What follows belongs to an exercise in optimizing a design on an open flow for small area and a short achievable clock period; a production flow would make more cautious choices. RTL that was checked went through simulation tests only; none was proved equivalent to the original. The series may have gaps, and a smaller design here may also do less where the tests do not look. Function not checked in runs 3 to 6 and 10 to 13: the RTL went through the layout flow alone.

### flow/constraint.sdc
create_clock -name core_clock -period 7.0 [get_ports {clk}]
set_input_delay 1.4000 -clock core_clock [delete_from_list [all_inputs] [get_ports {clk}]]
set_output_delay 1.4000 -clock core_clock [all_outputs]
set_load 0.01 [all_outputs]
### flow/config.mk
export PLATFORM = sky130hd
export DESIGN_NAME = FPadd
export DESIGN_NICKNAME = FPadd
export VERILOG_FILES = /design/flow/design.v
export SDC_FILE = /design/flow/constraint.sdc
export NUM_CORES = 4
export LEC_CHECK = 0
export CAP_MARGIN = 20
export CORE_MARGIN = 2
export CORE_UTILIZATION = 40
export SLEW_MARGIN = 20
### flow/run.sh
#!/bin/bash
# synth_recipe.tcl (not shown) runs the flow's synth.tcl, then flattens the netlist and writes it again
# the make line also repeats each setting of config.mk as NAME=value (left out here)
make -C /OpenROAD-flow-scripts/flow DESIGN_CONFIG=/design/flow/config.mk WORK_HOME=/design/flow/orfs CLKGATE_MAP_FILE= SYNTH_SCRIPT=/design/flow/synth_recipe.tcl finish
### flow/design.v
module UnpackFP (
    input  [31:0] FP,
    output [31:0] SIG,
    output [7:0]  EXP,
    output        SIGN,
    output        isNaN,
    output        isINF,
    output        isZ,
    output        isDN
);
    wire [7:0]  exp_int = FP[30:23];
    wire [22:0] sig_int = FP[22:0];
    wire expZ  = (exp_int == 8'h00);
    wire expFF = (exp_int == 8'hFF);
    wire sigZ  = (sig_int == 23'd0);
    assign SIGN  = FP[31];
    assign EXP   = exp_int;
    assign SIG   = {8'h00, ~expZ, sig_int};
    assign isNaN = expFF & ~sigZ;
    assign isINF = expFF & sigZ;
    assign isZ   = expZ & sigZ;
    assign isDN  = expZ & ~sigZ;
endmodule
module PackFP (
    input         SIGN,
    input  [7:0]  EXP,
    input  [22:0] SIG,
    input         isNaN,
    input         isINF,
    input         isZ,
    output reg [31:0] FP
);
    always @* begin
        if (isNaN)
            FP = {SIGN, 8'hFF, 23'h400000};
        else if (isINF)
            FP = {SIGN, 8'hFF, 23'h000000};
        else if (isZ)
            FP = {SIGN, 8'h00, 23'h000000};
        else
            FP = {SIGN, EXP, SIG};
    end
endmodule
module FPswap #(parameter width = 29) (
    input  [width-1:0] A_in,
    input  [width-1:0] B_in,
    input              swap_AB,
    output [width-1:0] A_out,
    output [width-1:0] B_out
);
    assign A_out = swap_AB ? B_in : A_in;
    assign B_out = swap_AB ? A_in : B_in;
endmodule
module FPalign (
    input  [28:0] A_in,
    input  [28:0] B_in,
    input         cin,
    input  [8:0]  diff,
    output [28:0] A_out,
    output reg [28:0] B_out
);
    wire [8:0]  diff_int = (cin && diff[8]) ? (diff + 9'd2) : diff;
    wire [5:0]  shift_B  = diff_int[8] ? ((~diff_int[5:0]) + 6'd1) : diff_int[5:0];
    wire [8:0]  ndiff    = (~diff_int) + 9'd1;
    wire [28:0] B_shift  = B_in >> shift_B;
    assign A_out = A_in;
    always @* begin
        if (diff_int[8])
            B_out = (ndiff > 9'd28) ? 29'd0 : B_shift;
        else
            B_out = (diff_int > 9'd28) ? 29'd0 : B_shift;
    end
endmodule
module FPinvert #(parameter width = 29) (
    input  [width-1:0] A_in,
    input  [width-1:0] B_in,
    input              invert_A,
    input              invert_B,
    output [width-1:0] A_out,
    output [width-1:0] B_out
);
    assign A_out = invert_A ? ~A_in : A_in;
    assign B_out = invert_B ? ~B_in : B_in;
endmodule
module FPselComplement #(parameter SIG_width = 28) (
    input  [SIG_width:0]   SIG_in,
    input  [7:0]           EXP_in,
    output [SIG_width-1:0] SIG_out,
    output [7:0]           EXP_out
);
    assign EXP_out = EXP_in;
    assign SIG_out = SIG_in[SIG_width] ? ((~SIG_in[SIG_width-1:0]) + 1'b1)
                                       : SIG_in[SIG_width-1:0];
endmodule
module FPlzc (
    input  [26:0]    word,
    output reg       zero,
    output reg [4:0] count
);
    integer i;
    always @* begin
        zero  = (word == 27'd0);
        count = 5'd27;
        for (i = 0; i <= 26; i = i + 1)
            if (word[i])
                count = 5'd26 - i[4:0];
    end
endmodule
module FPadd_normalize (
    input  [7:0]  EXP_in,
    input  [27:0] SIG_in,
    output reg [7:0]  EXP_out,
    output reg [27:0] SIG_out,
    output        zero
);
    wire [4:0]  count;
    wire        zero_int;
    wire [27:0] SIG_rshift = {1'b0, SIG_in[27:2], SIG_in[1] & SIG_in[0]};
    wire [7:0]  EXP_rshift = EXP_in + 8'd1;
    wire [7:0]  EXP_lshift = EXP_in - {3'b000, count};
    wire        denormal   = ({3'b000, count} > EXP_in);
    wire [4:0]  lshift_cnt = denormal ? (EXP_in[4:0] - 5'd1) : count;
    wire [27:0] SIG_lshift = SIG_in << lshift_cnt;
    wire        isDN       = ~SIG_in[27] & ~SIG_in[26] & (EXP_in == 8'h01);
    wire        shift_RL   = ~(~SIG_in[27] & ~SIG_in[26] & (EXP_in != 8'h00));
    FPlzc I0 (.word(SIG_in[26:0]), .zero(zero_int), .count(count));
    assign zero = zero_int & ~SIG_in[27];
    always @* begin
        if (isDN) begin
            EXP_out = 8'h00;
            SIG_out = SIG_in;
        end else if (shift_RL) begin
            if (SIG_in[27]) begin
                EXP_out = EXP_rshift;
                SIG_out = SIG_rshift;
            end else begin
                EXP_out = EXP_in;
                SIG_out = SIG_in;
            end
        end else if (denormal) begin
            EXP_out = 8'h00;
            SIG_out = SIG_lshift;
        end else begin
            EXP_out = EXP_lshift;
            SIG_out = SIG_lshift;
        end
    end
endmodule
module FPround #(parameter SIG_width = 28) (
    input  [SIG_width-1:0] SIG_in,
    input  [7:0]           EXP_in,
    output [SIG_width-1:0] SIG_out,
    output [7:0]           EXP_out
);
    assign EXP_out = EXP_in;
    assign SIG_out = SIG_in[2] ? {SIG_in[SIG_width-1:3] + 1'b1, 3'b000} : SIG_in;
endmodule
module FPnormalize #(parameter SIG_width = 28) (
    input  [SIG_width-1:0] SIG_in,
    input  [7:0]           EXP_in,
    output [SIG_width-1:0] SIG_out,
    output [7:0]           EXP_out
);
    assign SIG_out = SIG_in[SIG_width-1] ? {1'b0, SIG_in[SIG_width-1:2], SIG_in[1] & SIG_in[0]} : SIG_in;
    assign EXP_out = SIG_in[SIG_width-1] ? (EXP_in + 8'd1) : EXP_in;
endmodule
module FPadd_stage1 (
    input             ADD_SUB,
    input      [31:0] FP_A,
    input      [31:0] FP_B,
    input             clk,
    output reg        ADD_SUB_out,
    output reg [7:0]  A_EXP,
    output reg        A_SIGN,
    output reg [28:0] A_in,
    output reg        A_isINF,
    output reg        A_isNaN,
    output reg        A_isZ,
    output reg [7:0]  B_EXP,
    output reg        B_XSIGN,
    output reg [28:0] B_in,
    output reg        B_isINF,
    output reg        B_isNaN,
    output reg        B_isZ,
    output reg [8:0]  EXP_diff,
    output reg        cin_sub
);
    wire [31:0] A_SIG, B_SIG;
    wire [7:0]  A_EXP_int, B_EXP_int;
    wire A_SIGN_int, A_isNaN_int, A_isINF_int, A_isZ_int, A_isDN_int;
    wire B_SIGN_int, B_isNaN_int, B_isINF_int, B_isZ_int, B_isDN_int;
    UnpackFP I1 (.FP(FP_A), .SIG(A_SIG), .EXP(A_EXP_int), .SIGN(A_SIGN_int),
                 .isNaN(A_isNaN_int), .isINF(A_isINF_int), .isZ(A_isZ_int), .isDN(A_isDN_int));
    UnpackFP I3 (.FP(FP_B), .SIG(B_SIG), .EXP(B_EXP_int), .SIGN(B_SIGN_int),
                 .isNaN(B_isNaN_int), .isINF(B_isINF_int), .isZ(B_isZ_int), .isDN(B_isDN_int));
    wire        cin_sub_int  = (A_isZ_int | A_isDN_int) ^ (B_isZ_int | B_isDN_int);
    wire [8:0]  EXP_diff_int = {1'b0, A_EXP_int} - {1'b0, B_EXP_int} - {8'd0, cin_sub_int};
    wire        B_XSIGN_int  = ~(B_SIGN_int ^ ADD_SUB);
    always @(posedge clk) begin
        A_SIGN      <= A_SIGN_int;
        B_XSIGN     <= B_XSIGN_int;
        A_in        <= {2'b00, A_SIG[23:0], 3'b000};
        B_in        <= {2'b00, B_SIG[23:0], 3'b000};
        A_EXP       <= A_EXP_int;
        B_EXP       <= B_EXP_int;
        EXP_diff    <= EXP_diff_int;
        A_isZ       <= A_isZ_int;
        B_isZ       <= B_isZ_int;
        A_isINF     <= A_isINF_int;
        B_isINF     <= B_isINF_int;
        A_isNaN     <= A_isNaN_int;
        B_isNaN     <= B_isNaN_int;
        ADD_SUB_out <= ADD_SUB;
        cin_sub     <= cin_sub_int;
    end
endmodule
module FPadd_stage2 (
    input             ADD_SUB_out,
    input      [7:0]  A_EXP,
    input             A_SIGN,
    input      [28:0] A_in,
    input             A_isINF,
    input             A_isNaN,
    input             A_isZ,
    input      [7:0]  B_EXP,
    input             B_XSIGN,
    input      [28:0] B_in,
    input             B_isINF,
    input             B_isNaN,
    input             B_isZ,
    input      [8:0]  EXP_diff,
    input             cin_sub,
    input             clk,
    output reg        A_SIGN_stage2,
    output reg [28:0] A_align,
    output reg        B_XSIGN_stage2,
    output reg [28:0] B_align,
    output reg [7:0]  EXP_base_stage2,
    output reg        cin,
    output reg        invert_A,
    output reg        invert_B,
    output reg        isINF_tab_stage2,
    output reg        isNaN_stage2,
    output reg        isZ_tab_stage2
);
    wire        swap_AB = EXP_diff[8];
    wire [28:0] A_CS, B_CS, A_align_int, B_align_int;
    reg         invert_A_int, invert_B_int;
    reg         isINF_tab_int, isNaN_int, isZ_tab_int;
    always @* begin
        case ({A_SIGN, B_XSIGN, swap_AB})
            3'b010:  begin invert_A_int = 1'b0; invert_B_int = 1'b1; end
            3'b011:  begin invert_A_int = 1'b1; invert_B_int = 1'b0; end
            3'b100:  begin invert_A_int = 1'b1; invert_B_int = 1'b0; end
            3'b101:  begin invert_A_int = 1'b0; invert_B_int = 1'b1; end
            default: begin invert_A_int = 1'b0; invert_B_int = 1'b0; end
        endcase
    end
    always @* begin
        isINF_tab_int = 1'b0;
        isNaN_int     = 1'b0;
        isZ_tab_int   = 1'b0;
        if (A_isNaN)
            isNaN_int = 1'b1;
        else if (B_isNaN)
            isNaN_int = 1'b1;
        else if (ADD_SUB_out && A_isINF && B_isINF)
            isINF_tab_int = 1'b1;
        else if (!ADD_SUB_out && A_isINF && B_isINF)
            isNaN_int = 1'b1;
        else if (A_isINF)
            isINF_tab_int = 1'b1;
        else if (B_isINF)
            isINF_tab_int = 1'b1;
        else if (A_isZ && B_isZ)
            isZ_tab_int = 1'b1;
    end
    wire [7:0] EXP_base_int = swap_AB ? B_EXP : A_EXP;
    wire       cin_int      = invert_B_int | invert_A_int;
    FPswap #(.width(29)) I3 (.A_in(A_in), .B_in(B_in), .swap_AB(swap_AB), .A_out(A_CS), .B_out(B_CS));
    FPalign I4 (.A_in(A_CS), .B_in(B_CS), .cin(cin_sub), .diff(EXP_diff), .A_out(A_align_int), .B_out(B_align_int));
    always @(posedge clk) begin
        cin              <= cin_int;
        invert_A         <= invert_A_int;
        invert_B         <= invert_B_int;
        EXP_base_stage2  <= EXP_base_int;
        A_align          <= A_align_int;
        B_align          <= B_align_int;
        A_SIGN_stage2    <= A_SIGN;
        B_XSIGN_stage2   <= B_XSIGN;
        isINF_tab_stage2 <= isINF_tab_int;
        isNaN_stage2     <= isNaN_int;
        isZ_tab_stage2   <= isZ_tab_int;
    end
endmodule
module FPadd_stage3 (
    input             A_SIGN_stage2,
    input      [28:0] A_align,
    input             B_XSIGN_stage2,
    input      [28:0] B_align,
    input      [7:0]  EXP_base_stage2,
    input             cin,
    input             clk,
    input             invert_A,
    input             invert_B,
    input             isINF_tab_stage2,
    input             isNaN_stage2,
    input             isZ_tab_stage2,
    output reg        A_SIGN_stage3,
    output reg        B_XSIGN_stage3,
    output reg [7:0]  EXP_base,
    output reg [28:0] add_out,
    output reg        isINF_tab_stage3,
    output reg        isNaN_stage3,
    output reg        isZ_tab_stage3
);
    wire [28:0] A_inv, B_inv;
    FPinvert #(.width(29)) I14 (.A_in(A_align), .B_in(B_align), .invert_A(invert_A), .invert_B(invert_B),
                                .A_out(A_inv), .B_out(B_inv));
    wire [28:0] add_out_int = A_inv + B_inv + {28'd0, cin};
    always @(posedge clk) begin
        add_out          <= add_out_int;
        EXP_base         <= EXP_base_stage2;
        A_SIGN_stage3    <= A_SIGN_stage2;
        B_XSIGN_stage3   <= B_XSIGN_stage2;
        isINF_tab_stage3 <= isINF_tab_stage2;
        isNaN_stage3     <= isNaN_stage2;
        isZ_tab_stage3   <= isZ_tab_stage2;
    end
endmodule
module FPadd_stage4 (
    input             A_SIGN_stage3,
    input             B_XSIGN_stage3,
    input      [7:0]  EXP_base,
    input      [28:0] add_out,
    input             clk,
    input             isINF_tab_stage3,
    input             isNaN_stage3,
    input             isZ_tab_stage3,
    output reg [7:0]  EXP_norm,
    output reg        OV_stage4,
    output reg [27:0] SIG_norm,
    output reg        Z_SIGN_stage4,
    output reg        isINF_tab_stage4,
    output reg        isNaN_stage4,
    output reg        isZ_tab_stage4,
    output reg        zero_stage4
);
    reg OV, Z_SIGN;
    always @* begin
        case ({A_SIGN_stage3, B_XSIGN_stage3, add_out[28]})
            3'b001:  begin OV = 1'b1; Z_SIGN = 1'b0; end
            3'b011:  begin OV = 1'b0; Z_SIGN = 1'b1; end
            3'b101:  begin OV = 1'b0; Z_SIGN = 1'b1; end
            3'b110:  begin OV = 1'b0; Z_SIGN = 1'b1; end
            3'b111:  begin OV = 1'b1; Z_SIGN = 1'b1; end
            default: begin OV = 1'b0; Z_SIGN = 1'b0; end
        endcase
    end
    wire [27:0] SIG_selC, SIG_norm_int;
    wire [7:0]  EXP_selC, EXP_norm_int;
    wire        zero;
    FPselComplement #(.SIG_width(28)) I12 (.SIG_in(add_out), .EXP_in(EXP_base), .SIG_out(SIG_selC), .EXP_out(EXP_selC));
    FPadd_normalize I8 (.EXP_in(EXP_selC), .SIG_in(SIG_selC), .EXP_out(EXP_norm_int), .SIG_out(SIG_norm_int), .zero(zero));
    always @(posedge clk) begin
        Z_SIGN_stage4    <= Z_SIGN;
        OV_stage4        <= OV;
        EXP_norm         <= EXP_norm_int;
        SIG_norm         <= SIG_norm_int;
        zero_stage4      <= zero;
        isINF_tab_stage4 <= isINF_tab_stage3;
        isNaN_stage4     <= isNaN_stage3;
        isZ_tab_stage4   <= isZ_tab_stage3;
    end
endmodule
module FPadd_stage5 (
    input      [7:0]  EXP_norm,
    input             OV_stage4,
    input      [27:0] SIG_norm,
    input             Z_SIGN_stage4,
    input             clk,
    input             isINF_tab_stage4,
    input             isNaN_stage4,
    input             isZ_tab_stage4,
    input             zero_stage4,
    output reg        OV,
    output reg [27:0] SIG_norm2,
    output reg [7:0]  Z_EXP,
    output reg        Z_SIGN,
    output reg        isINF_tab,
    output reg        isNaN,
    output reg        isZ_tab,
    output reg        zero
);
    wire [27:0] SIG_round_int, SIG_norm2_int;
    wire [7:0]  EXP_round_int, Z_EXP_int;
    FPround #(.SIG_width(28)) I10 (.SIG_in(SIG_norm), .EXP_in(EXP_norm), .SIG_out(SIG_round_int), .EXP_out(EXP_round_int));
    FPnormalize #(.SIG_width(28)) I11 (.SIG_in(SIG_round_int), .EXP_in(EXP_round_int), .SIG_out(SIG_norm2_int), .EXP_out(Z_EXP_int));
    always @(posedge clk) begin
        Z_EXP     <= Z_EXP_int;
        SIG_norm2 <= SIG_norm2_int;
        Z_SIGN    <= Z_SIGN_stage4;
        OV        <= OV_stage4;
        zero      <= zero_stage4;
        isINF_tab <= isINF_tab_stage4;
        isNaN     <= isNaN_stage4;
        isZ_tab   <= isZ_tab_stage4;
    end
endmodule
module FPadd_stage6 (
    input             OV,
    input      [27:0] SIG_norm2,
    input      [7:0]  Z_EXP,
    input             Z_SIGN,
    input             clk,
    input             isINF_tab,
    input             isNaN,
    input             isZ_tab,
    input             zero,
    output reg [31:0] FP_Z
);
    wire [22:0] Z_SIG = SIG_norm2[25:3];
    wire EXP_isINF = OV | (Z_EXP == 8'hFF);
    wire isINF = EXP_isINF | isINF_tab;
    wire isZ = zero | isZ_tab;
    wire [31:0] FP_Z_int;
    PackFP I2 (.SIGN(Z_SIGN), .EXP(Z_EXP), .SIG(Z_SIG), .isNaN(isNaN), .isINF(isINF), .isZ(isZ), .FP(FP_Z_int));
    always @(posedge clk)
        FP_Z <= FP_Z_int;
endmodule
module FPadd (
    input         ADD_SUB,
    input  [31:0] FP_A,
    input  [31:0] FP_B,
    input         clk,
    output [31:0] FP_Z
);
    wire        ADD_SUB_out, A_SIGN, A_isINF, A_isNaN, A_isZ, B_XSIGN, B_isINF, B_isNaN, B_isZ, cin_sub;
    wire [7:0]  A_EXP, B_EXP;
    wire [28:0] A_in, B_in;
    wire [8:0]  EXP_diff;
    wire        A_SIGN_stage2, B_XSIGN_stage2, cin, invert_A, invert_B;
    wire        isINF_tab_stage2, isNaN_stage2, isZ_tab_stage2;
    wire [28:0] A_align, B_align;
    wire [7:0]  EXP_base_stage2;
    wire        A_SIGN_stage3, B_XSIGN_stage3, isINF_tab_stage3, isNaN_stage3, isZ_tab_stage3;
    wire [7:0]  EXP_base;
    wire [28:0] add_out;
    wire [7:0]  EXP_norm;
    wire        OV_stage4, Z_SIGN_stage4, isINF_tab_stage4, isNaN_stage4, isZ_tab_stage4, zero_stage4;
    wire [27:0] SIG_norm;
    wire        OV, Z_SIGN, isINF_tab, isNaN, isZ_tab, zero;
    wire [27:0] SIG_norm2;
    wire [7:0]  Z_EXP;
    FPadd_stage1 I1 (.ADD_SUB(ADD_SUB), .FP_A(FP_A), .FP_B(FP_B), .clk(clk),
        .ADD_SUB_out(ADD_SUB_out), .A_EXP(A_EXP), .A_SIGN(A_SIGN), .A_in(A_in), .A_isINF(A_isINF),
        .A_isNaN(A_isNaN), .A_isZ(A_isZ), .B_EXP(B_EXP), .B_XSIGN(B_XSIGN), .B_in(B_in),
        .B_isINF(B_isINF), .B_isNaN(B_isNaN), .B_isZ(B_isZ), .EXP_diff(EXP_diff), .cin_sub(cin_sub));
    FPadd_stage2 I2 (.ADD_SUB_out(ADD_SUB_out), .A_EXP(A_EXP), .A_SIGN(A_SIGN), .A_in(A_in),
        .A_isINF(A_isINF), .A_isNaN(A_isNaN), .A_isZ(A_isZ), .B_EXP(B_EXP), .B_XSIGN(B_XSIGN),
        .B_in(B_in), .B_isINF(B_isINF), .B_isNaN(B_isNaN), .B_isZ(B_isZ), .EXP_diff(EXP_diff),
        .cin_sub(cin_sub), .clk(clk),
        .A_SIGN_stage2(A_SIGN_stage2), .A_align(A_align), .B_XSIGN_stage2(B_XSIGN_stage2),
        .B_align(B_align), .EXP_base_stage2(EXP_base_stage2), .cin(cin), .invert_A(invert_A),
        .invert_B(invert_B), .isINF_tab_stage2(isINF_tab_stage2), .isNaN_stage2(isNaN_stage2),
        .isZ_tab_stage2(isZ_tab_stage2));
    FPadd_stage3 I3 (.A_SIGN_stage2(A_SIGN_stage2), .A_align(A_align), .B_XSIGN_stage2(B_XSIGN_stage2),
        .B_align(B_align), .EXP_base_stage2(EXP_base_stage2), .cin(cin), .clk(clk),
        .invert_A(invert_A), .invert_B(invert_B), .isINF_tab_stage2(isINF_tab_stage2),
        .isNaN_stage2(isNaN_stage2), .isZ_tab_stage2(isZ_tab_stage2),
        .A_SIGN_stage3(A_SIGN_stage3), .B_XSIGN_stage3(B_XSIGN_stage3), .EXP_base(EXP_base),
        .add_out(add_out), .isINF_tab_stage3(isINF_tab_stage3), .isNaN_stage3(isNaN_stage3),
        .isZ_tab_stage3(isZ_tab_stage3));
    FPadd_stage4 I4 (.A_SIGN_stage3(A_SIGN_stage3), .B_XSIGN_stage3(B_XSIGN_stage3), .EXP_base(EXP_base),
        .add_out(add_out), .clk(clk), .isINF_tab_stage3(isINF_tab_stage3), .isNaN_stage3(isNaN_stage3),
        .isZ_tab_stage3(isZ_tab_stage3),
        .EXP_norm(EXP_norm), .OV_stage4(OV_stage4), .SIG_norm(SIG_norm), .Z_SIGN_stage4(Z_SIGN_stage4),
        .isINF_tab_stage4(isINF_tab_stage4), .isNaN_stage4(isNaN_stage4), .isZ_tab_stage4(isZ_tab_stage4),
        .zero_stage4(zero_stage4));
    FPadd_stage5 I5 (.EXP_norm(EXP_norm), .OV_stage4(OV_stage4), .SIG_norm(SIG_norm),
        .Z_SIGN_stage4(Z_SIGN_stage4), .clk(clk), .isINF_tab_stage4(isINF_tab_stage4),
        .isNaN_stage4(isNaN_stage4), .isZ_tab_stage4(isZ_tab_stage4), .zero_stage4(zero_stage4),
        .OV(OV), .SIG_norm2(SIG_norm2), .Z_EXP(Z_EXP), .Z_SIGN(Z_SIGN), .isINF_tab(isINF_tab),
        .isNaN(isNaN), .isZ_tab(isZ_tab), .zero(zero));
    FPadd_stage6 I6 (.OV(OV), .SIG_norm2(SIG_norm2), .Z_EXP(Z_EXP), .Z_SIGN(Z_SIGN), .clk(clk),
        .isINF_tab(isINF_tab), .isNaN(isNaN), .isZ_tab(isZ_tab), .zero(zero), .FP_Z(FP_Z));
endmodule
Run 1, M1 wires:
Drawn at 2 px/µm. Supply wires on this layer in grey. Cells faint in the background.
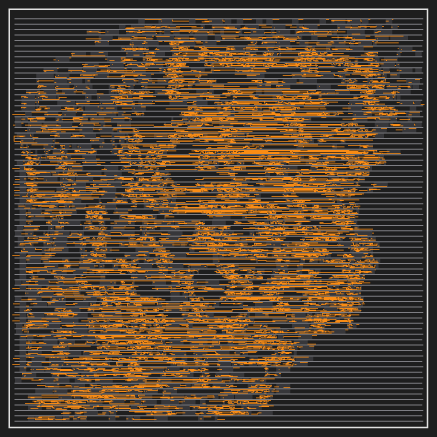
wire length on this layer: 22.2 mm
share of all routed wire: 46%
nets with wire on the layer: 2003
main direction: horizontal
met1 Track Usage GR: 30.1%
Vias: 14557
WL final: 48700 µm

Run 1, M2 wires:
Drawn at 2 px/µm.
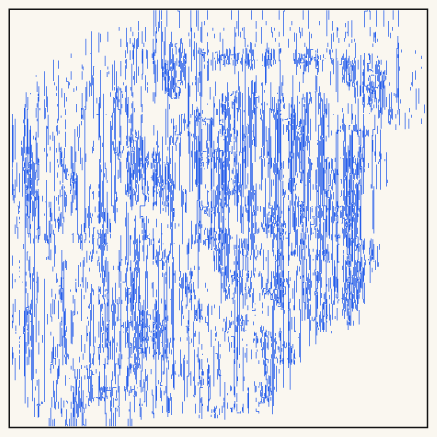
wire length on this layer: 22.0 mm
longest straight run: 117 µm
nets with wire on the layer: 1781
main direction: vertical
share of all routed wire: 45%
GR Util met2: 35.8%

==> results.toml, run 1 <==
[yosys]
yosys.area.top_type = "dfxtp_1"
dominantRegCellSynth = "dfxtp_1"
synth-simple-area-share_pct = 18.1
synthTopCellsByArea = "dfxtp_1 36%, xor2_1 4.9%, mux2i_1 4.3%"
synth_common_cells = "301 x dfxtp_1, 157 x nand2_1, 135 x nor2_1"
synth_compound_area_share_pct = 18.0
ys_seq_area_share_pct = 36.1
syn_nets = 2007
synth_top_area_share_pct = 36.1
synth_area_mm2 = 0.0167
syn_inst = 1880
ys_ff_latch = 301
synth_area_per_cell_um2 = 8.89
synthMuxAreaShare_pct = 10.1
synth_adder_area_share_pct = 4.85
synth_xor_area_share_pct = 8.85
synth_top_family_by_area = "simple AND/OR/NAND/NOR gates"
async_reset_ff_share_pct = 0
synth.most_common_cell = "dfxtp_1"
yosys_warnings = 10
synth_edf_count = 0

[drt]
via_per_inst = 5.74
wl_met3_um = 3120
detail-route-antenna-nets = 0
maxUsedRoutingLayer = "met4"
drt_iter0_drc = 1050
dr.pass1.iters = 5
drc = 0
drt-met1-wl_um = 22200

[sta]
slew_headroom_pct = 29.3
max_freq_mhz = 152
worstMarginPinSlew_ns = 1.05
hold_viol_final = 0
setup_viol = 0
report.final.slew_viol_count = 0
hold_ws_ns = 0.318
clock_skew_ns = 0.0203
fin_crit_ns = 6.60
rsz0062_at_grt = "no"
setup_tns_ns = 0
setup_ws_ns = 0.400
finalCritPeriodShare_pct = 94.3

[worst_hold_path]
hold_class = "reg2reg"
min_path_cells = 0
hold_path_end = "I3.EXP_base[0]"
hp-start = "I2.EXP_base_stage2[0]"

[finish]
final_cell_area_mm2 = 0.0197
finalNetCount = 2107
nClkBuffers = 49
seq_cell_count = 301
top_register = "I6.FP_Z"
fin_util_pct = 48.1
largest_reg_flops = 32
layout_common_cells = "299 x dfxtp_1, 157 x nand2_1, 135 x nor2_1, 114 x a21oi_1, 97 x clkdlybuf4s50_1"
ff_latch_area_mm2 = 0.00603
syn2layout_area_growth_pct = 18.0
drive_gt1_share_pct = 12.6
diodes = 0
seq_share_pct = 30.6
nonClkBufAreaFrac_pct = 8.15
clkCellAreaFrac_pct = 5.47
fillers = 3938
buffers = 180
multi_input_area_share_pct = 51.5
inverters = 49
instances_no_fill = 2535
largest_class = "multi-input combinational cells"
layout_commonest_cell = "dfxtp_1"
largest_registers = "I6.FP_Z x32, I3.add_out x29, I2.B_align x27"

[worst_setup_path]
crit_path_start = "I3.add_out[1]"
crit_fanout = 23
r2r-end = "I4.SIG_norm[17]"
cp_num_buf_inv = 4
cpMaxStageDelayCell = "or3b_1"
end_kind = "flop"
crit_cells = 23
cp.arrival_ns = 6.96
cp_data_required_time_ns = 7.36
regToRegSetupSlack_ns = 0.40
r2r_start = "I3.add_out[1]"
critPathMaxStageDelay_ns = 0.48
rr_worst_depth = 23
critPathLaunchType = "flop"
crit_family = "compound AO/OA/AOI/OAI gates"

[cts]
postCtsSetupBuffers = 0
cts.repair.resized = 0
cts_tree = "yes"
cts_buffers = 34
clkSinkCount = 301
clk_latency_ns = 0.54
htreeDepth = 2
cts_root_buffer = "clkbuf_16"

[grt]
grt_overflow = 0
grt-busiest-layer = "met2"
grt_pass1_vias = 13680
grt_max_degree = 65
antenna_found_initial = 1
grt_usage_pct = 22.2
grt_first_pass_wirelength_um = 76600

[outcome]
outcome = "timing/DRC/antenna clean"

[die]
die_h_um = 208
num_rows = 74
initial_utilization_pct = 40.7
taps = 532
pin_count = 98
die-area_mm2 = 0.0434
core_area_mm2 = 0.0410
chipWidth_um = 208

[placed_design]
hpwl_um = 37400
gp_congestion = 0.927
dpl_cell_area_mm2 = 0.0185
dp_slack_ns = 0.282
portBuffers = 97

[flow_run]
maxCapViolations = 0
Run 1, signal wires on met3:
Drawn at 3 px/µm.
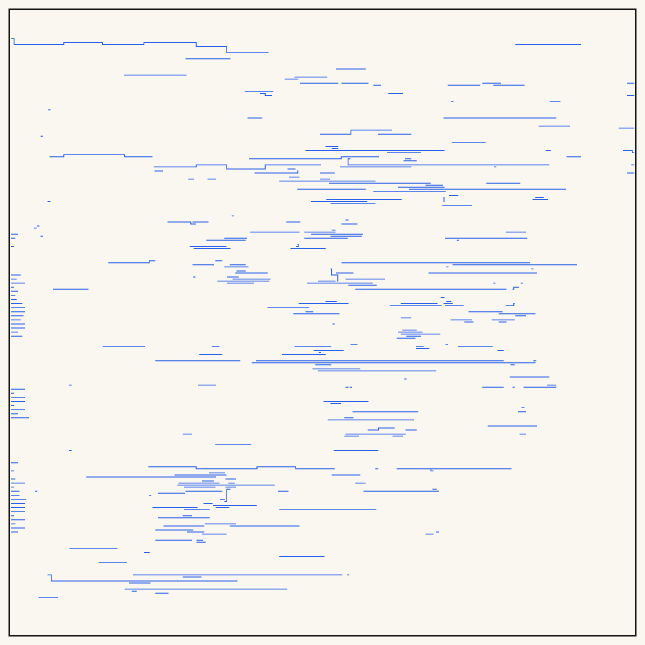
main direction: horizontal
nets with wire on the layer: 223
longest straight run: 94.3 µm
wire length on this layer: 3120 µm
share of all routed wire: 6.4%
met3 usage: 3.86%

--- run 2 (changed files replaced; the others as in run 1) ---
==> flow/design.v <==
module FPadd (
    input         ADD_SUB,
    input  [31:0] FP_A,
    input  [31:0] FP_B,
    input         clk,
    output reg [31:0] FP_Z
);
    reg [31:0] a1, b1;
    reg        op1;
    always @(posedge clk) begin
        a1  <= FP_A;
        b1  <= FP_B;
        op1 <= ADD_SUB;
    end
    wire [7:0]  eA = a1[30:23], eB = b1[30:23];
    wire        zA = (eA == 8'd0), zB = (eB == 8'd0);
    wire [23:0] mA = {~zA, a1[22:0]}, mB = {~zB, b1[22:0]};
    wire [7:0]  fA = {eA[7:1], eA[0] | zA}, fB = {eB[7:1], eB[0] | zB};
    wire        ffA = (eA == 8'hFF), ffB = (eB == 8'hFF);
    wire        nzA = |a1[22:0], nzB = |b1[22:0];
    wire        nan2 = (ffA & nzA) | (ffB & nzB) | (ffA & ffB & ~op1);
    wire        inf2 = ffA | ffB;
    wire [8:0]  dAB = {1'b0, fA} - {1'b0, fB};
    wire [8:0]  dBA = {1'b0, fB} - {1'b0, fA};
    wire        eq  = (fA == fB);
    wire        swap = dAB[8] | (eq & (mA < mB));
    wire [7:0]  sh   = dAB[8] ? dBA[7:0] : dAB[7:0];
    wire [23:0] mL = swap ? mB : mA;
    wire [23:0] mS = swap ? mA : mB;
    wire [26:0] sal = (sh > 8'd26) ? 27'd0 : ({mS, 3'b000} >> sh[4:0]);
    wire [7:0]  eL = swap ? eB : eA;
    wire        xB = b1[31] ^ ~op1;
    wire        sL = swap ? xB : a1[31];
    reg  [23:0] mL2;
    reg  [26:0] sal2;
    reg  [7:0]  e2;
    reg         sub2, s2, nan2r, inf2r;
    always @(posedge clk) begin
        mL2   <= mL;
        sal2  <= sal;
        e2    <= eL;
        sub2  <= a1[31] ^ xB;
        s2    <= sL;
        nan2r <= nan2;
        inf2r <= inf2;
    end
    wire [27:0] M = sub2 ? ({1'b0, mL2, 3'b000} - {1'b0, sal2})
                         : ({1'b0, mL2, 3'b000} + {1'b0, sal2});
    reg  [4:0]  cnt;
    integer i;
    always @* begin
        cnt = 5'd27;
        for (i = 0; i <= 26; i = i + 1)
            if (M[i]) cnt = 5'd26 - i[4:0];
    end
    wire        zeroM  = ~|M;
    wire        top    = M[27] | M[26];
    wire        isDN   = ~top & (e2 == 8'd1);
    wire        keep   = top | (e2 == 8'd0) | isDN;   
    wire        dnrm   = ({3'b000, cnt} > e2);
    wire [4:0]  lsh    = dnrm ? (e2[4:0] - 5'd1) : cnt;
    wire [7:0]  elsh   = dnrm ? 8'd0 : (e2 - {3'b000, cnt});
    reg  [27:0] M3;
    reg  [4:0]  lsh3;
    reg  [7:0]  e3;
    reg         keep3, s3, nan3, inf3, zero3;
    always @(posedge clk) begin
        M3    <= M;
        lsh3  <= keep ? 5'd0 : lsh;
        e3    <= keep ? (isDN ? 8'd0 : e2) : elsh;
        keep3 <= keep;
        s3    <= s2 & ~(sub2 & zeroM);
        nan3  <= nan2r;
        inf3  <= inf2r;
        zero3 <= zeroM;
    end
    wire        rsh  = M3[27];
    wire [27:0] Ml   = M3 << lsh3;
    wire [24:0] sig4 = rsh ? M3[27:3] : Ml[26:2];
    wire [7:0]  e4   = e3 + {7'd0, rsh};
    reg  [24:0] sig4r;
    reg  [7:0]  e4r;
    reg         s4, nan4, inf4, zero4;
    always @(posedge clk) begin
        sig4r <= sig4;
        e4r   <= e4;
        s4    <= s3;
        nan4  <= nan3;
        inf4  <= inf3;
        zero4 <= zero3;
    end
    wire [24:0] T    = {1'b0, sig4r[24:1]} + {24'd0, sig4r[0]};
    wire [7:0]  ez   = e4r + {7'd0, T[24]};
    wire        infz = inf4 | (ez == 8'hFF);
    reg  [31:0] z;
    always @* begin
        if (nan4)
            z = {s4, 8'hFF, 23'h400000};
        else if (infz)
            z = {s4, 8'hFF, 23'h000000};
        else if (zero4)
            z = {s4, 8'h00, 23'h000000};
        else
            z = {s4, ez, T[22:0]};
    end
    reg  [31:0] z5;
    always @(posedge clk) z5 <= z;
    always @(posedge clk) FP_Z <= z5;
endmodule
Run 2, M2 wires:
Drawn at 2 px/µm.
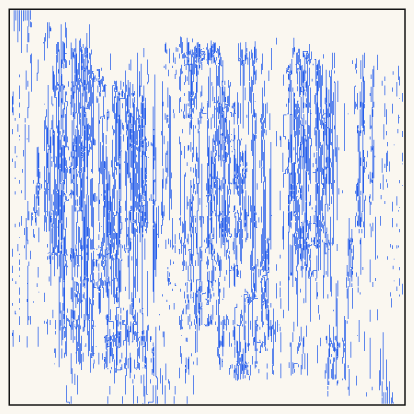
wire length on this layer: 19500 µm
longest straight run: 85.3 µm
main direction: vertical
nets with wire on the layer: 1546
Vias: 12534
GR Util met2: 36.4%
WL final: 40200 µm

Run 2, signal wires on met4:
Drawn at 2 px/µm. Supply wires on this layer in grey.
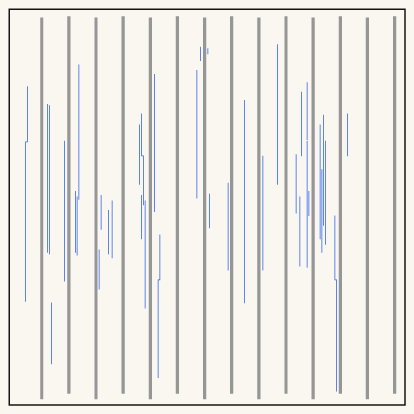
share of all routed wire: 4.3%
wire length on this layer: 1740 µm
main direction: vertical
nets with wire on the layer: 31

Run 2, signal wires on met3:
Drawn at 3 px/µm.
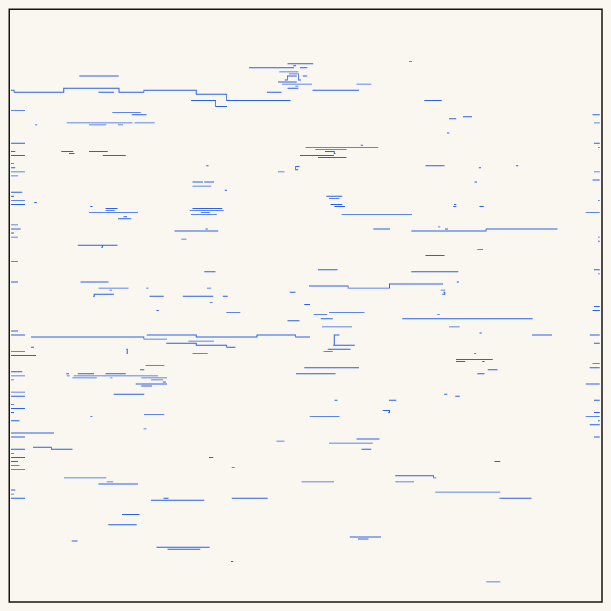
longest straight run: 43.2 µm
share of all routed wire: 3.8%
main direction: horizontal
nets with wire on the layer: 181
met3 usage: 2.41%

==> results.toml, run 2 <==
[outcome]
outcome = "timing/DRC/antenna clean"

[finish]
diodes = 0
inverters = 119
nClkBuffers = 42
fin_util_pct = 47.2
multi_input_area_share_pct = 50.1
clkCellAreaFrac_pct = 5.76
ff_latch_area_mm2 = 0.00549
layout_commonest_cell = "dfxtp_1"
layout_common_cells = "274 x dfxtp_1, 169 x nand2_1, 121 x nor2_1, 120 x o21ai_0, 117 x inv_1"
buffers = 118
largest_class = "multi-input combinational cells"
nMultiInputCombCells = 1232
final_cell_area_mm2 = 0.0173
multi_input_area_mm2 = 0.00868
nonClkBufAreaFrac_pct = 6.51
drive_gt1_share_pct = 8.57
seq_share_pct = 31.7
fillers = 3602
seq_cell_count = 274
instances_no_fill = 2266
syn2layout_area_growth_pct = 16.2
finalNetCount = 1947

[worst_setup_path]
r2r-end = "sal2[4]"
rr_worst_depth = 19
crit_path_start = "b1[25]"
crit_family = "simple AND/OR/NAND/NOR gates"
cp_data_required_time_ns = 7.49
path_class = "reg2reg"
critical_path.most_common_cell = "nor2_1"
regToRegSetupSlack_ns = 1.33
critPathMaxStageDelay_ns = 0.63
cpMaxStageDelayCell = "nor2_1"
critPathLaunchType = "flop"
r2r_start = "b1[25]"
crit_chain = "or4_1, nor2_1, or2_2, ha_1, inv_1, fa_1, a21o_1, a21oi_1, nor2_1, nor2_1, nor2_1, buf_4, nor2_2, buf_4, o221ai_1, mux2_2, a21o_1, or3_1, a21oi_1"
crit_cells = 19
cp-endpoint = "sal2[4]"
crit_fanout = 21
end_kind = "flop"
cp.arrival_ns = 6.15
cp_num_buf_inv = 3

[sta]
finalCritPeriodShare_pct = 80.9
fin_crit_ns = 5.67
rsz0062_at_grt = "no"
report.final.slew_viol_count = 0
slew_headroom_pct = 41.5
worstMarginPinSlew_ns = 0.877
clock_skew_ns = 0.0117
setup_tns_ns = 0
max_freq_mhz = 176
hold_ws_ns = 0.323
hold_viol_final = 0
setup_viol = 0
setup_ws_ns = 1.33

[yosys]
synth_edf_count = 0
synth-simple-area-share_pct = 17.2
synth_top_family_by_area = "compound AO/OA/AOI/OAI gates"
ys_types = 98
async_reset_ff_share_pct = 0
synth_xor_area_share_pct = 3.99
synth_common_cells = "274 x dfxtp_1, 169 x nand2_1, 121 x nor2_1"
syn_nets = 1875
synth_compound_area_share_pct = 20.8
synth_top_area_share_pct = 36.8
ys_seq_area_share_pct = 36.8
synth_area_per_cell_um2 = 8.76
syn_inst = 1703
yosys_warnings = 1
synthTopCellsByArea = "dfxtp_1 37%, ha_1 8.6%, nand2_1 4.3%"
yosys.area.top_type = "dfxtp_1"
ys_ff_latch = 274
synth_adder_area_share_pct = 9.09
dominantRegCellSynth = "dfxtp_1"
synth_area_mm2 = 0.0149
synth.most_common_cell = "dfxtp_1"
synthMuxAreaShare_pct = 7.03

[flow_run]
maxCapViolations = 0

[drt]
drt-wirelength-per-cell_um = 17.8
drt-met1-wl_um = 17400
dr.pass1.iters = 7
drc = 0
via_per_inst = 5.53
met2_length_um = 19500
drt_iter0_drc = 786
maxUsedRoutingLayer = "met4"
wl_met3_um = 1530
detail-route-antenna-nets = 0

[grt]
grt-busiest-layer = "met2"
grt_overflow = 0
grt_usage_pct = 20.5
grt_use_met1_pct = 25.1
grt_max_degree = 58
antenna_found_initial = 0
grt_pass1_vias = 11961
grt_first_pass_wirelength_um = 64000

[worst_hold_path]
hp-start = "inf2r"
hold_class = "reg2reg"
hold_path_end = "inf3"
min_path_cells = 0

[die]
die_h_um = 197
pin_count = 98
num_rows = 70
chipWidth_um = 197
taps = 468
core_area_mm2 = 0.0367
initial_utilization_pct = 40.6
die-area_mm2 = 0.0388

[placed_design]
dpl_cell_area_mm2 = 0.0163
dp_cells = 2211
portBuffers = 97
dp_slack_ns = 1.41
gp_congestion = 0.926
hpwl_um = 31800

[cts]
clkSinkCount = 274
clock_path_buffers = 3
holdBufCountCts = 0
clk_latency_ns = 0.57
cts_tree = "yes"
htreeDepth = 1
postCtsSetupBuffers = 0
cts_buffers = 30
cts.repair.resized = 0
cts.reportedPaths.clkPinSlew_ns = 0.06
cts_root_buffer = "clkbuf_16"
==> run 3, diff against run 2 <==
==> flow/design.v (replaced) <==
module FPadd (
    input         ADD_SUB,
    input  [31:0] FP_A,
    input  [31:0] FP_B,
    input         clk,
    output reg [31:0] FP_Z
);
    wire [7:0]  eA = FP_A[30:23], eB = FP_B[30:23];
    wire        zA = ~|eA, zB = ~|eB;
    wire        ffA = &eA, ffB = &eB;
    wire [7:0]  fA = {eA[7:1], eA[0] | zA}, fB = {eB[7:1], eB[0] | zB};
    wire [8:0]  dAB = {1'b0, fA} - {1'b0, fB};
    wire [7:0]  dBA = fB - fA;
    wire        dneg = dAB[8];
    wire        deq  = (fA == fB);
    wire [7:0]  sh   = dneg ? dBA : dAB[7:0];
    wire        xB   = FP_B[31] ^ ~ADD_SUB;
    reg  [22:0] fa1, fb1;
    reg         ha1, hb1, sa1, xb1, dneg1, deq1, shz1, nan1, inf1;
    reg  [4:0]  sh1;
    reg  [7:0]  e1;
    always @(posedge clk) begin
        fa1   <= FP_A[22:0];
        fb1   <= FP_B[22:0];
        ha1   <= ~zA;
        hb1   <= ~zB;
        sa1   <= FP_A[31];
        xb1   <= xB;
        dneg1 <= dneg;
        deq1  <= deq;
        sh1   <= sh[4:0];
        shz1  <= (sh > 8'd26);
        e1    <= dneg ? eB : (deq ? (eA | eB) : eA);
        nan1  <= (ffA & |FP_A[22:0]) | (ffB & |FP_B[22:0]) | (ffA & ffB & ~ADD_SUB);
        inf1  <= ffA | ffB;
    end
    wire [23:0] mA = {ha1, fa1}, mB = {hb1, fb1};
    wire [23:0] L0 = dneg1 ? mB : mA;
    wire [23:0] S0 = dneg1 ? mA : mB;
    wire [26:0] sal = shz1 ? 27'd0 : ({S0, 3'b000} >> sh1);
    reg  [23:0] l2;
    reg  [26:0] s2al;
    reg  [7:0]  e2;
    reg         cmp2, sl2, sub2, nan2, inf2;
    always @(posedge clk) begin
        l2   <= L0;
        s2al <= sal;
        cmp2 <= deq1 & (mA < mB);
        e2   <= e1;
        sl2  <= dneg1 ? xb1 : sa1;
        sub2 <= sa1 ^ xb1;
        nan2 <= nan1;
        inf2 <= inf1;
    end
    wire [26:0] opL = cmp2 ? s2al : {l2, 3'b000};
    wire [26:0] opS = cmp2 ? {l2, 3'b000} : s2al;
    wire [27:0] M   = sub2 ? ({1'b0, opL} - {1'b0, opS}) : ({1'b0, opL} + {1'b0, opS});
    reg  [27:0] m3;
    reg  [7:0]  e3;
    reg         sl3, sub3, nan3, inf3;
    always @(posedge clk) begin
        m3   <= M;
        e3   <= e2;
        sl3  <= sl2 ^ (cmp2 & sub2);
        sub3 <= sub2;
        nan3 <= nan2;
        inf3 <= inf2;
    end
    reg  [4:0]  cnt;
    integer i;
    always @* begin
        cnt = 5'd27;
        for (i = 0; i <= 26; i = i + 1)
            if (m3[i]) cnt = 5'd26 - i[4:0];
    end
    wire        zero = ~|m3;
    wire        top  = m3[27] | m3[26];
    wire        isDN = ~top & (e3 == 8'd1);
    wire        keep = top | (e3 == 8'd0) | isDN;
    wire        dnrm = ({3'b000, cnt} > e3);
    reg  [27:0] m4;
    reg  [4:0]  lsh4;
    reg  [7:0]  e4;
    reg         s4, nan4, inf4, zero4;
    always @(posedge clk) begin
        m4    <= m3;
        lsh4  <= keep ? 5'd0 : (dnrm ? (e3[4:0] - 5'd1) : cnt);
        e4    <= keep ? (isDN ? 8'd0 : (e3 + {7'd0, m3[27]}))
                      : (dnrm ? 8'd0 : (e3 - {3'b000, cnt}));
        s4    <= sl3 & ~(sub3 & zero);
        nan4  <= nan3;
        inf4  <= inf3;
        zero4 <= zero;
    end
    wire [27:0] ml = m4 << lsh4;
    reg  [24:0] sig5;
    reg  [7:0]  e5;
    reg         s5, nan5, inf5, zero5;
    always @(posedge clk) begin
        sig5  <= m4[27] ? m4[27:3] : ml[26:2];
        e5    <= e4;
        s5    <= s4;
        nan5  <= nan4;
        inf5  <= inf4;
        zero5 <= zero4;
    end
    wire [24:0] T    = {1'b0, sig5[24:1]} + {24'd0, sig5[0]};
    wire [7:0]  ez   = e5 + {7'd0, T[24]};
    wire        infz = inf5 | (ez == 8'hFF);
    always @(posedge clk) begin
        if (nan5)
            FP_Z <= {s5, 8'hFF, 23'h400000};
        else if (infz)
            FP_Z <= {s5, 8'hFF, 23'h000000};
        else if (zero5)
            FP_Z <= {s5, 8'h00, 23'h000000};
        else
            FP_Z <= {s5, ez, T[22:0]};
    end
endmodule
--- a/flow/config.mk
+++ b/flow/config.mk
@@ -8,4 +8,5 @@
 export CAP_MARGIN = 20
 export CORE_MARGIN = 2
 export CORE_UTILIZATION = 40
+export SETUP_SLACK_MARGIN = 3.5
 export SLEW_MARGIN = 20
Run 3, signal wires on met4:
Drawn at 2 px/µm. Supply wires on this layer in grey.
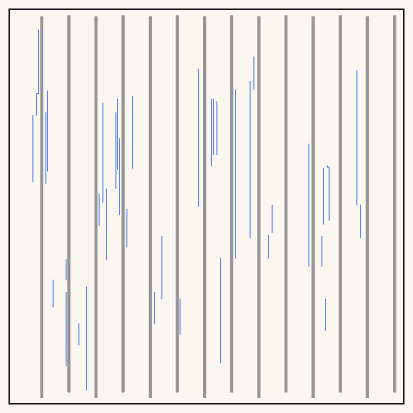
share of all routed wire: 3.6%
nets with wire on the layer: 23
Vias: 11552
WL final: 34900 µm

Run 3, M1 wires:
Drawn at 2 px/µm. Supply wires on this layer in grey. Cells faint in the background.
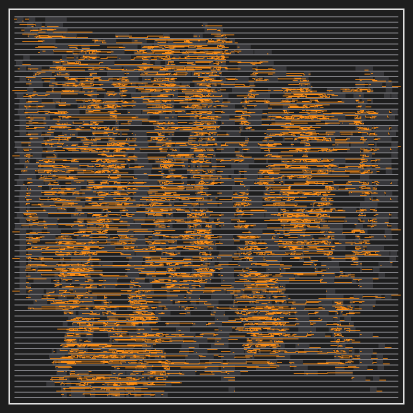
share of all routed wire: 44%
nets with wire on the layer: 1741
met1 Track Usage GR: 21.7%

Run 3, signal wires on met3:
Drawn at 3 px/µm.
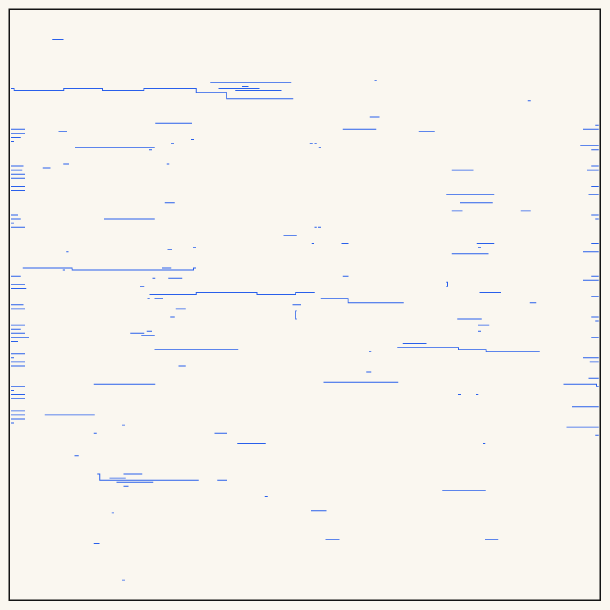
nets with wire on the layer: 106
longest straight run: 40.5 µm
main direction: horizontal
wire length on this layer: 996 µm
met3 usage: 2.12%

==> results.toml, run 3 <==
[finish]
nonClkBufAreaFrac_pct = 8.50
layout_common_cells = "279 x dfxtp_1, 143 x nor2_1, 116 x nand2_1, 82 x mux2_2"
fin_util_pct = 50.4
layout_commonest_cell = "dfxtp_1"
top_register = "FP_Z"
buffers = 170
largest_registers = "FP_Z x32, m3 x28, m4 x28"
instances_no_fill = 2215
inverters = 75
seq_cell_count = 286
finalNetCount = 1878
largest_class = "multi-input combinational cells"
fillers = 3413
diodes = 1
seq_share_pct = 31.2
largest_reg_flops = 32
multi_input_area_mm2 = 0.00913
clkCellAreaFrac_pct = 5.93

[worst_setup_path]
crit_fanout = 10
r2r-end = "m3[27]"
crit_cells = 17
critPathMaxStageDelay_ns = 0.44
cp-endpoint = "m3[27]"
r2r_start = "cmp2"
critPathLaunchType = "flop"
crit_path_start = "cmp2"
end_kind = "flop"
crit_family = "compound AO/OA/AOI/OAI gates"
regToRegSetupSlack_ns = 3.36
cp.arrival_ns = 4.09
path_class = "reg2reg"
rr_worst_depth = 17
cp_num_buf_inv = 2
cp_data_required_time_ns = 7.45

[placed_design]
dp_cells = 2092
portBuffers = 97
hpwl_um = 26100
dpl_cell_area_mm2 = 0.0163
gp_congestion = 0.905
dp_slack_ns = 1.84

[cts]
cts_buffers = 31
clkSinkCount = 286
cts_tree = "yes"
cts.reportedPaths.clkPinSlew_ns = 0.06
clock_path_buffers = 3
htreeDepth = 1
cts_root_buffer = "clkbuf_16"
clk_latency_ns = 0.58
cts.repair.resized = 136

[sta]
report.final.slew_viol_count = 0
slew_headroom_pct = 31.9
max_freq_mhz = 275
rsz0062_at_grt = "yes"
finalCritPeriodShare_pct = 51.9
hold_viol_final = 0
setup_ws_ns = 3.36
hold_ws_ns = 0.325
fin_crit_ns = 3.64
setup_viol = 0
clock_skew_ns = 0.00742

[yosys]
synth_top_family_by_area = "compound AO/OA/AOI/OAI gates"
synth_area_mm2 = 0.0148
synth-simple-area-share_pct = 14.5
synth_area_per_cell_um2 = 9.36
synth.most_common_cell = "dfxtp_1"
syn_nets = 1738
yosys_warnings = 1
ys_ff_latch = 286
synth_adder_area_share_pct = 7.66
synth_common_cells = "286 x dfxtp_1, 149 x nor2_1, 120 x nand2_1"
ys_seq_area_share_pct = 38.6
ys_types = 79
synth_edf_count = 0
dominantRegCellSynth = "dfxtp_1"
synthTopCellsByArea = "dfxtp_1 39%, ha_1 7.3%, mux2_2 6.2%"
synthMuxAreaShare_pct = 14.7
synth_compound_area_share_pct = 15.5
async_reset_ff_share_pct = 0

[flow_run]
maxCapViolations = 0

[die]
num_rows = 70
die_h_um = 197
initial_utilization_pct = 40.6
die-area_mm2 = 0.0386
core_area_mm2 = 0.0365
pin_count = 98
taps = 468

[outcome]
outcome = "timing/DRC/antenna clean"

[drt]
maxUsedRoutingLayer = "met4"
drt_iter0_drc = 558
detail-route-antenna-nets = 0
drt-wirelength-per-cell_um = 15.7
drc = 0
via_per_inst = 5.22
drt-met1-wl_um = 15400
wl_met3_um = 995

[worst_hold_path]
min_path_cells = 0
hp-start = "inf2"

[grt]
grt_overflow = 0
grt_pass1_vias = 11198
grt-busiest-layer = "met2"
grt_first_pass_wirelength_um = 55700
grt_util_met2_pct = 31.4
antenna_found_initial = 0
==> run 4, diff against run 3 <==
--- a/flow/config.mk
+++ b/flow/config.mk
@@ -8,5 +8,5 @@
 export CAP_MARGIN = 20
 export CORE_MARGIN = 2
 export CORE_UTILIZATION = 40
-export SETUP_SLACK_MARGIN = 3.5
+export SETUP_SLACK_MARGIN = 4.5
 export SLEW_MARGIN = 20
Run 4, M1 wires:
Drawn at 2 px/µm. Supply wires on this layer in grey. Cells faint in the background.
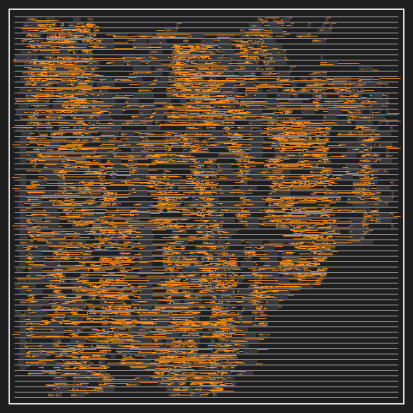
share of all routed wire: 42%
main direction: horizontal
longest straight run: 42.3 µm
nets with wire on the layer: 1811
WL final: 37300 µm
met1 Track Usage GR: 21.7%
Vias: 12067

Run 4, signal wires on met4:
Drawn at 2 px/µm. Supply wires on this layer in grey.
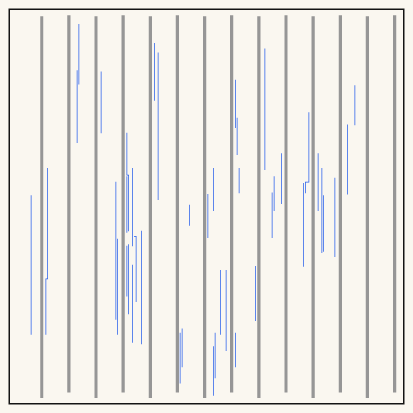
share of all routed wire: 4.0%
main direction: vertical

==> results.toml, run 4 <==
[finish]
seq_cell_count = 286
buffers = 233
layout_commonest_cell = "dfxtp_1"
multi_input_area_share_pct = 50.1
nonClkBufAreaFrac_pct = 10.7
drive_gt1_share_pct = 31.0
final_cell_area_mm2 = 0.0196
inverters = 75
finalNetCount = 1942
nClkBuffers = 40
diodes = 0
multi_input_area_mm2 = 0.00980
seq_share_pct = 29.3
clkCellAreaFrac_pct = 5.33
ff_latch_area_mm2 = 0.00574
largest_class = "multi-input combinational cells"

[sta]
finalCritPeriodShare_pct = 54.4
clock_skew_ns = 0.0158
hold_viol_final = 0
fin_crit_ns = 3.81
setup_viol = 0
setup_tns_ns = 0
report.final.slew_viol_count = 0
slew_headroom_pct = 51.1
max_freq_mhz = 263

[cts]
cts.repair.resized = 331
cts_buffers = 30
cts_tree = "yes"
clk_latency_ns = 0.56
postCtsSetupBuffers = 87
clock_path_buffers = 3
clkSinkCount = 286
cts_root_buffer = "clkbuf_16"

[yosys]
dominantRegCellSynth = "dfxtp_1"
synthTopCellsByArea = "dfxtp_1 39%, ha_1 7.3%, mux2_2 6.2%"
ys_seq_area_share_pct = 38.6
synth_edf_count = 0
synth_area_per_cell_um2 = 9.36
synth_area_mm2 = 0.0148
yosys.area.top_type = "dfxtp_1"
synth_xor_area_share_pct = 5.32
synth_common_cells = "286 x dfxtp_1, 149 x nor2_1, 120 x nand2_1"
yosys_warnings = 1
syn_inst = 1583
ys_types = 79
synth_top_area_share_pct = 38.6
synth_compound_area_share_pct = 15.5
async_reset_ff_share_pct = 0

[worst_setup_path]
crit_chain = "buf_6, buf_12, o32ai_4, nand2_2, nor4_4, and2_4, nor2_2, xor2_1, ha_2, a21o_1, a21oi_4, buf_4, a21boi_2, a2111oi_4, nor2_2, a211oi_2, a21oi_2, xnor2_1"
cpMaxStageDelayCell = "a2111oi_4"
crit_cells = 18
critPathMaxStageDelay_ns = 0.41
crit_family = "compound AO/OA/AOI/OAI gates"
cp-endpoint = "m3[27]"
r2r_start = "cmp2"
path_class = "reg2reg"
cp_num_buf_inv = 3

[placed_design]
hpwl_um = 26600
dpl_cell_area_mm2 = 0.0165
gp_congestion = 0.916
dp_slack_ns = 1.80

[outcome]
outcome = "timing/DRC/antenna clean"

[drt]
drt_iter0_drc = 519
via_per_inst = 5.30
drt-met1-wl_um = 15700
detail-route-antenna-nets = 0
drt-wirelength-per-cell_um = 16.4
dr.pass1.iters = 5
wl_met3_um = 1150
met2_length_um = 18900

[grt]
grt_first_pass_wirelength_um = 59300
grt_pass1_vias = 12015
grt-busiest-layer = "met2"
grt_util_met2_pct = 35.0

[die]
initial_utilization_pct = 40.6
die_h_um = 197
pin_count = 98
chipWidth_um = 197

[worst_hold_path]
hold_path_end = "e3[3]"
hold_class = "reg2reg"

[flow_run]
maxCapViolations = 0
Run 4, top view of the die:
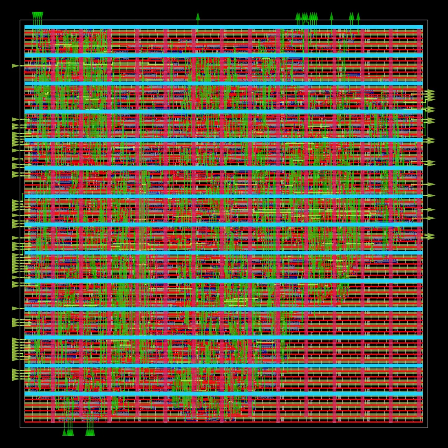
Core Rows: 70
Util after Layout: 53.6%
Die Area: 0.0386 mm²

--- run 5 (changed files replaced; the others as in run 4) ---
==> flow/design.v <==
module FPadd (
    input         ADD_SUB,
    input  [31:0] FP_A,
    input  [31:0] FP_B,
    input         clk,
    output reg [31:0] FP_Z
);
    integer i, l;
    wire [7:0]  eA = FP_A[30:23], eB = FP_B[30:23];
    wire        zA = ~|eA, zB = ~|eB;
    wire        ffA = &eA, ffB = &eB;
    wire [7:0]  fA = {eA[7:1], eA[0] | zA}, fB = {eB[7:1], eB[0] | zB};
    wire [8:0]  dAB = {1'b0, fA} - {1'b0, fB};
    wire [7:0]  dBA = fB - fA;
    wire        dneg = dAB[8];
    wire        deq  = (fA == fB);
    wire        xB   = FP_B[31] ^ ~ADD_SUB;
    reg  [22:0] fa1, fb1;
    reg         ha1, hb1, sa1, xb1, dneg1, deq1, zab1, zba1, nan1, inf1;
    reg  [4:0]  dab1, dba1;
    reg  [7:0]  e1;
    always @(posedge clk) begin
        fa1   <= FP_A[22:0];
        fb1   <= FP_B[22:0];
        ha1   <= ~zA;
        hb1   <= ~zB;
        sa1   <= FP_A[31];
        xb1   <= xB;
        dneg1 <= dneg;
        deq1  <= deq;
        dab1  <= dAB[4:0];
        dba1  <= dBA[4:0];
        zab1  <= |dAB[7:5];
        zba1  <= |dBA[7:5];
        e1    <= (eA < eB) ? eB : eA;
        nan1  <= (ffA & |FP_A[22:0]) | (ffB & |FP_B[22:0]) | (ffA & ffB & ~ADD_SUB);
        inf1  <= ffA | ffB;
    end
    wire [23:0] mA = {ha1, fa1}, mB = {hb1, fb1};
    wire [23:0] L0 = dneg1 ? mB : mA;
    wire [23:0] S0 = dneg1 ? mA : mB;
    wire [4:0]  sh1  = dneg1 ? dba1 : dab1;
    wire        shz1 = dneg1 ? zba1 : zab1;
    wire [26:0] sal = shz1 ? 27'd0 : ({S0, 3'b000} >> sh1);
    reg  [23:0] lt, eqv;
    always @* begin
        lt  = ~mA & mB;
        eqv = ~(mA ^ mB);
        for (l = 0; (1 << l) < 24; l = l + 1)
            for (i = 0; i < 24; i = i + 1)
                if (((i >> l) & 1) == 1) begin
                    lt[i]  = lt[i] | (eqv[i] & lt[((i >> l) << l) - 1]);
                    eqv[i] = eqv[i] & eqv[((i >> l) << l) - 1];
                end
    end
    wire        cmp = deq1 & lt[23];
    wire        sub = sa1 ^ xb1;
    reg  [23:0] l2;
    reg  [26:0] s2al;
    reg  [7:0]  e2;
    reg         sl2, sub2, nan2, inf2;
    always @(posedge clk) begin
        l2    <= cmp ? mB : L0;
        s2al  <= cmp ? {mA, 3'b000} : sal;
        e2    <= e1;
        sl2   <= (dneg1 | cmp) ? xb1 : sa1;
        sub2  <= sub;
        nan2  <= nan1;
        inf2  <= inf1;
    end
    wire [27:0] xo = {1'b0, l2, 3'b000};
    wire [27:0] yo = {1'b0, s2al} ^ {28{sub2}};
    wire        ci = sub2;
    reg  [27:0] g, p;
    always @* begin
        g = xo & yo;
        p = xo ^ yo;
        g[0] = g[0] | (p[0] & ci);
        for (l = 0; (1 << l) < 28; l = l + 1)
            for (i = 0; i < 28; i = i + 1)
                if (((i >> l) & 1) == 1) begin
                    g[i] = g[i] | (p[i] & g[((i >> l) << l) - 1]);
                    p[i] = p[i] & p[((i >> l) << l) - 1];
                end
    end
    wire [27:0] M = (xo ^ yo) ^ {g[26:0], ci};
    reg  [27:0] m3;
    reg  [7:0]  e3;
    reg         sl3, sub3, nan3, inf3;
    always @(posedge clk) begin
        m3   <= M;
        e3   <= e2;
        sl3  <= sl2;
        sub3 <= sub2;
        nan3 <= nan2;
        inf3 <= inf2;
    end
    reg  [4:0]  cnt;
    always @* begin
        cnt = 5'd27;
        for (i = 0; i <= 26; i = i + 1)
            if (m3[i]) cnt = 5'd26 - i[4:0];
    end
    reg  [26:0] msk;
    always @* begin
        for (i = 0; i <= 26; i = i + 1)
            msk[i] = ({1'b0, e3} >= 9'd26 - i);
    end
    wire        zero = ~|m3;
    wire        top  = m3[27] | m3[26];
    wire        isDN = ~top & (e3 == 8'd1);
    wire        keep = top | (e3 == 8'd0) | isDN;
    wire        dnrm = ~|(m3[26:0] & msk);
    reg  [27:0] m4;
    reg  [4:0]  lsh4;
    reg  [7:0]  e4;
    reg         keep4, ez4, s4, nan4, inf4, zero4;
    always @(posedge clk) begin
        m4    <= m3;
        lsh4  <= keep ? 5'd0 : (dnrm ? (e3[4:0] - 5'd1) : cnt);
        e4    <= e3;
        keep4 <= keep;
        ez4   <= isDN | (~keep & dnrm);
        s4    <= sl3 & ~(sub3 & zero);
        nan4  <= nan3;
        inf4  <= inf3;
        zero4 <= zero;
    end
    wire [27:0] ml = m4 << lsh4;
    wire [7:0]  en = ez4 ? 8'd0 : (keep4 ? (e4 + {7'd0, m4[27]}) : (e4 - {3'b000, lsh4}));
    reg  [24:0] sig5;
    reg  [7:0]  e5;
    reg         s5, nan5, inf5, zero5;
    always @(posedge clk) begin
        sig5  <= m4[27] ? m4[27:3] : ml[26:2];
        e5    <= en;
        s5    <= s4;
        nan5  <= nan4;
        inf5  <= inf4;
        zero5 <= zero4;
    end
    reg  [24:0] a;
    always @* begin
        a = sig5;
        for (l = 0; (1 << l) < 25; l = l + 1)
            for (i = 0; i < 25; i = i + 1)
                if (((i >> l) & 1) == 1)
                    a[i] = a[i] & a[((i >> l) << l) - 1];
    end
    wire [22:0] frac = sig5[23:1] ^ a[22:0];
    wire        c    = a[24];
    wire [7:0]  ez   = c ? (e5 + 8'd1) : e5;
    wire        infz = inf5 | (ez == 8'hFF);
    always @(posedge clk) begin
        if (nan5)
            FP_Z <= {s5, 8'hFF, 23'h400000};
        else if (infz)
            FP_Z <= {s5, 8'hFF, 23'h000000};
        else if (zero5)
            FP_Z <= {s5, 8'h00, 23'h000000};
        else
            FP_Z <= {s5, ez, frac};
    end
endmodule
==> flow/config.mk <==
export PLATFORM = sky130hd
export DESIGN_NAME = FPadd
export DESIGN_NICKNAME = FPadd
export VERILOG_FILES = /design/flow/design.v
export SDC_FILE = /design/flow/constraint.sdc
export NUM_CORES = 4
export LEC_CHECK = 0
export CAP_MARGIN = 20
export CORE_MARGIN = 2
export CORE_UTILIZATION = 40
export SETUP_SLACK_MARGIN = 4.0
export SLEW_MARGIN = 20
Run 5, signal wires on met3:
Drawn at 3 px/µm.
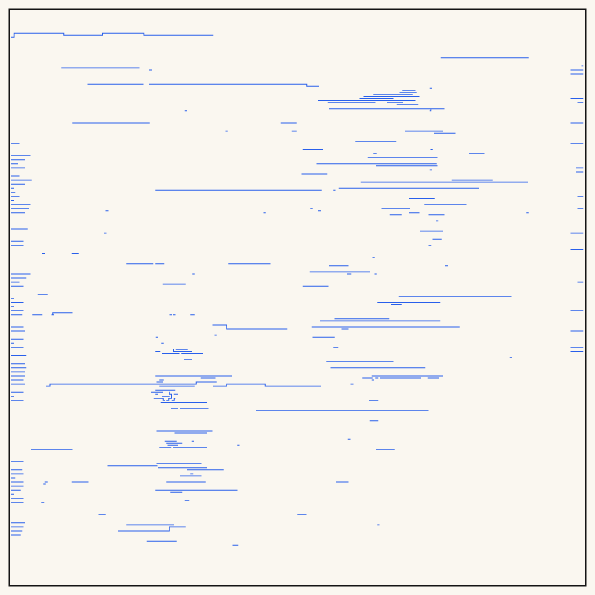
wire length on this layer: 1930 µm
share of all routed wire: 5.2%
met3 usage: 2.83%
Vias: 10908
WL final: 36900 µm

Run 5, M1 wires:
Drawn at 2 px/µm. Supply wires on this layer in grey. Cells faint in the background.
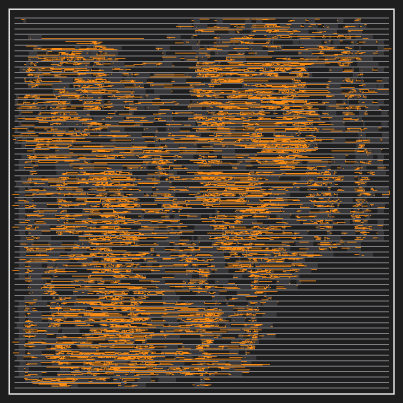
longest straight run: 51.1 µm
share of all routed wire: 44%
met1 Track Usage GR: 25.4%

Run 5, M2 wires:
Drawn at 2 px/µm.
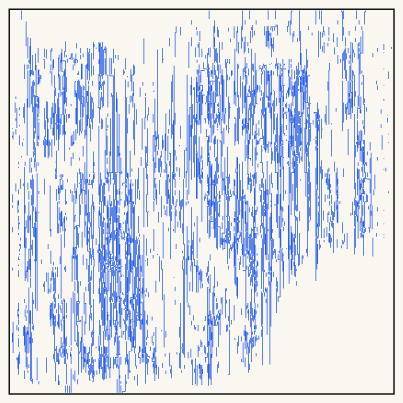
main direction: vertical
longest straight run: 68.7 µm
nets with wire on the layer: 1374
wire length on this layer: 17400 µm
GR Util met2: 33.6%

==> results.toml, run 5 <==
[outcome]
outcome = "timing/DRC/antenna clean"

[sta]
finalCritPeriodShare_pct = 42.0
clock_skew_ns = 0.0313
hold_viol_final = 0
hold_ws_ns = 0.325
max_freq_mhz = 340
setup_ws_ns = 4.06
fin_crit_ns = 2.94

[yosys]
syn_inst = 1475
synth_top_family_by_area = "compound AO/OA/AOI/OAI gates"
synth_top_area_share_pct = 41.5
synth.most_common_cell = "dfxtp_1"
dominantRegCellSynth = "dfxtp_1"
synth_area_mm2 = 0.0141
synth_xor_area_share_pct = 5.78
synthMuxAreaShare_pct = 12.9
yosys_warnings = 1
ys_seq_area_share_pct = 41.5
synth-simple-area-share_pct = 13.6

[placed_design]
gp_congestion = 0.931
dp_cells = 1976
portBuffers = 97
dp_slack_ns = 2.92
hpwl_um = 27800

[cts]
holdBufCountCts = 0
clock_path_buffers = 3
cts_tree = "yes"
cts_buffers = 31
cts.repair.resized = 43
clk_latency_ns = 0.58

[worst_setup_path]
critical_path.most_common_cell = "buf_4"
regToRegSetupSlack_ns = 4.12
cp_num_buf_inv = 5
cp-endpoint = "dba1[4]"
cp_data_required_time_ns = 7.51
crit_family = "buffers and inverters"
cp.arrival_ns = 3.45
rr_worst_depth = 9
end_kind = "flop"

[finish]
multi_input_area_mm2 = 0.00789
diodes = 0
final_cell_area_mm2 = 0.0170
multi_input_area_share_pct = 46.3
layout_commonest_cell = "dfxtp_1"
syn2layout_area_growth_pct = 21.0
ff_latch_area_mm2 = 0.00586
seq_cell_count = 292
nClkBuffers = 39
buffers = 133
largest_reg_flops = 32
largest_registers = "FP_Z x32, m3 x28, m4 x28"
drive_gt1_share_pct = 15.0
nMultiInputCombCells = 1033
inverters = 89
nonClkBufAreaFrac_pct = 7.44
seq_share_pct = 34.4
layout_common_cells = "288 x dfxtp_1, 134 x nand2_1, 119 x nor2_1, 85 x inv_1, 82 x ha_1"
top_register = "FP_Z"

[grt]
grt_first_pass_wirelength_um = 57500
antenna_found_initial = 2
grt_overflow = 0

[drt]
drc = 0
dr.pass1.iters = 5
drt-wirelength-per-cell_um = 17.9
drt_iter0_drc = 840
met2_length_um = 17400
drt-met1-wl_um = 16100
detail-route-antenna-nets = 0

[die]
die_h_um = 192
pin_count = 98
chipWidth_um = 192
initial_utilization_pct = 40.7
core_area_mm2 = 0.0346
taps = 455

[worst_hold_path]
hold_path_end = "e3[4]"
hp-start = "e2[4]"
hold_class = "reg2reg"
==> run 6, diff against run 5 <==
--- a/flow/config.mk
+++ b/flow/config.mk
@@ -8,5 +8,5 @@
 export CAP_MARGIN = 20
 export CORE_MARGIN = 2
 export CORE_UTILIZATION = 40
-export SETUP_SLACK_MARGIN = 4.0
+export SETUP_SLACK_MARGIN = 4.3
 export SLEW_MARGIN = 20
==> results.toml, run 6 <==
[worst_setup_path]
r2r_start = "sub2"
cp_num_buf_inv = 3
cp_data_required_time_ns = 7.38
crit_cells = 15
crit_path_start = "FP_A[30]"
rr_worst_depth = 12
cp.arrival_ns = 3.31
end_kind = "flop"
cpMaxStageDelayCell = "fa_2"
cp-endpoint = "zab1"
critPathMaxStageDelay_ns = 0.34
path_class = "in2reg"
critPathLaunchType = "input port"

[worst_hold_path]
min_path_cells = 0
hold_class = "reg2reg"
hp-start = "inf2"
hold_path_end = "inf3"

[drt]
met2_length_um = 19900
drt-met1-wl_um = 15800
via_per_inst = 5.37
drt_iter0_drc = 773
dr.pass1.iters = 5
detail-route-antenna-nets = 0
drc = 0

[cts]
clock_path_buffers = 3
cts.reportedPaths.clkPinSlew_ns = 0.06
cts_root_buffer = "clkbuf_16"
htreeDepth = 2
cts.repair.resized = 187
clk_latency_ns = 0.51
cts_tree = "yes"

[placed_design]
gp_congestion = 0.903
dpl_cell_area_mm2 = 0.0156
portBuffers = 97

[yosys]
synth_xor_area_share_pct = 5.78
dominantRegCellSynth = "dfxtp_1"
synth_adder_area_share_pct = 8.38
synth_edf_count = 0
synth_top_area_share_pct = 41.5
synth_top_family_by_area = "compound AO/OA/AOI/OAI gates"
ys_seq_area_share_pct = 41.5
synthTopCellsByArea = "dfxtp_1 41%, ha_1 7.5%, mux4_2 5.8%"
synth.most_common_cell = "dfxtp_1"
yosys.area.top_type = "dfxtp_1"
synthMuxAreaShare_pct = 12.9
synth_compound_area_share_pct = 13.8
syn_inst = 1475
ys_ff_latch = 292
yosys_warnings = 1
async_reset_ff_share_pct = 0
synth-simple-area-share_pct = 13.6
syn_nets = 1631

[die]
initial_utilization_pct = 40.7
die-area_mm2 = 0.0367
core_area_mm2 = 0.0346
pin_count = 98
die_h_um = 192

[outcome]
outcome = "timing/DRC/antenna clean"

[finish]
nMultiInputCombCells = 1036
largest_class = "multi-input combinational cells"
instances_no_fill = 2128
syn2layout_area_growth_pct = 29.7
drive_gt1_share_pct = 23.2
seq_cell_count = 292
multi_input_area_share_pct = 45.8
diodes = 0
layout_commonest_cell = "dfxtp_1"
buffers = 195
largest_registers = "FP_Z x32, m3 x28, m4 x28"
multi_input_area_mm2 = 0.00837
clkCellAreaFrac_pct = 6.48
top_register = "FP_Z"
fillers = 3169
ff_latch_area_mm2 = 0.00590
final_cell_area_mm2 = 0.0183
largest_reg_flops = 32
layout_common_cells = "268 x dfxtp_1, 130 x nand2_1, 110 x nor2_1, 78 x inv_1"
nClkBuffers = 46

[sta]
clock_skew_ns = 0.0116
setup_tns_ns = 0
report.final.slew_viol_count = 0
setup_viol = 0
fin_crit_ns = 2.93
setup_ws_ns = 4.07
hold_ws_ns = 0.322
rsz0062_at_grt = "yes"
worstMarginPinSlew_ns = 0.635
hold_viol_final = 0

[flow_run]
maxCapViolations = 0

[grt]
grt_usage_pct = 20.4
grt_first_pass_wirelength_um = 58900
grt_use_met1_pct = 24.2
grt_pass1_vias = 10848
antenna_found_initial = 0
grt_max_degree = 38
Run 6, signal wires on met3:
Drawn at 3 px/µm.
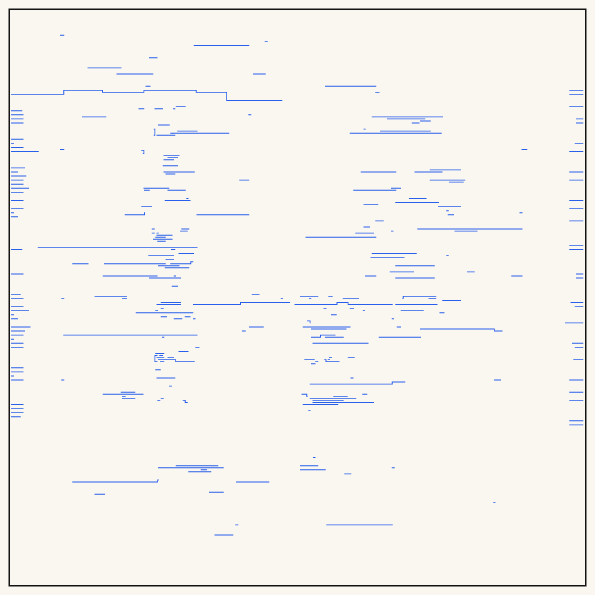
share of all routed wire: 4.4%
nets with wire on the layer: 184
wire length on this layer: 1710 µm
WL final: 39000 µm
Vias: 11430
met3 usage: 2.48%

Run 6, signal wires on met4:
Drawn at 2 px/µm. Supply wires on this layer in grey.
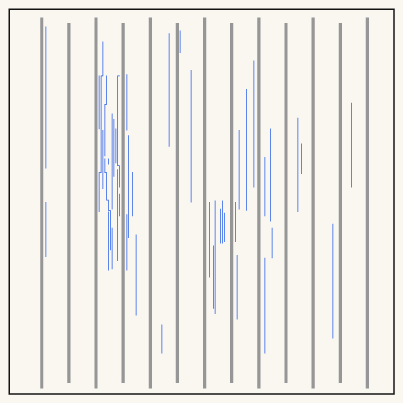
share of all routed wire: 4.1%
nets with wire on the layer: 34
main direction: vertical
wire length on this layer: 1600 µm

Run 6, M2 wires:
Drawn at 2 px/µm.
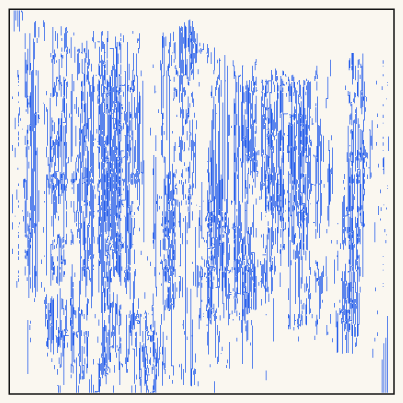
wire length on this layer: 19900 µm
main direction: vertical
GR Util met2: 37.2%

--- run 7 (changed files replaced; the others as in run 6) ---
==> flow/design.v <==
module FPadd (
    input         ADD_SUB,
    input  [31:0] FP_A,
    input  [31:0] FP_B,
    input         clk,
    output reg [31:0] FP_Z
);
    integer i, l;
    wire [7:0]  eA = FP_A[30:23], eB = FP_B[30:23];
    wire        zA = ~|eA, zB = ~|eB;
    wire        ffA = &eA, ffB = &eB;
    wire [7:0]  fA = {eA[7:1], eA[0] | zA}, fB = {eB[7:1], eB[0] | zB};
    wire [8:0]  dAB = {1'b0, fA} - {1'b0, fB};
    wire [7:0]  dBA = fB - fA;
    wire        dneg = dAB[8];
    wire        deq  = (fA == fB);
    wire [23:0] mA = {~zA, FP_A[22:0]}, mB = {~zB, FP_B[22:0]};
    reg  [23:0] lt, eqv;
    always @* begin
        lt  = ~mA & mB;
        eqv = ~(mA ^ mB);
        for (l = 0; (1 << l) < 24; l = l + 1)
            for (i = 0; i < 24; i = i + 1)
                if (((i >> l) & 1) == 1) begin
                    lt[i]  = lt[i] | (eqv[i] & lt[((i >> l) << l) - 1]);
                    eqv[i] = eqv[i] & eqv[((i >> l) << l) - 1];
                end
    end
    wire        swp = dneg | (deq & lt[23]);
    wire        xB  = FP_B[31] ^ ~ADD_SUB;
    reg  [23:0] ma1, mb1;
    reg         sa1, xb1, dneg1, swp1, zab1, zba1, nan1, inf1;
    reg  [4:0]  dab1, dba1;
    reg  [7:0]  e1;
    always @(posedge clk) begin
        ma1   <= mA;
        mb1   <= mB;
        sa1   <= FP_A[31];
        xb1   <= xB;
        dneg1 <= dneg;
        swp1  <= swp;
        dab1  <= dAB[4:0];
        dba1  <= dBA[4:0];
        zab1  <= |dAB[7:5];
        zba1  <= |dBA[7:5];
        e1    <= (eA < eB) ? eB : eA;
        nan1  <= (ffA & |FP_A[22:0]) | (ffB & |FP_B[22:0]) | (ffA & ffB & ~ADD_SUB);
        inf1  <= ffA | ffB;
    end
    wire [23:0] L0  = swp1 ? mb1 : ma1;
    wire [23:0] S0  = swp1 ? ma1 : mb1;
    wire [4:0]  sh  = dneg1 ? dba1 : dab1;
    wire        shz = dneg1 ? zba1 : zab1;
    wire [26:0] sal = shz ? 27'd0 : ({S0, 3'b000} >> sh);
    reg  [23:0] l2;
    reg  [26:0] s2al;
    reg  [7:0]  e2;
    reg         sl2, sub2, nan2, inf2;
    always @(posedge clk) begin
        l2    <= L0;
        s2al  <= sal;
        e2    <= e1;
        sl2   <= swp1 ? xb1 : sa1;
        sub2  <= sa1 ^ xb1;
        nan2  <= nan1;
        inf2  <= inf1;
    end
    wire [27:0] xo = {1'b0, l2, 3'b000};
    wire [27:0] yo = {1'b0, s2al} ^ {28{sub2}};
    reg  [27:0] g, p;
    always @* begin
        g = xo & yo;
        p = xo ^ yo;
        g[0] = g[0] | (p[0] & sub2);
        for (l = 0; (1 << l) < 28; l = l + 1)
            for (i = 0; i < 28; i = i + 1)
                if (((i >> l) & 1) == 1) begin
                    g[i] = g[i] | (p[i] & g[((i >> l) << l) - 1]);
                    p[i] = p[i] & p[((i >> l) << l) - 1];
                end
    end
    wire [27:0] M = (xo ^ yo) ^ {g[26:0], sub2};
    reg  [27:0] m3;
    reg  [7:0]  e3;
    reg         sl3, sub3, nan3, inf3;
    always @(posedge clk) begin
        m3   <= M;
        e3   <= e2;
        sl3  <= sl2;
        sub3 <= sub2;
        nan3 <= nan2;
        inf3 <= inf2;
    end
    reg  [4:0]  cnt1;
    always @* begin
        cnt1 = 5'd28;
        for (i = 0; i <= 26; i = i + 1)
            if (m3[i]) cnt1 = 5'd27 - i[4:0];
    end
    reg  [26:0] msk;
    always @* begin
        for (i = 0; i <= 26; i = i + 1)
            msk[i] = ({1'b0, e3} >= 9'd26 - i);
    end
    wire        zero = ~|m3;
    wire        top  = m3[27] | m3[26];
    wire        isDN = ~top & (e3 == 8'd1);
    wire        keep = top | (e3 == 8'd0) | isDN;
    wire        dnrm = ~|(m3[26:0] & msk);
    reg  [27:0] m4;
    reg  [4:0]  k4;
    reg  [7:0]  e4;
    reg         keep4, ez4, s4, nan4, inf4, zero4;
    always @(posedge clk) begin
        m4    <= m3;
        k4    <= m3[27] ? 5'd0 : keep ? 5'd1 : dnrm ? e3[4:0] : cnt1;
        e4    <= e3;
        keep4 <= keep;
        ez4   <= isDN | (~keep & dnrm);
        s4    <= sl3 & ~(sub3 & zero);
        nan4  <= nan3;
        inf4  <= inf3;
        zero4 <= zero;
    end
    wire [28:0] ml = {m4, 1'b0} << k4;
    wire [7:0]  en = ez4 ? 8'd0 : (keep4 ? (e4 + {7'd0, m4[27]}) : (e4 + 8'd1 - {3'b000, k4}));
    reg  [24:0] sig5;
    reg  [7:0]  e5;
    reg         s5, nan5, inf5, zero5;
    always @(posedge clk) begin
        sig5  <= ml[28:4];
        e5    <= en;
        s5    <= s4;
        nan5  <= nan4;
        inf5  <= inf4;
        zero5 <= zero4;
    end
    reg  [24:0] a;
    always @* begin
        a = sig5;
        for (l = 0; (1 << l) < 25; l = l + 1)
            for (i = 0; i < 25; i = i + 1)
                if (((i >> l) & 1) == 1)
                    a[i] = a[i] & a[((i >> l) << l) - 1];
    end
    wire [22:0] frac = sig5[23:1] ^ a[22:0];
    wire        c    = a[24];
    wire [7:0]  ez   = c ? (e5 + 8'd1) : e5;
    wire        infz = inf5 | (ez == 8'hFF);
    always @(posedge clk) begin
        if (nan5)
            FP_Z <= {s5, 8'hFF, 23'h400000};
        else if (infz)
            FP_Z <= {s5, 8'hFF, 23'h000000};
        else if (zero5)
            FP_Z <= {s5, 8'h00, 23'h000000};
        else
            FP_Z <= {s5, ez, frac};
    end
endmodule
==> flow/config.mk <==
export PLATFORM = sky130hd
export DESIGN_NAME = FPadd
export DESIGN_NICKNAME = FPadd
export VERILOG_FILES = /design/flow/design.v
export SDC_FILE = /design/flow/constraint.sdc
export NUM_CORES = 4
export LEC_CHECK = 0
export CAP_MARGIN = 20
export CORE_MARGIN = 2
export CORE_UTILIZATION = 40
export CTS_BUF_LIST = sky130_fd_sc_hd__clkbuf_4 sky130_fd_sc_hd__clkbuf_8
export CTS_CLUSTER_SIZE = 30
export SETUP_SLACK_MARGIN = 4.0
export SLEW_MARGIN = 20
Run 7, M2 wires:
Drawn at 2 px/µm.
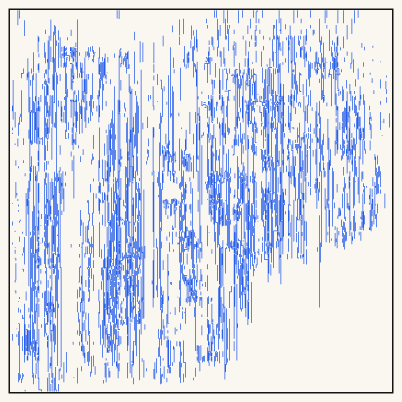
wire length on this layer: 17500 µm
main direction: vertical
share of all routed wire: 49%
longest straight run: 94.7 µm
Vias: 10851
WL final: 35600 µm

Run 7, signal wires on met4:
Drawn at 2 px/µm. Supply wires on this layer in grey.
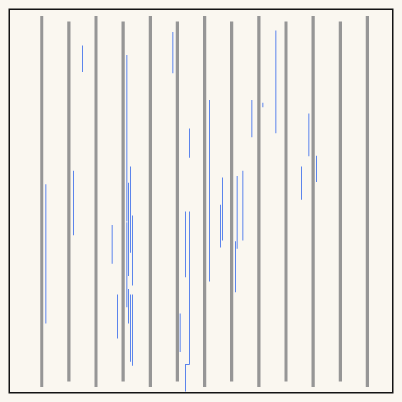
longest straight run: 90.4 µm
main direction: vertical
share of all routed wire: 2.9%
nets with wire on the layer: 24
wire length on this layer: 1030 µm

Run 7, top view of the die:
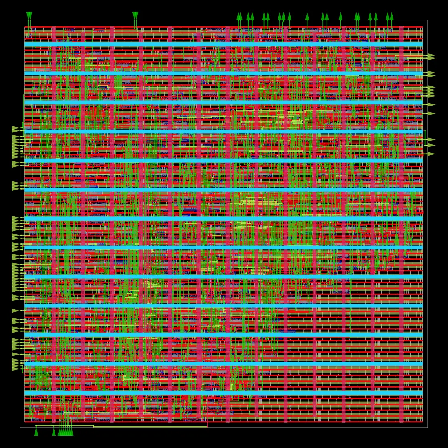
width of the chip: 191 µm
final non-filler cell total: 2067

==> results.toml, run 7 <==
[finish]
nClkBuffers = 71
finalNetCount = 1733
nonClkBufAreaFrac_pct = 6.83
top_register = "FP_Z"
buffers = 122
fillers = 3277
ff_latch_area_mm2 = 0.00586
diodes = 0
nMultiInputCombCells = 1013
inverters = 99
seq_cell_count = 292
layout_common_cells = "287 x dfxtp_1, 126 x nor2_1, 107 x nand2_1, 92 x inv_1, 82 x ha_1"
final_cell_area_mm2 = 0.0169
fin_util_pct = 49.0
multi_input_area_share_pct = 46.1
largest_reg_flops = 32
largest_registers = "FP_Z x32, m3 x28, m4 x28"
clkCellAreaFrac_pct = 6.72
seq_share_pct = 34.7
layout_commonest_cell = "dfxtp_1"
multi_input_area_mm2 = 0.00779
largest_class = "multi-input combinational cells"
drive_gt1_share_pct = 16.4
syn2layout_area_growth_pct = 20.8

[placed_design]
dpl_cell_area_mm2 = 0.0154
portBuffers = 97
hpwl_um = 26900
dp_cells = 1959
dp_slack_ns = 2.79
gp_congestion = 0.931

[grt]
grt_pass1_vias = 10666
grt_use_met1_pct = 23.5
grtUsageMet3_pct = 3.29
grt-busiest-layer = "met2"
grt_usage_pct = 19.3
grt_util_met2_pct = 34.0
grt_first_pass_wirelength_um = 55500
grt_max_degree = 51
antenna_found_initial = 0
grt_overflow = 0

[sta]
clock_skew_ns = 0.0464
hold_ws_ns = 0.323
setup_tns_ns = 0
worstMarginPinSlew_ns = 1.06
fin_crit_ns = 2.95
max_freq_mhz = 339
setup_ws_ns = 4.05
finalCritPeriodShare_pct = 42.1
slew_headroom_pct = 29.2
setup_viol = 0
report.final.slew_viol_count = 0
rsz0062_at_grt = "yes"
hold_viol_final = 0

[drt]
maxUsedRoutingLayer = "met4"
met2_length_um = 17500
drt-wirelength-per-cell_um = 17.2
via_per_inst = 5.25
drt-met1-wl_um = 15500
dr.pass1.iters = 5
drc = 0
wl_met3_um = 1490
detail-route-antenna-nets = 0
drt_iter0_drc = 548

[cts]
htreeDepth = 2
clock_path_buffers = 3
cts_root_buffer = "clkbuf_8"
postCtsSetupBuffers = 8
cts_buffers = 48
cts_tree = "yes"
cts.repair.resized = 61
clkSinkCount = 292
holdBufCountCts = 0
clk_latency_ns = 0.60
cts.reportedPaths.clkPinSlew_ns = 0.06

[worst_setup_path]
regToRegSetupSlack_ns = 4.15
critPathLaunchType = "input port"
cpMaxStageDelayCell = "fa_2"
cp.arrival_ns = 3.44
critical_path.most_common_cell = "inv_2"
cp_data_required_time_ns = 7.50
cp_num_buf_inv = 4
rr_worst_depth = 10
crit_cells = 15
path_class = "in2reg"
r2r-end = "m3[17]"
crit_path_start = "FP_A[28]"
end_kind = "flop"
r2r_start = "sub2"
crit_family = "simple AND/OR/NAND/NOR gates"
crit_fanout = 4
critPathMaxStageDelay_ns = 0.37
crit_chain = "buf_8, nor4_4, and2_1, inv_1, nand2b_1, inv_2, ha_4, fa_2, inv_2, a21oi_2, o21bai_2, a211oi_2, mux2i_1, nor2_1, a22oi_1"
cp-endpoint = "zab1"

[die]
num_rows = 68
taps = 455
core_area_mm2 = 0.0345
initial_utilization_pct = 40.6
die-area_mm2 = 0.0365
pin_count = 98

[yosys]
synth_top_area_share_pct = 41.8
synth_compound_area_share_pct = 13.4
synthTopCellsByArea = "dfxtp_1 42%, ha_1 7.6%, mux4_2 5.0%"
synth_adder_area_share_pct = 8.54
synth_common_cells = "292 x dfxtp_1, 127 x nor2_1, 107 x nand2_1"
synth_area_per_cell_um2 = 9.58
ys_seq_area_share_pct = 41.8
synth-simple-area-share_pct = 13.9
synth_xor_area_share_pct = 5.26
synth_area_mm2 = 0.0140
ys_types = 74
synth_top_family_by_area = "simple AND/OR/NAND/NOR gates"
synthMuxAreaShare_pct = 12.6
ys_ff_latch = 292
syn_nets = 1617
dominantRegCellSynth = "dfxtp_1"
yosys.area.top_type = "dfxtp_1"
yosys_warnings = 1
synth_edf_count = 0
synth.most_common_cell = "dfxtp_1"
async_reset_ff_share_pct = 0
syn_inst = 1460

[flow_run]
maxCapViolations = 0

[worst_hold_path]
min_path_cells = 0
hp-start = "nan3"
hold_class = "reg2reg"
hold_path_end = "nan4"

[outcome]
outcome = "timing/DRC/antenna clean"
Run 7, M1 wires:
Drawn at 2 px/µm. Supply wires on this layer in grey. Cells faint in the background.
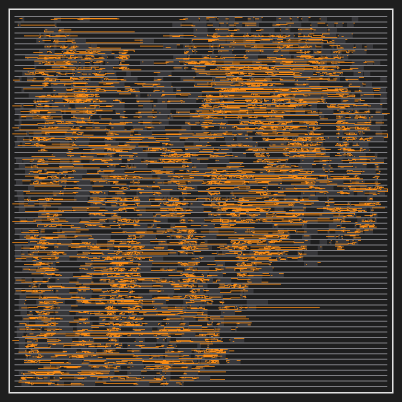

==> run 8, diff against run 7 <==
--- a/flow/config.mk
+++ b/flow/config.mk
@@ -8,7 +8,5 @@
 export CAP_MARGIN = 20
 export CORE_MARGIN = 2
 export CORE_UTILIZATION = 40
-export CTS_BUF_LIST = sky130_fd_sc_hd__clkbuf_4 sky130_fd_sc_hd__clkbuf_8
-export CTS_CLUSTER_SIZE = 30
 export SETUP_SLACK_MARGIN = 4.0
 export SLEW_MARGIN = 20
Run 8, M1 wires:
Drawn at 2 px/µm. Supply wires on this layer in grey. Cells faint in the background.
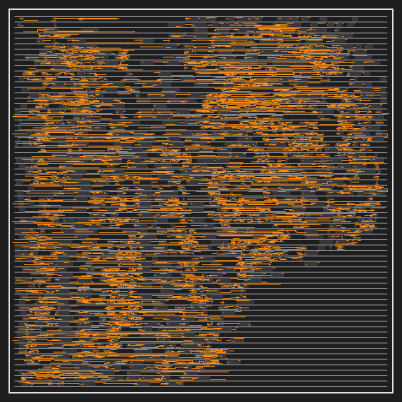
main direction: horizontal
nets with wire on the layer: 1611
share of all routed wire: 43%
longest straight run: 61.2 µm
wire length on this layer: 15500 µm
met1 Track Usage GR: 23.5%
WL final: 35700 µm
Vias: 10810

Run 8, signal wires on met3:
Drawn at 3 px/µm.
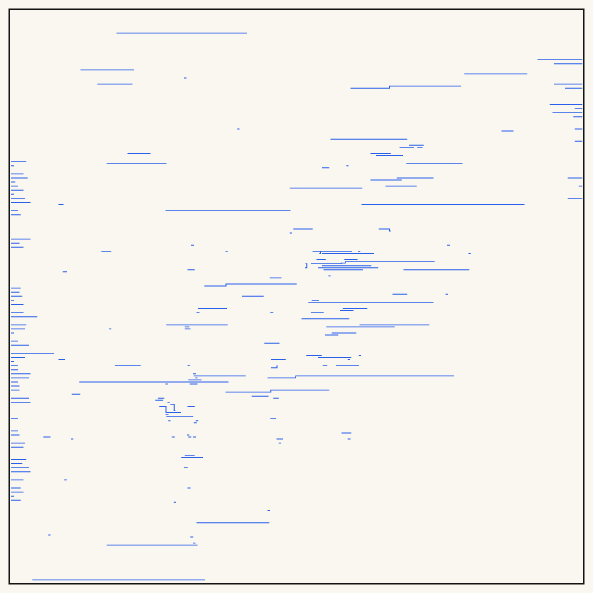
wire length on this layer: 1440 µm
longest straight run: 57.3 µm
main direction: horizontal
share of all routed wire: 4.0%
met3 usage: 2.72%

Run 8, top view of the die:
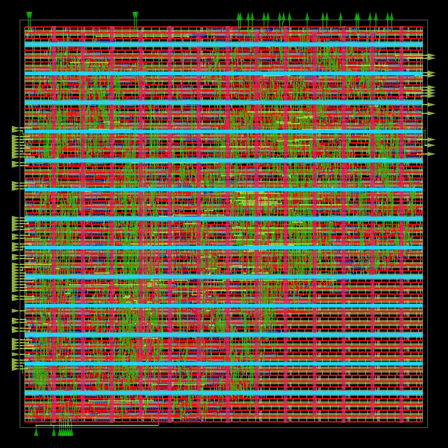
Core Rows: 68
design area: 0.0168 mm²

==> results.toml, run 8 <==
[outcome]
outcome = "timing/DRC/antenna clean"

[yosys]
synth_top_area_share_pct = 41.8
ys_types = 74
synthMuxAreaShare_pct = 12.6
synth_adder_area_share_pct = 8.54
synth_edf_count = 0
ys_seq_area_share_pct = 41.8
synth_common_cells = "292 x dfxtp_1, 127 x nor2_1, 107 x nand2_1"
ys_ff_latch = 292
synth_xor_area_share_pct = 5.26
synth_area_per_cell_um2 = 9.58
async_reset_ff_share_pct = 0
synth-simple-area-share_pct = 13.9

[worst_setup_path]
crit_chain = "buf_2, nor4_2, and2_1, inv_1, nand2b_1, inv_1, ha_2, fa_2, inv_2, a21oi_2, o21bai_2, a211oi_2, mux2i_1, nor2_1, a22oi_1"
critPathLaunchType = "input port"
crit_cells = 15
cpMaxStageDelayCell = "fa_2"
regToRegSetupSlack_ns = 4.13
r2r_start = "sig5[0]"
critPathMaxStageDelay_ns = 0.38
critical_path.most_common_cell = "inv_1"
cp.arrival_ns = 3.49
cp_data_required_time_ns = 7.50
rr_worst_depth = 8
crit_family = "simple AND/OR/NAND/NOR gates"

[cts]
postCtsSetupBuffers = 11
cts_buffers = 31
cts_tree = "yes"
clock_path_buffers = 3
cts.repair.resized = 65
clkSinkCount = 292

[drt]
drt-met1-wl_um = 15500
maxUsedRoutingLayer = "met4"
dr.pass1.iters = 5
drc = 0
wl_met3_um = 1440
drt_iter0_drc = 493

[sta]
setup_viol = 0
setup_ws_ns = 4.01
clock_skew_ns = 0.0158
hold_viol_final = 0
slew_headroom_pct = 28.9
worstMarginPinSlew_ns = 1.06
finalCritPeriodShare_pct = 42.7

[grt]
antenna_found_initial = 0
grt-busiest-layer = "met2"
grt_usage_pct = 19.2
grt_overflow = 0

[die]
chipWidth_um = 191
taps = 455
pin_count = 98

[finish]
seq_share_pct = 34.9
nonClkBufAreaFrac_pct = 7.07
top_register = "FP_Z"
largest_reg_flops = 32
largest_class = "multi-input combinational cells"
seq_cell_count = 292
fillers = 3274
layout_commonest_cell = "dfxtp_1"
instances_no_fill = 2038
inverters = 99
syn2layout_area_growth_pct = 20.2
multi_input_area_share_pct = 46.5
buffers = 125
drive_gt1_share_pct = 14.3
nClkBuffers = 47

[placed_design]
gp_congestion = 0.931
dp_cells = 1959
dp_slack_ns = 2.79
dpl_cell_area_mm2 = 0.0154

[worst_hold_path]
hp-start = "nan2"
hold_path_end = "nan3"

[flow_run]
maxCapViolations = 0
==> run 9, diff against run 8 <==
==> flow/flow/run.sh (new file) <==
#!/bin/bash
# The standard layout (standard.sh: the standard ORFS synthesis through
# finish, unchanged) with one difference: the buffers that global placement
# puts on every input and output port are buf_2 cells instead of the cell
# buffer_ports picks by default (clkdlybuf4s50_1, a slow clock-delay cell).
set -euo pipefail
cd "$(dirname "$0")/.."
export BUFFER_PORTS_ARGS="-buffer_cell sky130_fd_sc_hd__buf_2"
bash standard.sh > standard.log 2>&1
==> flow/standard.sh (new file) <==
#!/bin/bash
# synth_recipe.tcl (not shown) runs the flow's synth.tcl, then flattens the netlist and writes it again
# the make line also repeats each setting of config.mk as NAME=value (left out here)
make -C /OpenROAD-flow-scripts/flow DESIGN_CONFIG=/design/flow/config.mk WORK_HOME=/design/flow/orfs CLKGATE_MAP_FILE= SYNTH_SCRIPT=/design/flow/synth_recipe.tcl "${@:-finish}"
removed: flow/run.sh
Run 9, M2 wires:
Drawn at 2 px/µm.
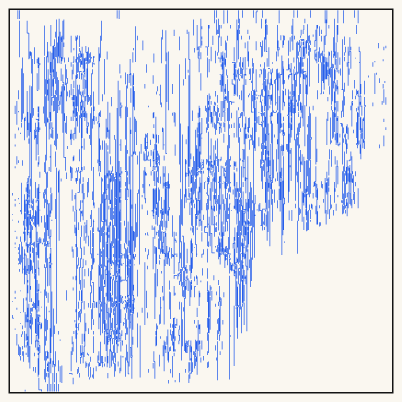
main direction: vertical
longest straight run: 110 µm
nets with wire on the layer: 1439
share of all routed wire: 49%
wire length on this layer: 17000 µm
GR Util met2: 33.2%
Vias: 10892
WL final: 34600 µm

Run 9, M1 wires:
Drawn at 2 px/µm. Supply wires on this layer in grey. Cells faint in the background.
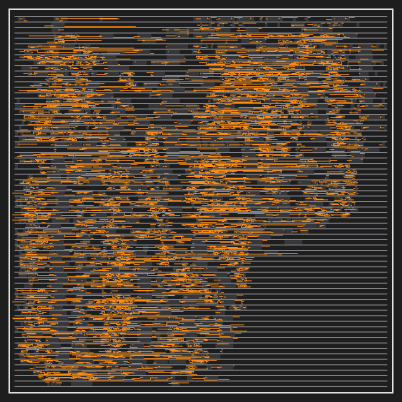
main direction: horizontal
longest straight run: 53.4 µm
met1 Track Usage GR: 22.8%

Run 9, signal wires on met3:
Drawn at 3 px/µm.
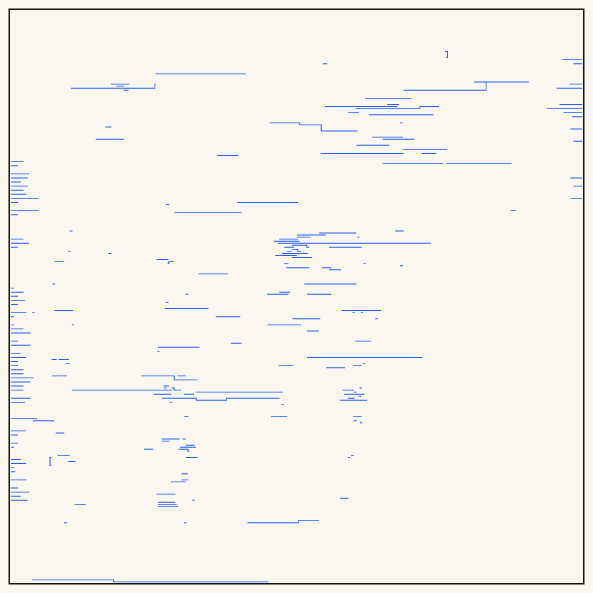
nets with wire on the layer: 149
main direction: horizontal
longest straight run: 51.5 µm
met3 usage: 2.66%

==> results.toml, run 9 <==
[outcome]
outcome = "timing/DRC/antenna clean"

[sta]
setup_ws_ns = 3.93
rsz0062_at_grt = "yes"
setup_viol = 0
slew_headroom_pct = 33.9
finalCritPeriodShare_pct = 43.8

[worst_setup_path]
crit_chain = "buf_8, nor4_4, and2_4, inv_2, nand2b_1, inv_1, ha_2, fa_2, inv_2, a21oi_2, o21bai_2, a211oi_2, mux2i_1, nor2_1, a22oi_1"
cp.arrival_ns = 3.49
cp-endpoint = "zab1"
path_class = "in2reg"
r2r-end = "e5[7]"
crit_path_start = "FP_A[30]"
critPathMaxStageDelay_ns = 0.37
critPathLaunchType = "input port"
critical_path.most_common_cell = "inv_2"
crit_family = "simple AND/OR/NAND/NOR gates"
cpMaxStageDelayCell = "fa_2"

[grt]
grt_overflow = 0
grt-busiest-layer = "met2"

[drt]
met2_length_um = 17000
drc = 0
maxUsedRoutingLayer = "met4"
via_per_inst = 5.32
dr.pass1.iters = 5
drt_iter0_drc = 590
wl_met3_um = 1420
drt-met1-wl_um = 14900

[placed_design]
hpwl_um = 26100
gp_congestion = 0.912
dp_slack_ns = 3.14
portBuffers = 97

[finish]
fillers = 3260
diodes = 0
buffers = 128
multi_input_area_share_pct = 46.8
layout_commonest_cell = "dfxtp_1"
final_cell_area_mm2 = 0.0166
largest_reg_flops = 32
seq_share_pct = 35.3
clkCellAreaFrac_pct = 7.25
nClkBuffers = 45

[yosys]
synthMuxAreaShare_pct = 12.6
synth_top_family_by_area = "simple AND/OR/NAND/NOR gates"
synth.most_common_cell = "dfxtp_1"
synth_adder_area_share_pct = 8.54
synth-simple-area-share_pct = 13.9
synthTopCellsByArea = "dfxtp_1 42%, ha_1 7.6%, mux4_2 5.0%"
ys_seq_area_share_pct = 41.8
syn_nets = 1617
synth_xor_area_share_pct = 5.26

[cts]
cts.reportedPaths.clkPinSlew_ns = 0.06
clkSinkCount = 292
cts_tree = "yes"
postCtsSetupBuffers = 19
clock_path_buffers = 3

[die]
chipWidth_um = 191
die-area_mm2 = 0.0365
initial_utilization_pct = 40.6
core_area_mm2 = 0.0345

[worst_hold_path]
hold_path_end = "inf5"
hold_class = "reg2reg"
==> run 10, diff against run 9 <==
--- a/flow/design.v
+++ b/flow/design.v
@@ -29,14 +29,14 @@
     wire        swp = dneg | (deq & lt[23]);
     wire        xB  = FP_B[31] ^ ~ADD_SUB;
     reg  [23:0] ma1, mb1;
-    reg         sa1, xb1, dneg1, swp1, zab1, zba1, nan1, inf1;
+    reg         sa1, sub1, dneg1, swp1, zab1, zba1, nan1, inf1;
     reg  [4:0]  dab1, dba1;
     reg  [7:0]  e1;
     always @(posedge clk) begin
         ma1   <= mA;
         mb1   <= mB;
         sa1   <= FP_A[31];
-        xb1   <= xB;
+        sub1  <= FP_A[31] ^ xB;
         dneg1 <= dneg;
         swp1  <= swp;
         dab1  <= dAB[4:0];
@@ -48,10 +48,11 @@
         inf1  <= ffA | ffB;
     end
     wire [23:0] L0  = swp1 ? mb1 : ma1;
-    wire [23:0] S0  = swp1 ? ma1 : mb1;
+    wire [23:0] S0  = swp1 ? (ma1 ^ {24{sub1}}) : (mb1 ^ {24{sub1}});
     wire [4:0]  sh  = dneg1 ? dba1 : dab1;
     wire        shz = dneg1 ? zba1 : zab1;
-    wire [26:0] sal = shz ? 27'd0 : ({S0, 3'b000} >> sh);
+    wire [57:0] sw  = {{31{sub1}}, S0, {3{sub1}}} >> sh;
+    wire [26:0] sal = shz ? {27{sub1}} : sw[26:0];
     reg  [23:0] l2;
     reg  [26:0] s2al;
     reg  [7:0]  e2;
@@ -60,13 +61,13 @@
         l2    <= L0;
         s2al  <= sal;
         e2    <= e1;
-        sl2   <= swp1 ? xb1 : sa1;
-        sub2  <= sa1 ^ xb1;
+        sl2   <= sa1 ^ (swp1 & sub1);
+        sub2  <= sub1;
         nan2  <= nan1;
         inf2  <= inf1;
     end
     wire [27:0] xo = {1'b0, l2, 3'b000};
-    wire [27:0] yo = {1'b0, s2al} ^ {28{sub2}};
+    wire [27:0] yo = {sub2, s2al};
     reg  [27:0] g, p;
     always @* begin
         g = xo & yo;
@@ -110,12 +111,11 @@
     reg  [27:0] m4;
     reg  [4:0]  k4;
     reg  [7:0]  e4;
-    reg         keep4, ez4, s4, nan4, inf4, zero4;
+    reg         ez4, s4, nan4, inf4, zero4;
     always @(posedge clk) begin
         m4    <= m3;
         k4    <= m3[27] ? 5'd0 : keep ? 5'd1 : dnrm ? e3[4:0] : cnt1;
-        e4    <= e3;
-        keep4 <= keep;
+        e4    <= e3 + 8'd1;
         ez4   <= isDN | (~keep & dnrm);
         s4    <= sl3 & ~(sub3 & zero);
         nan4  <= nan3;
@@ -123,7 +123,7 @@
         zero4 <= zero;
     end
     wire [28:0] ml = {m4, 1'b0} << k4;
-    wire [7:0]  en = ez4 ? 8'd0 : (keep4 ? (e4 + {7'd0, m4[27]}) : (e4 + 8'd1 - {3'b000, k4}));
+    wire [7:0]  en = ez4 ? 8'd0 : (e4 - {3'b000, k4});
     reg  [24:0] sig5;
     reg  [7:0]  e5;
     reg         s5, nan5, inf5, zero5;
--- a/flow/config.mk
+++ b/flow/config.mk
@@ -8,5 +8,5 @@
 export CAP_MARGIN = 20
 export CORE_MARGIN = 2
 export CORE_UTILIZATION = 40
-export SETUP_SLACK_MARGIN = 4.0
+export SETUP_SLACK_MARGIN = 4.2
 export SLEW_MARGIN = 20
Run 10, signal wires on met4:
Drawn at 2 px/µm. Supply wires on this layer in grey.
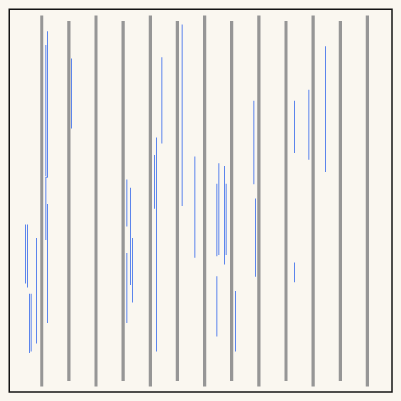
nets with wire on the layer: 23
main direction: vertical
longest straight run: 107 µm
Vias: 10608
WL final: 33800 µm

Run 10, M2 wires:
Drawn at 2 px/µm.
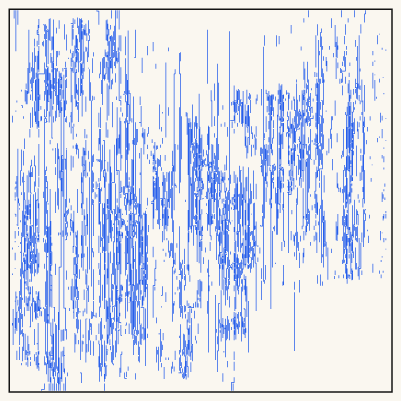
longest straight run: 117 µm
wire length on this layer: 17000 µm
main direction: vertical
nets with wire on the layer: 1379
share of all routed wire: 50%
GR Util met2: 33.6%

==> results.toml, run 10 <==
[sta]
fin_crit_ns = 3.03
setup_tns_ns = 0
worstMarginPinSlew_ns = 0.784
slew_headroom_pct = 47.2
rsz0062_at_grt = "yes"
report.final.slew_viol_count = 0
clock_skew_ns = 0.0241

[finish]
buffers = 142
clkCellAreaFrac_pct = 6.65
ff_latch_area_mm2 = 0.00584
nClkBuffers = 38
layout_commonest_cell = "dfxtp_1"
multi_input_area_share_pct = 47.1
multi_input_area_mm2 = 0.00775
fillers = 3265
largest_class = "multi-input combinational cells"
nMultiInputCombCells = 1010
top_register = "FP_Z"
largest_registers = "FP_Z x32, m3 x28, m4 x28"

[worst_setup_path]
path_class = "in2reg"
crit_chain = "buf_8, nor4_4, nand2_1, buf_4, buf_4, buf_4, buf_4, buf_4, buf_4, buf_4, buf_4, buf_6, buf_6, ha_4, nand2_1, o21ai_1"
cpMaxStageDelayCell = "nor4_4"
end_kind = "flop"
crit_family = "buffers and inverters"
r2r_start = "swp1"
rr_worst_depth = 7
critPathLaunchType = "input port"

[drt]
drt-met1-wl_um = 14400
drc = 0
maxUsedRoutingLayer = "met4"
wl_met3_um = 1090

[yosys]
synth_adder_area_share_pct = 8.13
synth_top_family_by_area = "simple AND/OR/NAND/NOR gates"
synth_area_mm2 = 0.0139
synthTopCellsByArea = "dfxtp_1 42%, ha_1 7.3%, mux4_2 5.7%"
async_reset_ff_share_pct = 0
ys_ff_latch = 291
ys_types = 82
synth_area_per_cell_um2 = 9.67
synth-simple-area-share_pct = 14.0
synth_xor_area_share_pct = 6.09
yosys_warnings = 1

[placed_design]
dp_slack_ns = 3.22
gp_congestion = 0.932
portBuffers = 97
hpwl_um = 26000

[grt]
grtUsageMet3_pct = 2.36
grt_first_pass_wirelength_um = 53700
grt-busiest-layer = "met2"
antenna_found_initial = 1

[die]
pin_count = 98
num_rows = 68
core_area_mm2 = 0.0345
initial_utilization_pct = 40.5

[outcome]
outcome = "timing/DRC/antenna clean"

[cts]
clk_latency_ns = 0.57
holdBufCountCts = 0
cts.reportedPaths.clkPinSlew_ns = 0.06
cts_buffers = 31

[flow_run]
maxCapViolations = 0
Run 10, M1 wires:
Drawn at 2 px/µm. Supply wires on this layer in grey. Cells faint in the background.
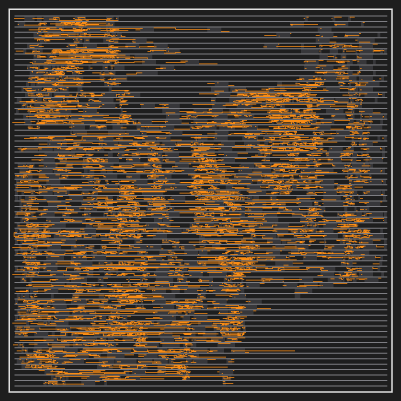
nets with wire on the layer: 1569
share of all routed wire: 42%
longest straight run: 75.0 µm
main direction: horizontal
met1 Track Usage GR: 21.8%

==> run 11, diff against run 10 <==
--- a/flow/config.mk
+++ b/flow/config.mk
@@ -8,5 +8,6 @@
 export CAP_MARGIN = 20
 export CORE_MARGIN = 2
 export CORE_UTILIZATION = 40
+export CTS_BUF_LIST = sky130_fd_sc_hd__clkbuf_4
 export SETUP_SLACK_MARGIN = 4.2
 export SLEW_MARGIN = 20
==> results.toml, run 11 <==
[outcome]
outcome = "timing/DRC/antenna clean"

[finish]
layout_common_cells = "284 x dfxtp_1, 123 x nand2_1, 116 x nor2_1, 108 x clkbuf_4, 90 x buf_2"
nMultiInputCombCells = 1010
instances_no_fill = 2093
largest_reg_flops = 32
seq_cell_count = 291
final_cell_area_mm2 = 0.0162
largest_class = "multi-input combinational cells"
layout_commonest_cell = "dfxtp_1"
seq_share_pct = 36.0
multi_input_area_mm2 = 0.00776
drive_gt1_share_pct = 23.3
buffers = 130
fillers = 3348
top_register = "FP_Z"
largest_registers = "FP_Z x32, m3 x28, m4 x28"
nClkBuffers = 108
nonClkBufAreaFrac_pct = 4.95
inverters = 80
multi_input_area_share_pct = 47.8

[drt]
drc = 0
met2_length_um = 16900
drt_iter0_drc = 576
dr.pass1.iters = 7
detail-route-antenna-nets = 0
wl_met3_um = 1550
via_per_inst = 5.18

[worst_setup_path]
critPathMaxStageDelay_ns = 0.35
end_kind = "flop"
critPathLaunchType = "input port"
cpMaxStageDelayCell = "fa_2"
r2r-end = "s2al[4]"
cp_data_required_time_ns = 7.63
crit_path_start = "FP_A[27]"
rr_worst_depth = 7
path_class = "in2reg"
crit_fanout = 5
regToRegSetupSlack_ns = 4.32
crit_family = "compound AO/OA/AOI/OAI gates"

[sta]
max_freq_mhz = 345
worstMarginPinSlew_ns = 0.719
hold_ws_ns = 0.318
slew_headroom_pct = 51.6
setup_tns_ns = 0
hold_viol_final = 0
setup_viol = 0
report.final.slew_viol_count = 0
fin_crit_ns = 2.90

[cts]
clk_latency_ns = 0.74
cts_tree = "yes"
cts_buffers = 76
postCtsSetupBuffers = 16
cts.repair.resized = 16
clkSinkCount = 291
holdBufCountCts = 0
htreeDepth = 3
cts.reportedPaths.clkPinSlew_ns = 0.06
clock_path_buffers = 3
cts_root_buffer = "clkbuf_4"

[die]
die_h_um = 191
die-area_mm2 = 0.0364
taps = 455
core_area_mm2 = 0.0345
num_rows = 68
chipWidth_um = 191

[placed_design]
hpwl_um = 26000
gp_congestion = 0.932
dp_cells = 1941
dpl_cell_area_mm2 = 0.0149

[yosys]
synth_top_area_share_pct = 41.8
synth-simple-area-share_pct = 14.0
synth_xor_area_share_pct = 6.09
synth_common_cells = "291 x dfxtp_1, 125 x nand2_1, 116 x nor2_1"
ys_seq_area_share_pct = 41.8
synth_adder_area_share_pct = 8.13
yosys_warnings = 1
synth_area_per_cell_um2 = 9.67
ys_types = 82
dominantRegCellSynth = "dfxtp_1"
syn_inst = 1442
synthMuxAreaShare_pct = 13.0
synthTopCellsByArea = "dfxtp_1 42%, ha_1 7.3%, mux4_2 5.7%"
synth.most_common_cell = "dfxtp_1"
synth_area_mm2 = 0.0139
ys_ff_latch = 291
synth_compound_area_share_pct = 12.9
yosys.area.top_type = "dfxtp_1"
synth_top_family_by_area = "simple AND/OR/NAND/NOR gates"

[worst_hold_path]
hold_path_end = "e3[0]"
hp-start = "e2[0]"

[grt]
grt-busiest-layer = "met2"
grt_usage_pct = 18.9
grt_pass1_vias = 10673

[flow_run]
maxCapViolations = 0
Run 11, signal wires on met3:
Drawn at 3 px/µm.
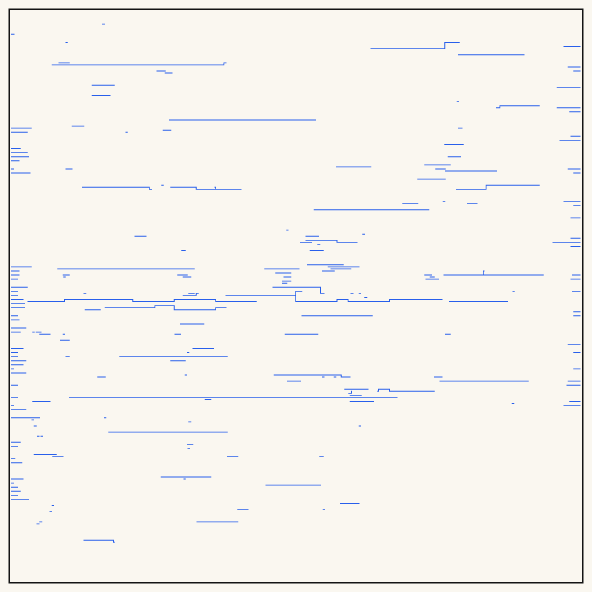
longest straight run: 109 µm
main direction: horizontal
nets with wire on the layer: 141
share of all routed wire: 4.6%
wire length on this layer: 1550 µm
Vias: 10842
met3 usage: 4.23%
WL final: 34100 µm

Run 11, M2 wires:
Drawn at 2 px/µm.
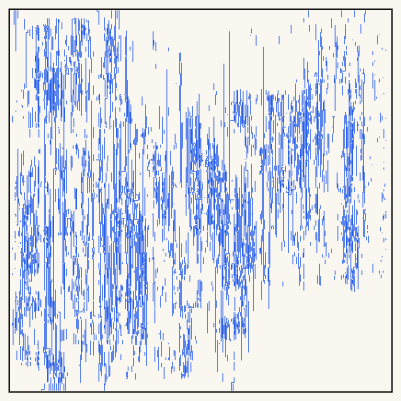
wire length on this layer: 16900 µm
nets with wire on the layer: 1413
main direction: vertical
longest straight run: 117 µm
GR Util met2: 33.2%

Run 11, signal wires on met4:
Drawn at 2 px/µm. Supply wires on this layer in grey.
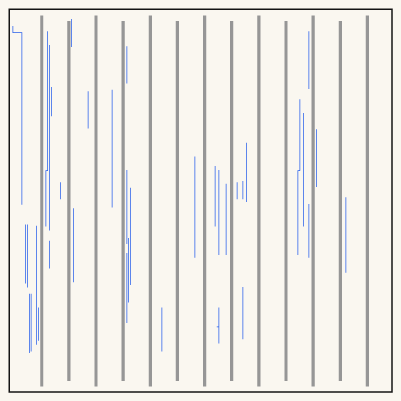
longest straight run: 92.5 µm
wire length on this layer: 1340 µm

Run 11, top view of the die:
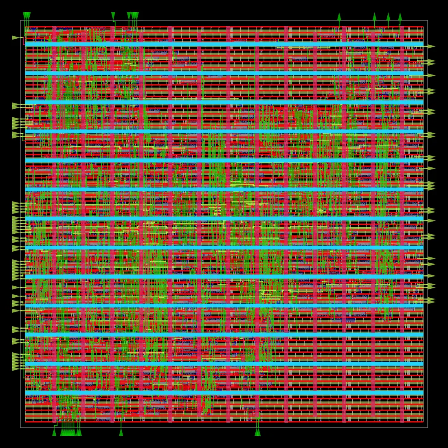

==> run 12, diff against run 11 <==
--- a/flow/config.mk
+++ b/flow/config.mk
@@ -8,6 +8,6 @@
 export CAP_MARGIN = 20
 export CORE_MARGIN = 2
 export CORE_UTILIZATION = 40
-export CTS_BUF_LIST = sky130_fd_sc_hd__clkbuf_4
+export CTS_BUF_LIST = sky130_fd_sc_hd__clkbuf_8
 export SETUP_SLACK_MARGIN = 4.2
 export SLEW_MARGIN = 20
Run 12, top view of the die:
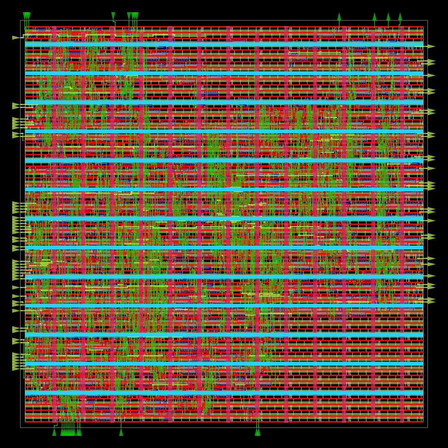
WL final: 34100 µm
design area: 0.0165 mm²

Run 12, M2 wires:
Drawn at 2 px/µm.
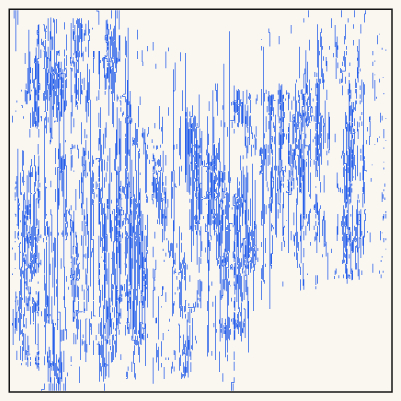
longest straight run: 117 µm
wire length on this layer: 17200 µm
GR Util met2: 33.9%
Vias: 10724

==> results.toml, run 12 <==
[grt]
grt-busiest-layer = "met2"
grtUsageMet3_pct = 2.98
grt_first_pass_wirelength_um = 54200
grt_max_degree = 51
antenna_found_initial = 1
grt_pass1_vias = 10550

[worst_hold_path]
hold_path_end = "nan4"
hold_class = "reg2reg"

[drt]
via_per_inst = 5.19
dr.pass1.iters = 5
met2_length_um = 17200
drt_iter0_drc = 578
drt-met1-wl_um = 14500
drc = 0
wl_met3_um = 1290
maxUsedRoutingLayer = "met4"
detail-route-antenna-nets = 0

[yosys]
ys_types = 82
synth_adder_area_share_pct = 8.13
synthTopCellsByArea = "dfxtp_1 42%, ha_1 7.3%, mux4_2 5.7%"
synth_compound_area_share_pct = 12.9
synth_top_area_share_pct = 41.8
synthMuxAreaShare_pct = 13.0
synth_area_mm2 = 0.0139
yosys_warnings = 1
synth_edf_count = 0
synth_area_per_cell_um2 = 9.67

[die]
taps = 455
core_area_mm2 = 0.0345
chipWidth_um = 191
die-area_mm2 = 0.0364
num_rows = 68
die_h_um = 191
initial_utilization_pct = 40.5
pin_count = 98

[cts]
cts_root_buffer = "clkbuf_8"
clk_latency_ns = 0.59
cts_buffers = 50
cts.reportedPaths.clkPinSlew_ns = 0.07
clkSinkCount = 291

[finish]
nonClkBufAreaFrac_pct = 5.51
clkCellAreaFrac_pct = 6.95
finalNetCount = 1726
largest_class = "multi-input combinational cells"
layout_common_cells = "284 x dfxtp_1, 123 x nand2_1, 116 x nor2_1, 89 x buf_2, 79 x inv_1"
ff_latch_area_mm2 = 0.00584
largest_registers = "FP_Z x32, m3 x28, m4 x28"
seq_share_pct = 35.3
diodes = 0
multi_input_area_share_pct = 46.9

[worst_setup_path]
critPathLaunchType = "input port"
rr_worst_depth = 7
crit_cells = 14
r2r-end = "s2al[4]"
cpMaxStageDelayCell = "fa_2"
crit_path_start = "FP_B[27]"
end_kind = "flop"

[placed_design]
dpl_cell_area_mm2 = 0.0149
portBuffers = 97
dp_cells = 1941
gp_congestion = 0.932
hpwl_um = 26000

[sta]
setup_tns_ns = 0
worstMarginPinSlew_ns = 0.819
hold_viol_final = 0
rsz0062_at_grt = "yes"
slew_headroom_pct = 44.8
fin_crit_ns = 2.98

[outcome]
outcome = "timing/DRC/antenna clean"
Run 12, M1 wires:
Drawn at 2 px/µm. Supply wires on this layer in grey. Cells faint in the background.
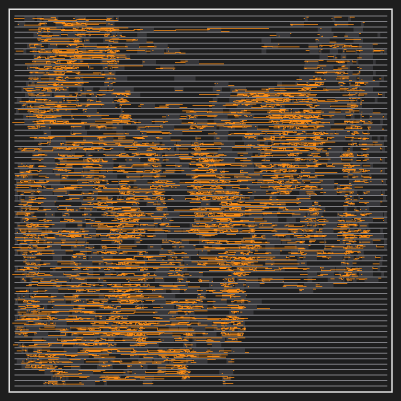
share of all routed wire: 42%
wire length on this layer: 14500 µm
met1 Track Usage GR: 21.9%

==> run 13, diff against run 12 <==
--- a/flow/design.v
+++ b/flow/design.v
@@ -9,11 +9,9 @@
     wire [7:0]  eA = FP_A[30:23], eB = FP_B[30:23];
     wire        zA = ~|eA, zB = ~|eB;
     wire        ffA = &eA, ffB = &eB;
-    wire [7:0]  fA = {eA[7:1], eA[0] | zA}, fB = {eB[7:1], eB[0] | zB};
-    wire [8:0]  dAB = {1'b0, fA} - {1'b0, fB};
-    wire [7:0]  dBA = fB - fA;
-    wire        dneg = dAB[8];
-    wire        deq  = (fA == fB);
+    wire        lowA = ~|eA[7:1], lowB = ~|eB[7:1];
+    wire        dneg = (eA < eB) & ~lowB;
+    wire        deq  = (eA == eB) | (lowA & lowB);
     wire [23:0] mA = {~zA, FP_A[22:0]}, mB = {~zB, FP_B[22:0]};
     reg  [23:0] lt, eqv;
     always @* begin
@@ -29,28 +27,29 @@
     wire        swp = dneg | (deq & lt[23]);
     wire        xB  = FP_B[31] ^ ~ADD_SUB;
     reg  [23:0] ma1, mb1;
-    reg         sa1, sub1, dneg1, swp1, zab1, zba1, nan1, inf1;
-    reg  [4:0]  dab1, dba1;
-    reg  [7:0]  e1;
+    reg  [7:0]  ea1, eb1;
+    reg         sa1, sub1, dneg1, deq1, swp1, nan1, inf1;
     always @(posedge clk) begin
         ma1   <= mA;
         mb1   <= mB;
+        ea1   <= eA;
+        eb1   <= eB;
         sa1   <= FP_A[31];
         sub1  <= FP_A[31] ^ xB;
         dneg1 <= dneg;
+        deq1  <= deq;
         swp1  <= swp;
-        dab1  <= dAB[4:0];
-        dba1  <= dBA[4:0];
-        zab1  <= |dAB[7:5];
-        zba1  <= |dBA[7:5];
-        e1    <= (eA < eB) ? eB : eA;
         nan1  <= (ffA & |FP_A[22:0]) | (ffB & |FP_B[22:0]) | (ffA & ffB & ~ADD_SUB);
         inf1  <= ffA | ffB;
     end
+    wire [7:0]  fA  = {ea1[7:1], ea1[0] | ~ma1[23]};
+    wire [7:0]  fB  = {eb1[7:1], eb1[0] | ~mb1[23]};
+    wire [7:0]  dAB = fA - fB;
+    wire [7:0]  dBA = fB - fA;
+    wire [4:0]  sh  = dneg1 ? dBA[4:0] : dAB[4:0];
+    wire        shz = dneg1 ? |dBA[7:5] : |dAB[7:5];
     wire [23:0] L0  = swp1 ? mb1 : ma1;
     wire [23:0] S0  = swp1 ? (ma1 ^ {24{sub1}}) : (mb1 ^ {24{sub1}});
-    wire [4:0]  sh  = dneg1 ? dba1 : dab1;
-    wire        shz = dneg1 ? zba1 : zab1;
     wire [57:0] sw  = {{31{sub1}}, S0, {3{sub1}}} >> sh;
     wire [26:0] sal = shz ? {27{sub1}} : sw[26:0];
     reg  [23:0] l2;
@@ -60,7 +59,7 @@
     always @(posedge clk) begin
         l2    <= L0;
         s2al  <= sal;
-        e2    <= e1;
+        e2    <= dneg1 ? eb1 : (deq1 ? (ea1 | eb1) : ea1);
         sl2   <= sa1 ^ (swp1 & sub1);
         sub2  <= sub1;
         nan2  <= nan1;
--- a/flow/config.mk
+++ b/flow/config.mk
@@ -8,6 +8,5 @@
 export CAP_MARGIN = 20
 export CORE_MARGIN = 2
 export CORE_UTILIZATION = 40
-export CTS_BUF_LIST = sky130_fd_sc_hd__clkbuf_8
 export SETUP_SLACK_MARGIN = 4.2
 export SLEW_MARGIN = 20
Run 13, signal wires on met4:
Drawn at 2 px/µm. Supply wires on this layer in grey.
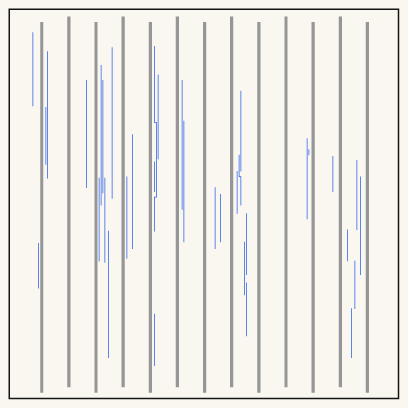
main direction: vertical
wire length on this layer: 1390 µm
longest straight run: 75.5 µm
nets with wire on the layer: 25
WL final: 35200 µm
Vias: 11052

Run 13, M1 wires:
Drawn at 2 px/µm. Supply wires on this layer in grey. Cells faint in the background.
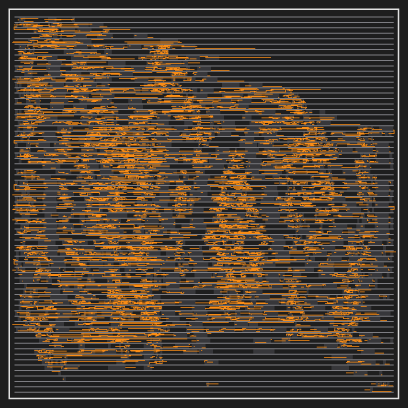
wire length on this layer: 14700 µm
longest straight run: 58.9 µm
share of all routed wire: 42%
met1 Track Usage GR: 21.7%

==> results.toml, run 13 <==
[yosys]
synth_xor_area_share_pct = 5.65
synth.most_common_cell = "dfxtp_1"
ys_types = 74
synth_edf_count = 0
synth_top_family_by_area = "multiplexers"
async_reset_ff_share_pct = 0
ys_seq_area_share_pct = 40.1
synth-simple-area-share_pct = 13.4
synth_area_mm2 = 0.0144
synth_common_cells = "289 x dfxtp_1, 110 x nand2_1, 100 x nor2_1"
dominantRegCellSynth = "dfxtp_1"
ys_ff_latch = 289
synthMuxAreaShare_pct = 14.4
syn_nets = 1651
syn_inst = 1484

[drt]
via_per_inst = 5.36
drt_iter0_drc = 559
detail-route-antenna-nets = 0
drt-wirelength-per-cell_um = 17.0
dr.pass1.iters = 5
met2_length_um = 17500
drt-met1-wl_um = 14700
drc = 0

[sta]
setup_ws_ns = 4.06
hold_ws_ns = 0.325
setup_tns_ns = 0
worstMarginPinSlew_ns = 0.843
setup_viol = 0
report.final.slew_viol_count = 0
hold_viol_final = 0

[worst_setup_path]
critical_path.most_common_cell = "inv_2"
regToRegSetupSlack_ns = 4.06
cp_num_buf_inv = 4
cp.arrival_ns = 3.38
crit_family = "multiplexers"
path_class = "reg2reg"
crit_fanout = 13
cp_data_required_time_ns = 7.44
crit_path_start = "eb1[0]"
crit_chain = "nand2b_4, inv_2, ha_4, inv_2, fa_2, mux2i_4, buf_12, buf_4, mux2i_2, xnor2_1, mux2_2, mux2i_1, a211oi_1, a311o_1"
end_kind = "flop"
critPathLaunchType = "flop"
rr_worst_depth = 14

[cts]
clkSinkCount = 289
cts_tree = "yes"
postCtsSetupBuffers = 18
cts_buffers = 30
cts.repair.resized = 32
clk_latency_ns = 0.56
clock_path_buffers = 3

[finish]
fin_util_pct = 48.1
drive_gt1_share_pct = 22.2
diodes = 0
instances_no_fill = 2063
largest_reg_flops = 32
ff_latch_area_mm2 = 0.00580
buffers = 129
layout_commonest_cell = "dfxtp_1"
nonClkBufAreaFrac_pct = 4.71
seq_share_pct = 33.9
layout_common_cells = "277 x dfxtp_1, 108 x nand2_1, 99 x nor2_1, 99 x buf_2, 91 x ha_1"
top_register = "FP_Z"
nMultiInputCombCells = 1037
multi_input_area_mm2 = 0.00846

[grt]
grt_max_degree = 51
grt_pass1_vias = 10706
grt_first_pass_wirelength_um = 55500
antenna_found_initial = 1
grt_overflow = 0

[worst_hold_path]
hold_path_end = "FP_Z[31]"
hp-start = "s5"
min_path_cells = 0
hold_class = "reg2reg"

[die]
num_rows = 69
pin_count = 98
die-area_mm2 = 0.0376
die_h_um = 194
core_area_mm2 = 0.0356
chipWidth_um = 194

[placed_design]
portBuffers = 97
dp_slack_ns = 3.16

[flow_run]
maxCapViolations = 0

[outcome]
outcome = "timing/DRC/antenna clean"
Run 13, signal wires on met3:
Drawn at 3 px/µm.
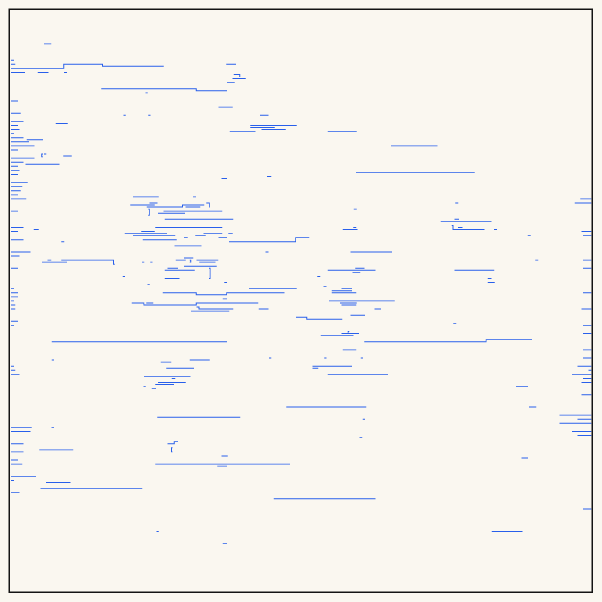
longest straight run: 58.2 µm
nets with wire on the layer: 168
met3 usage: 2.26%

[afterwards: timing with drivers on the ports]
Ports are ideal in the flow. The routed layouts listed here were re-timed in OpenROAD. Step 1 sets driving cells, clkbuf_16 on the clock port and buf_2 on the other inputs (assumed; they add their load-dependent delay and slew). Step 2 times the ports against the registers' clock, not the clock port: input delays grow and output delays shrink by t, the midpoint of the rising clock arrivals with the driver on. Three values: ideal, step 1, step 2; two values: the first two.
run | t (ns) | slack for setup (ns) | worst register clock-pin slew, ns | worst data-port slew with drivers (ns)
run 1 | 0.589 | 0.400 / 0.400 / 0.400 | 0.07 / 0.07 | 0.04
run 2 | 0.611 | 1.334 / 1.334 / 1.334 | 0.06 / 0.06 | 0.03
run 3 | 0.625 | 3.365 / 3.365 / 2.844 | 0.06 / 0.06 | 0.06
run 4 | 0.601 | 3.192 / 3.192 / 2.882 | 0.06 / 0.06 | 0.05
run 5 | 0.619 | 4.063 / 4.090 / 3.472 | 0.07 / 0.07 | 0.03
run 6 | 0.552 | 4.074 / 4.084 / 3.532 | 0.07 / 0.07 | 0.05
run 7 | 0.627 | 4.053 / 4.050 / 3.423 | 0.07 / 0.07 | 0.06
run 8 | 0.616 | 4.010 / 4.034 / 3.418 | 0.06 / 0.06 | 0.05
run 9 | 0.558 | 3.935 / 3.933 / 3.375 | 0.06 / 0.06 | 0.07
run 10 | 0.610 | 3.967 / 3.983 / 3.373 | 0.06 / 0.06 | 0.06
run 11 | 0.769 | 4.104 / 4.116 / 3.347 | 0.07 / 0.07 | 0.06
run 12 | 0.625 | 4.025 / 4.035 / 3.409 | 0.07 / 0.07 | 0.07
run 13 | 0.611 | 4.057 / 4.057 / 3.765 | 0.06 / 0.06 | 0.04
After both steps setup and hold are still met in every run listed. For run 11, which loses most, drivers alone change the setup slack by +0.012 ns; drivers and shift together by -0.757 ns.
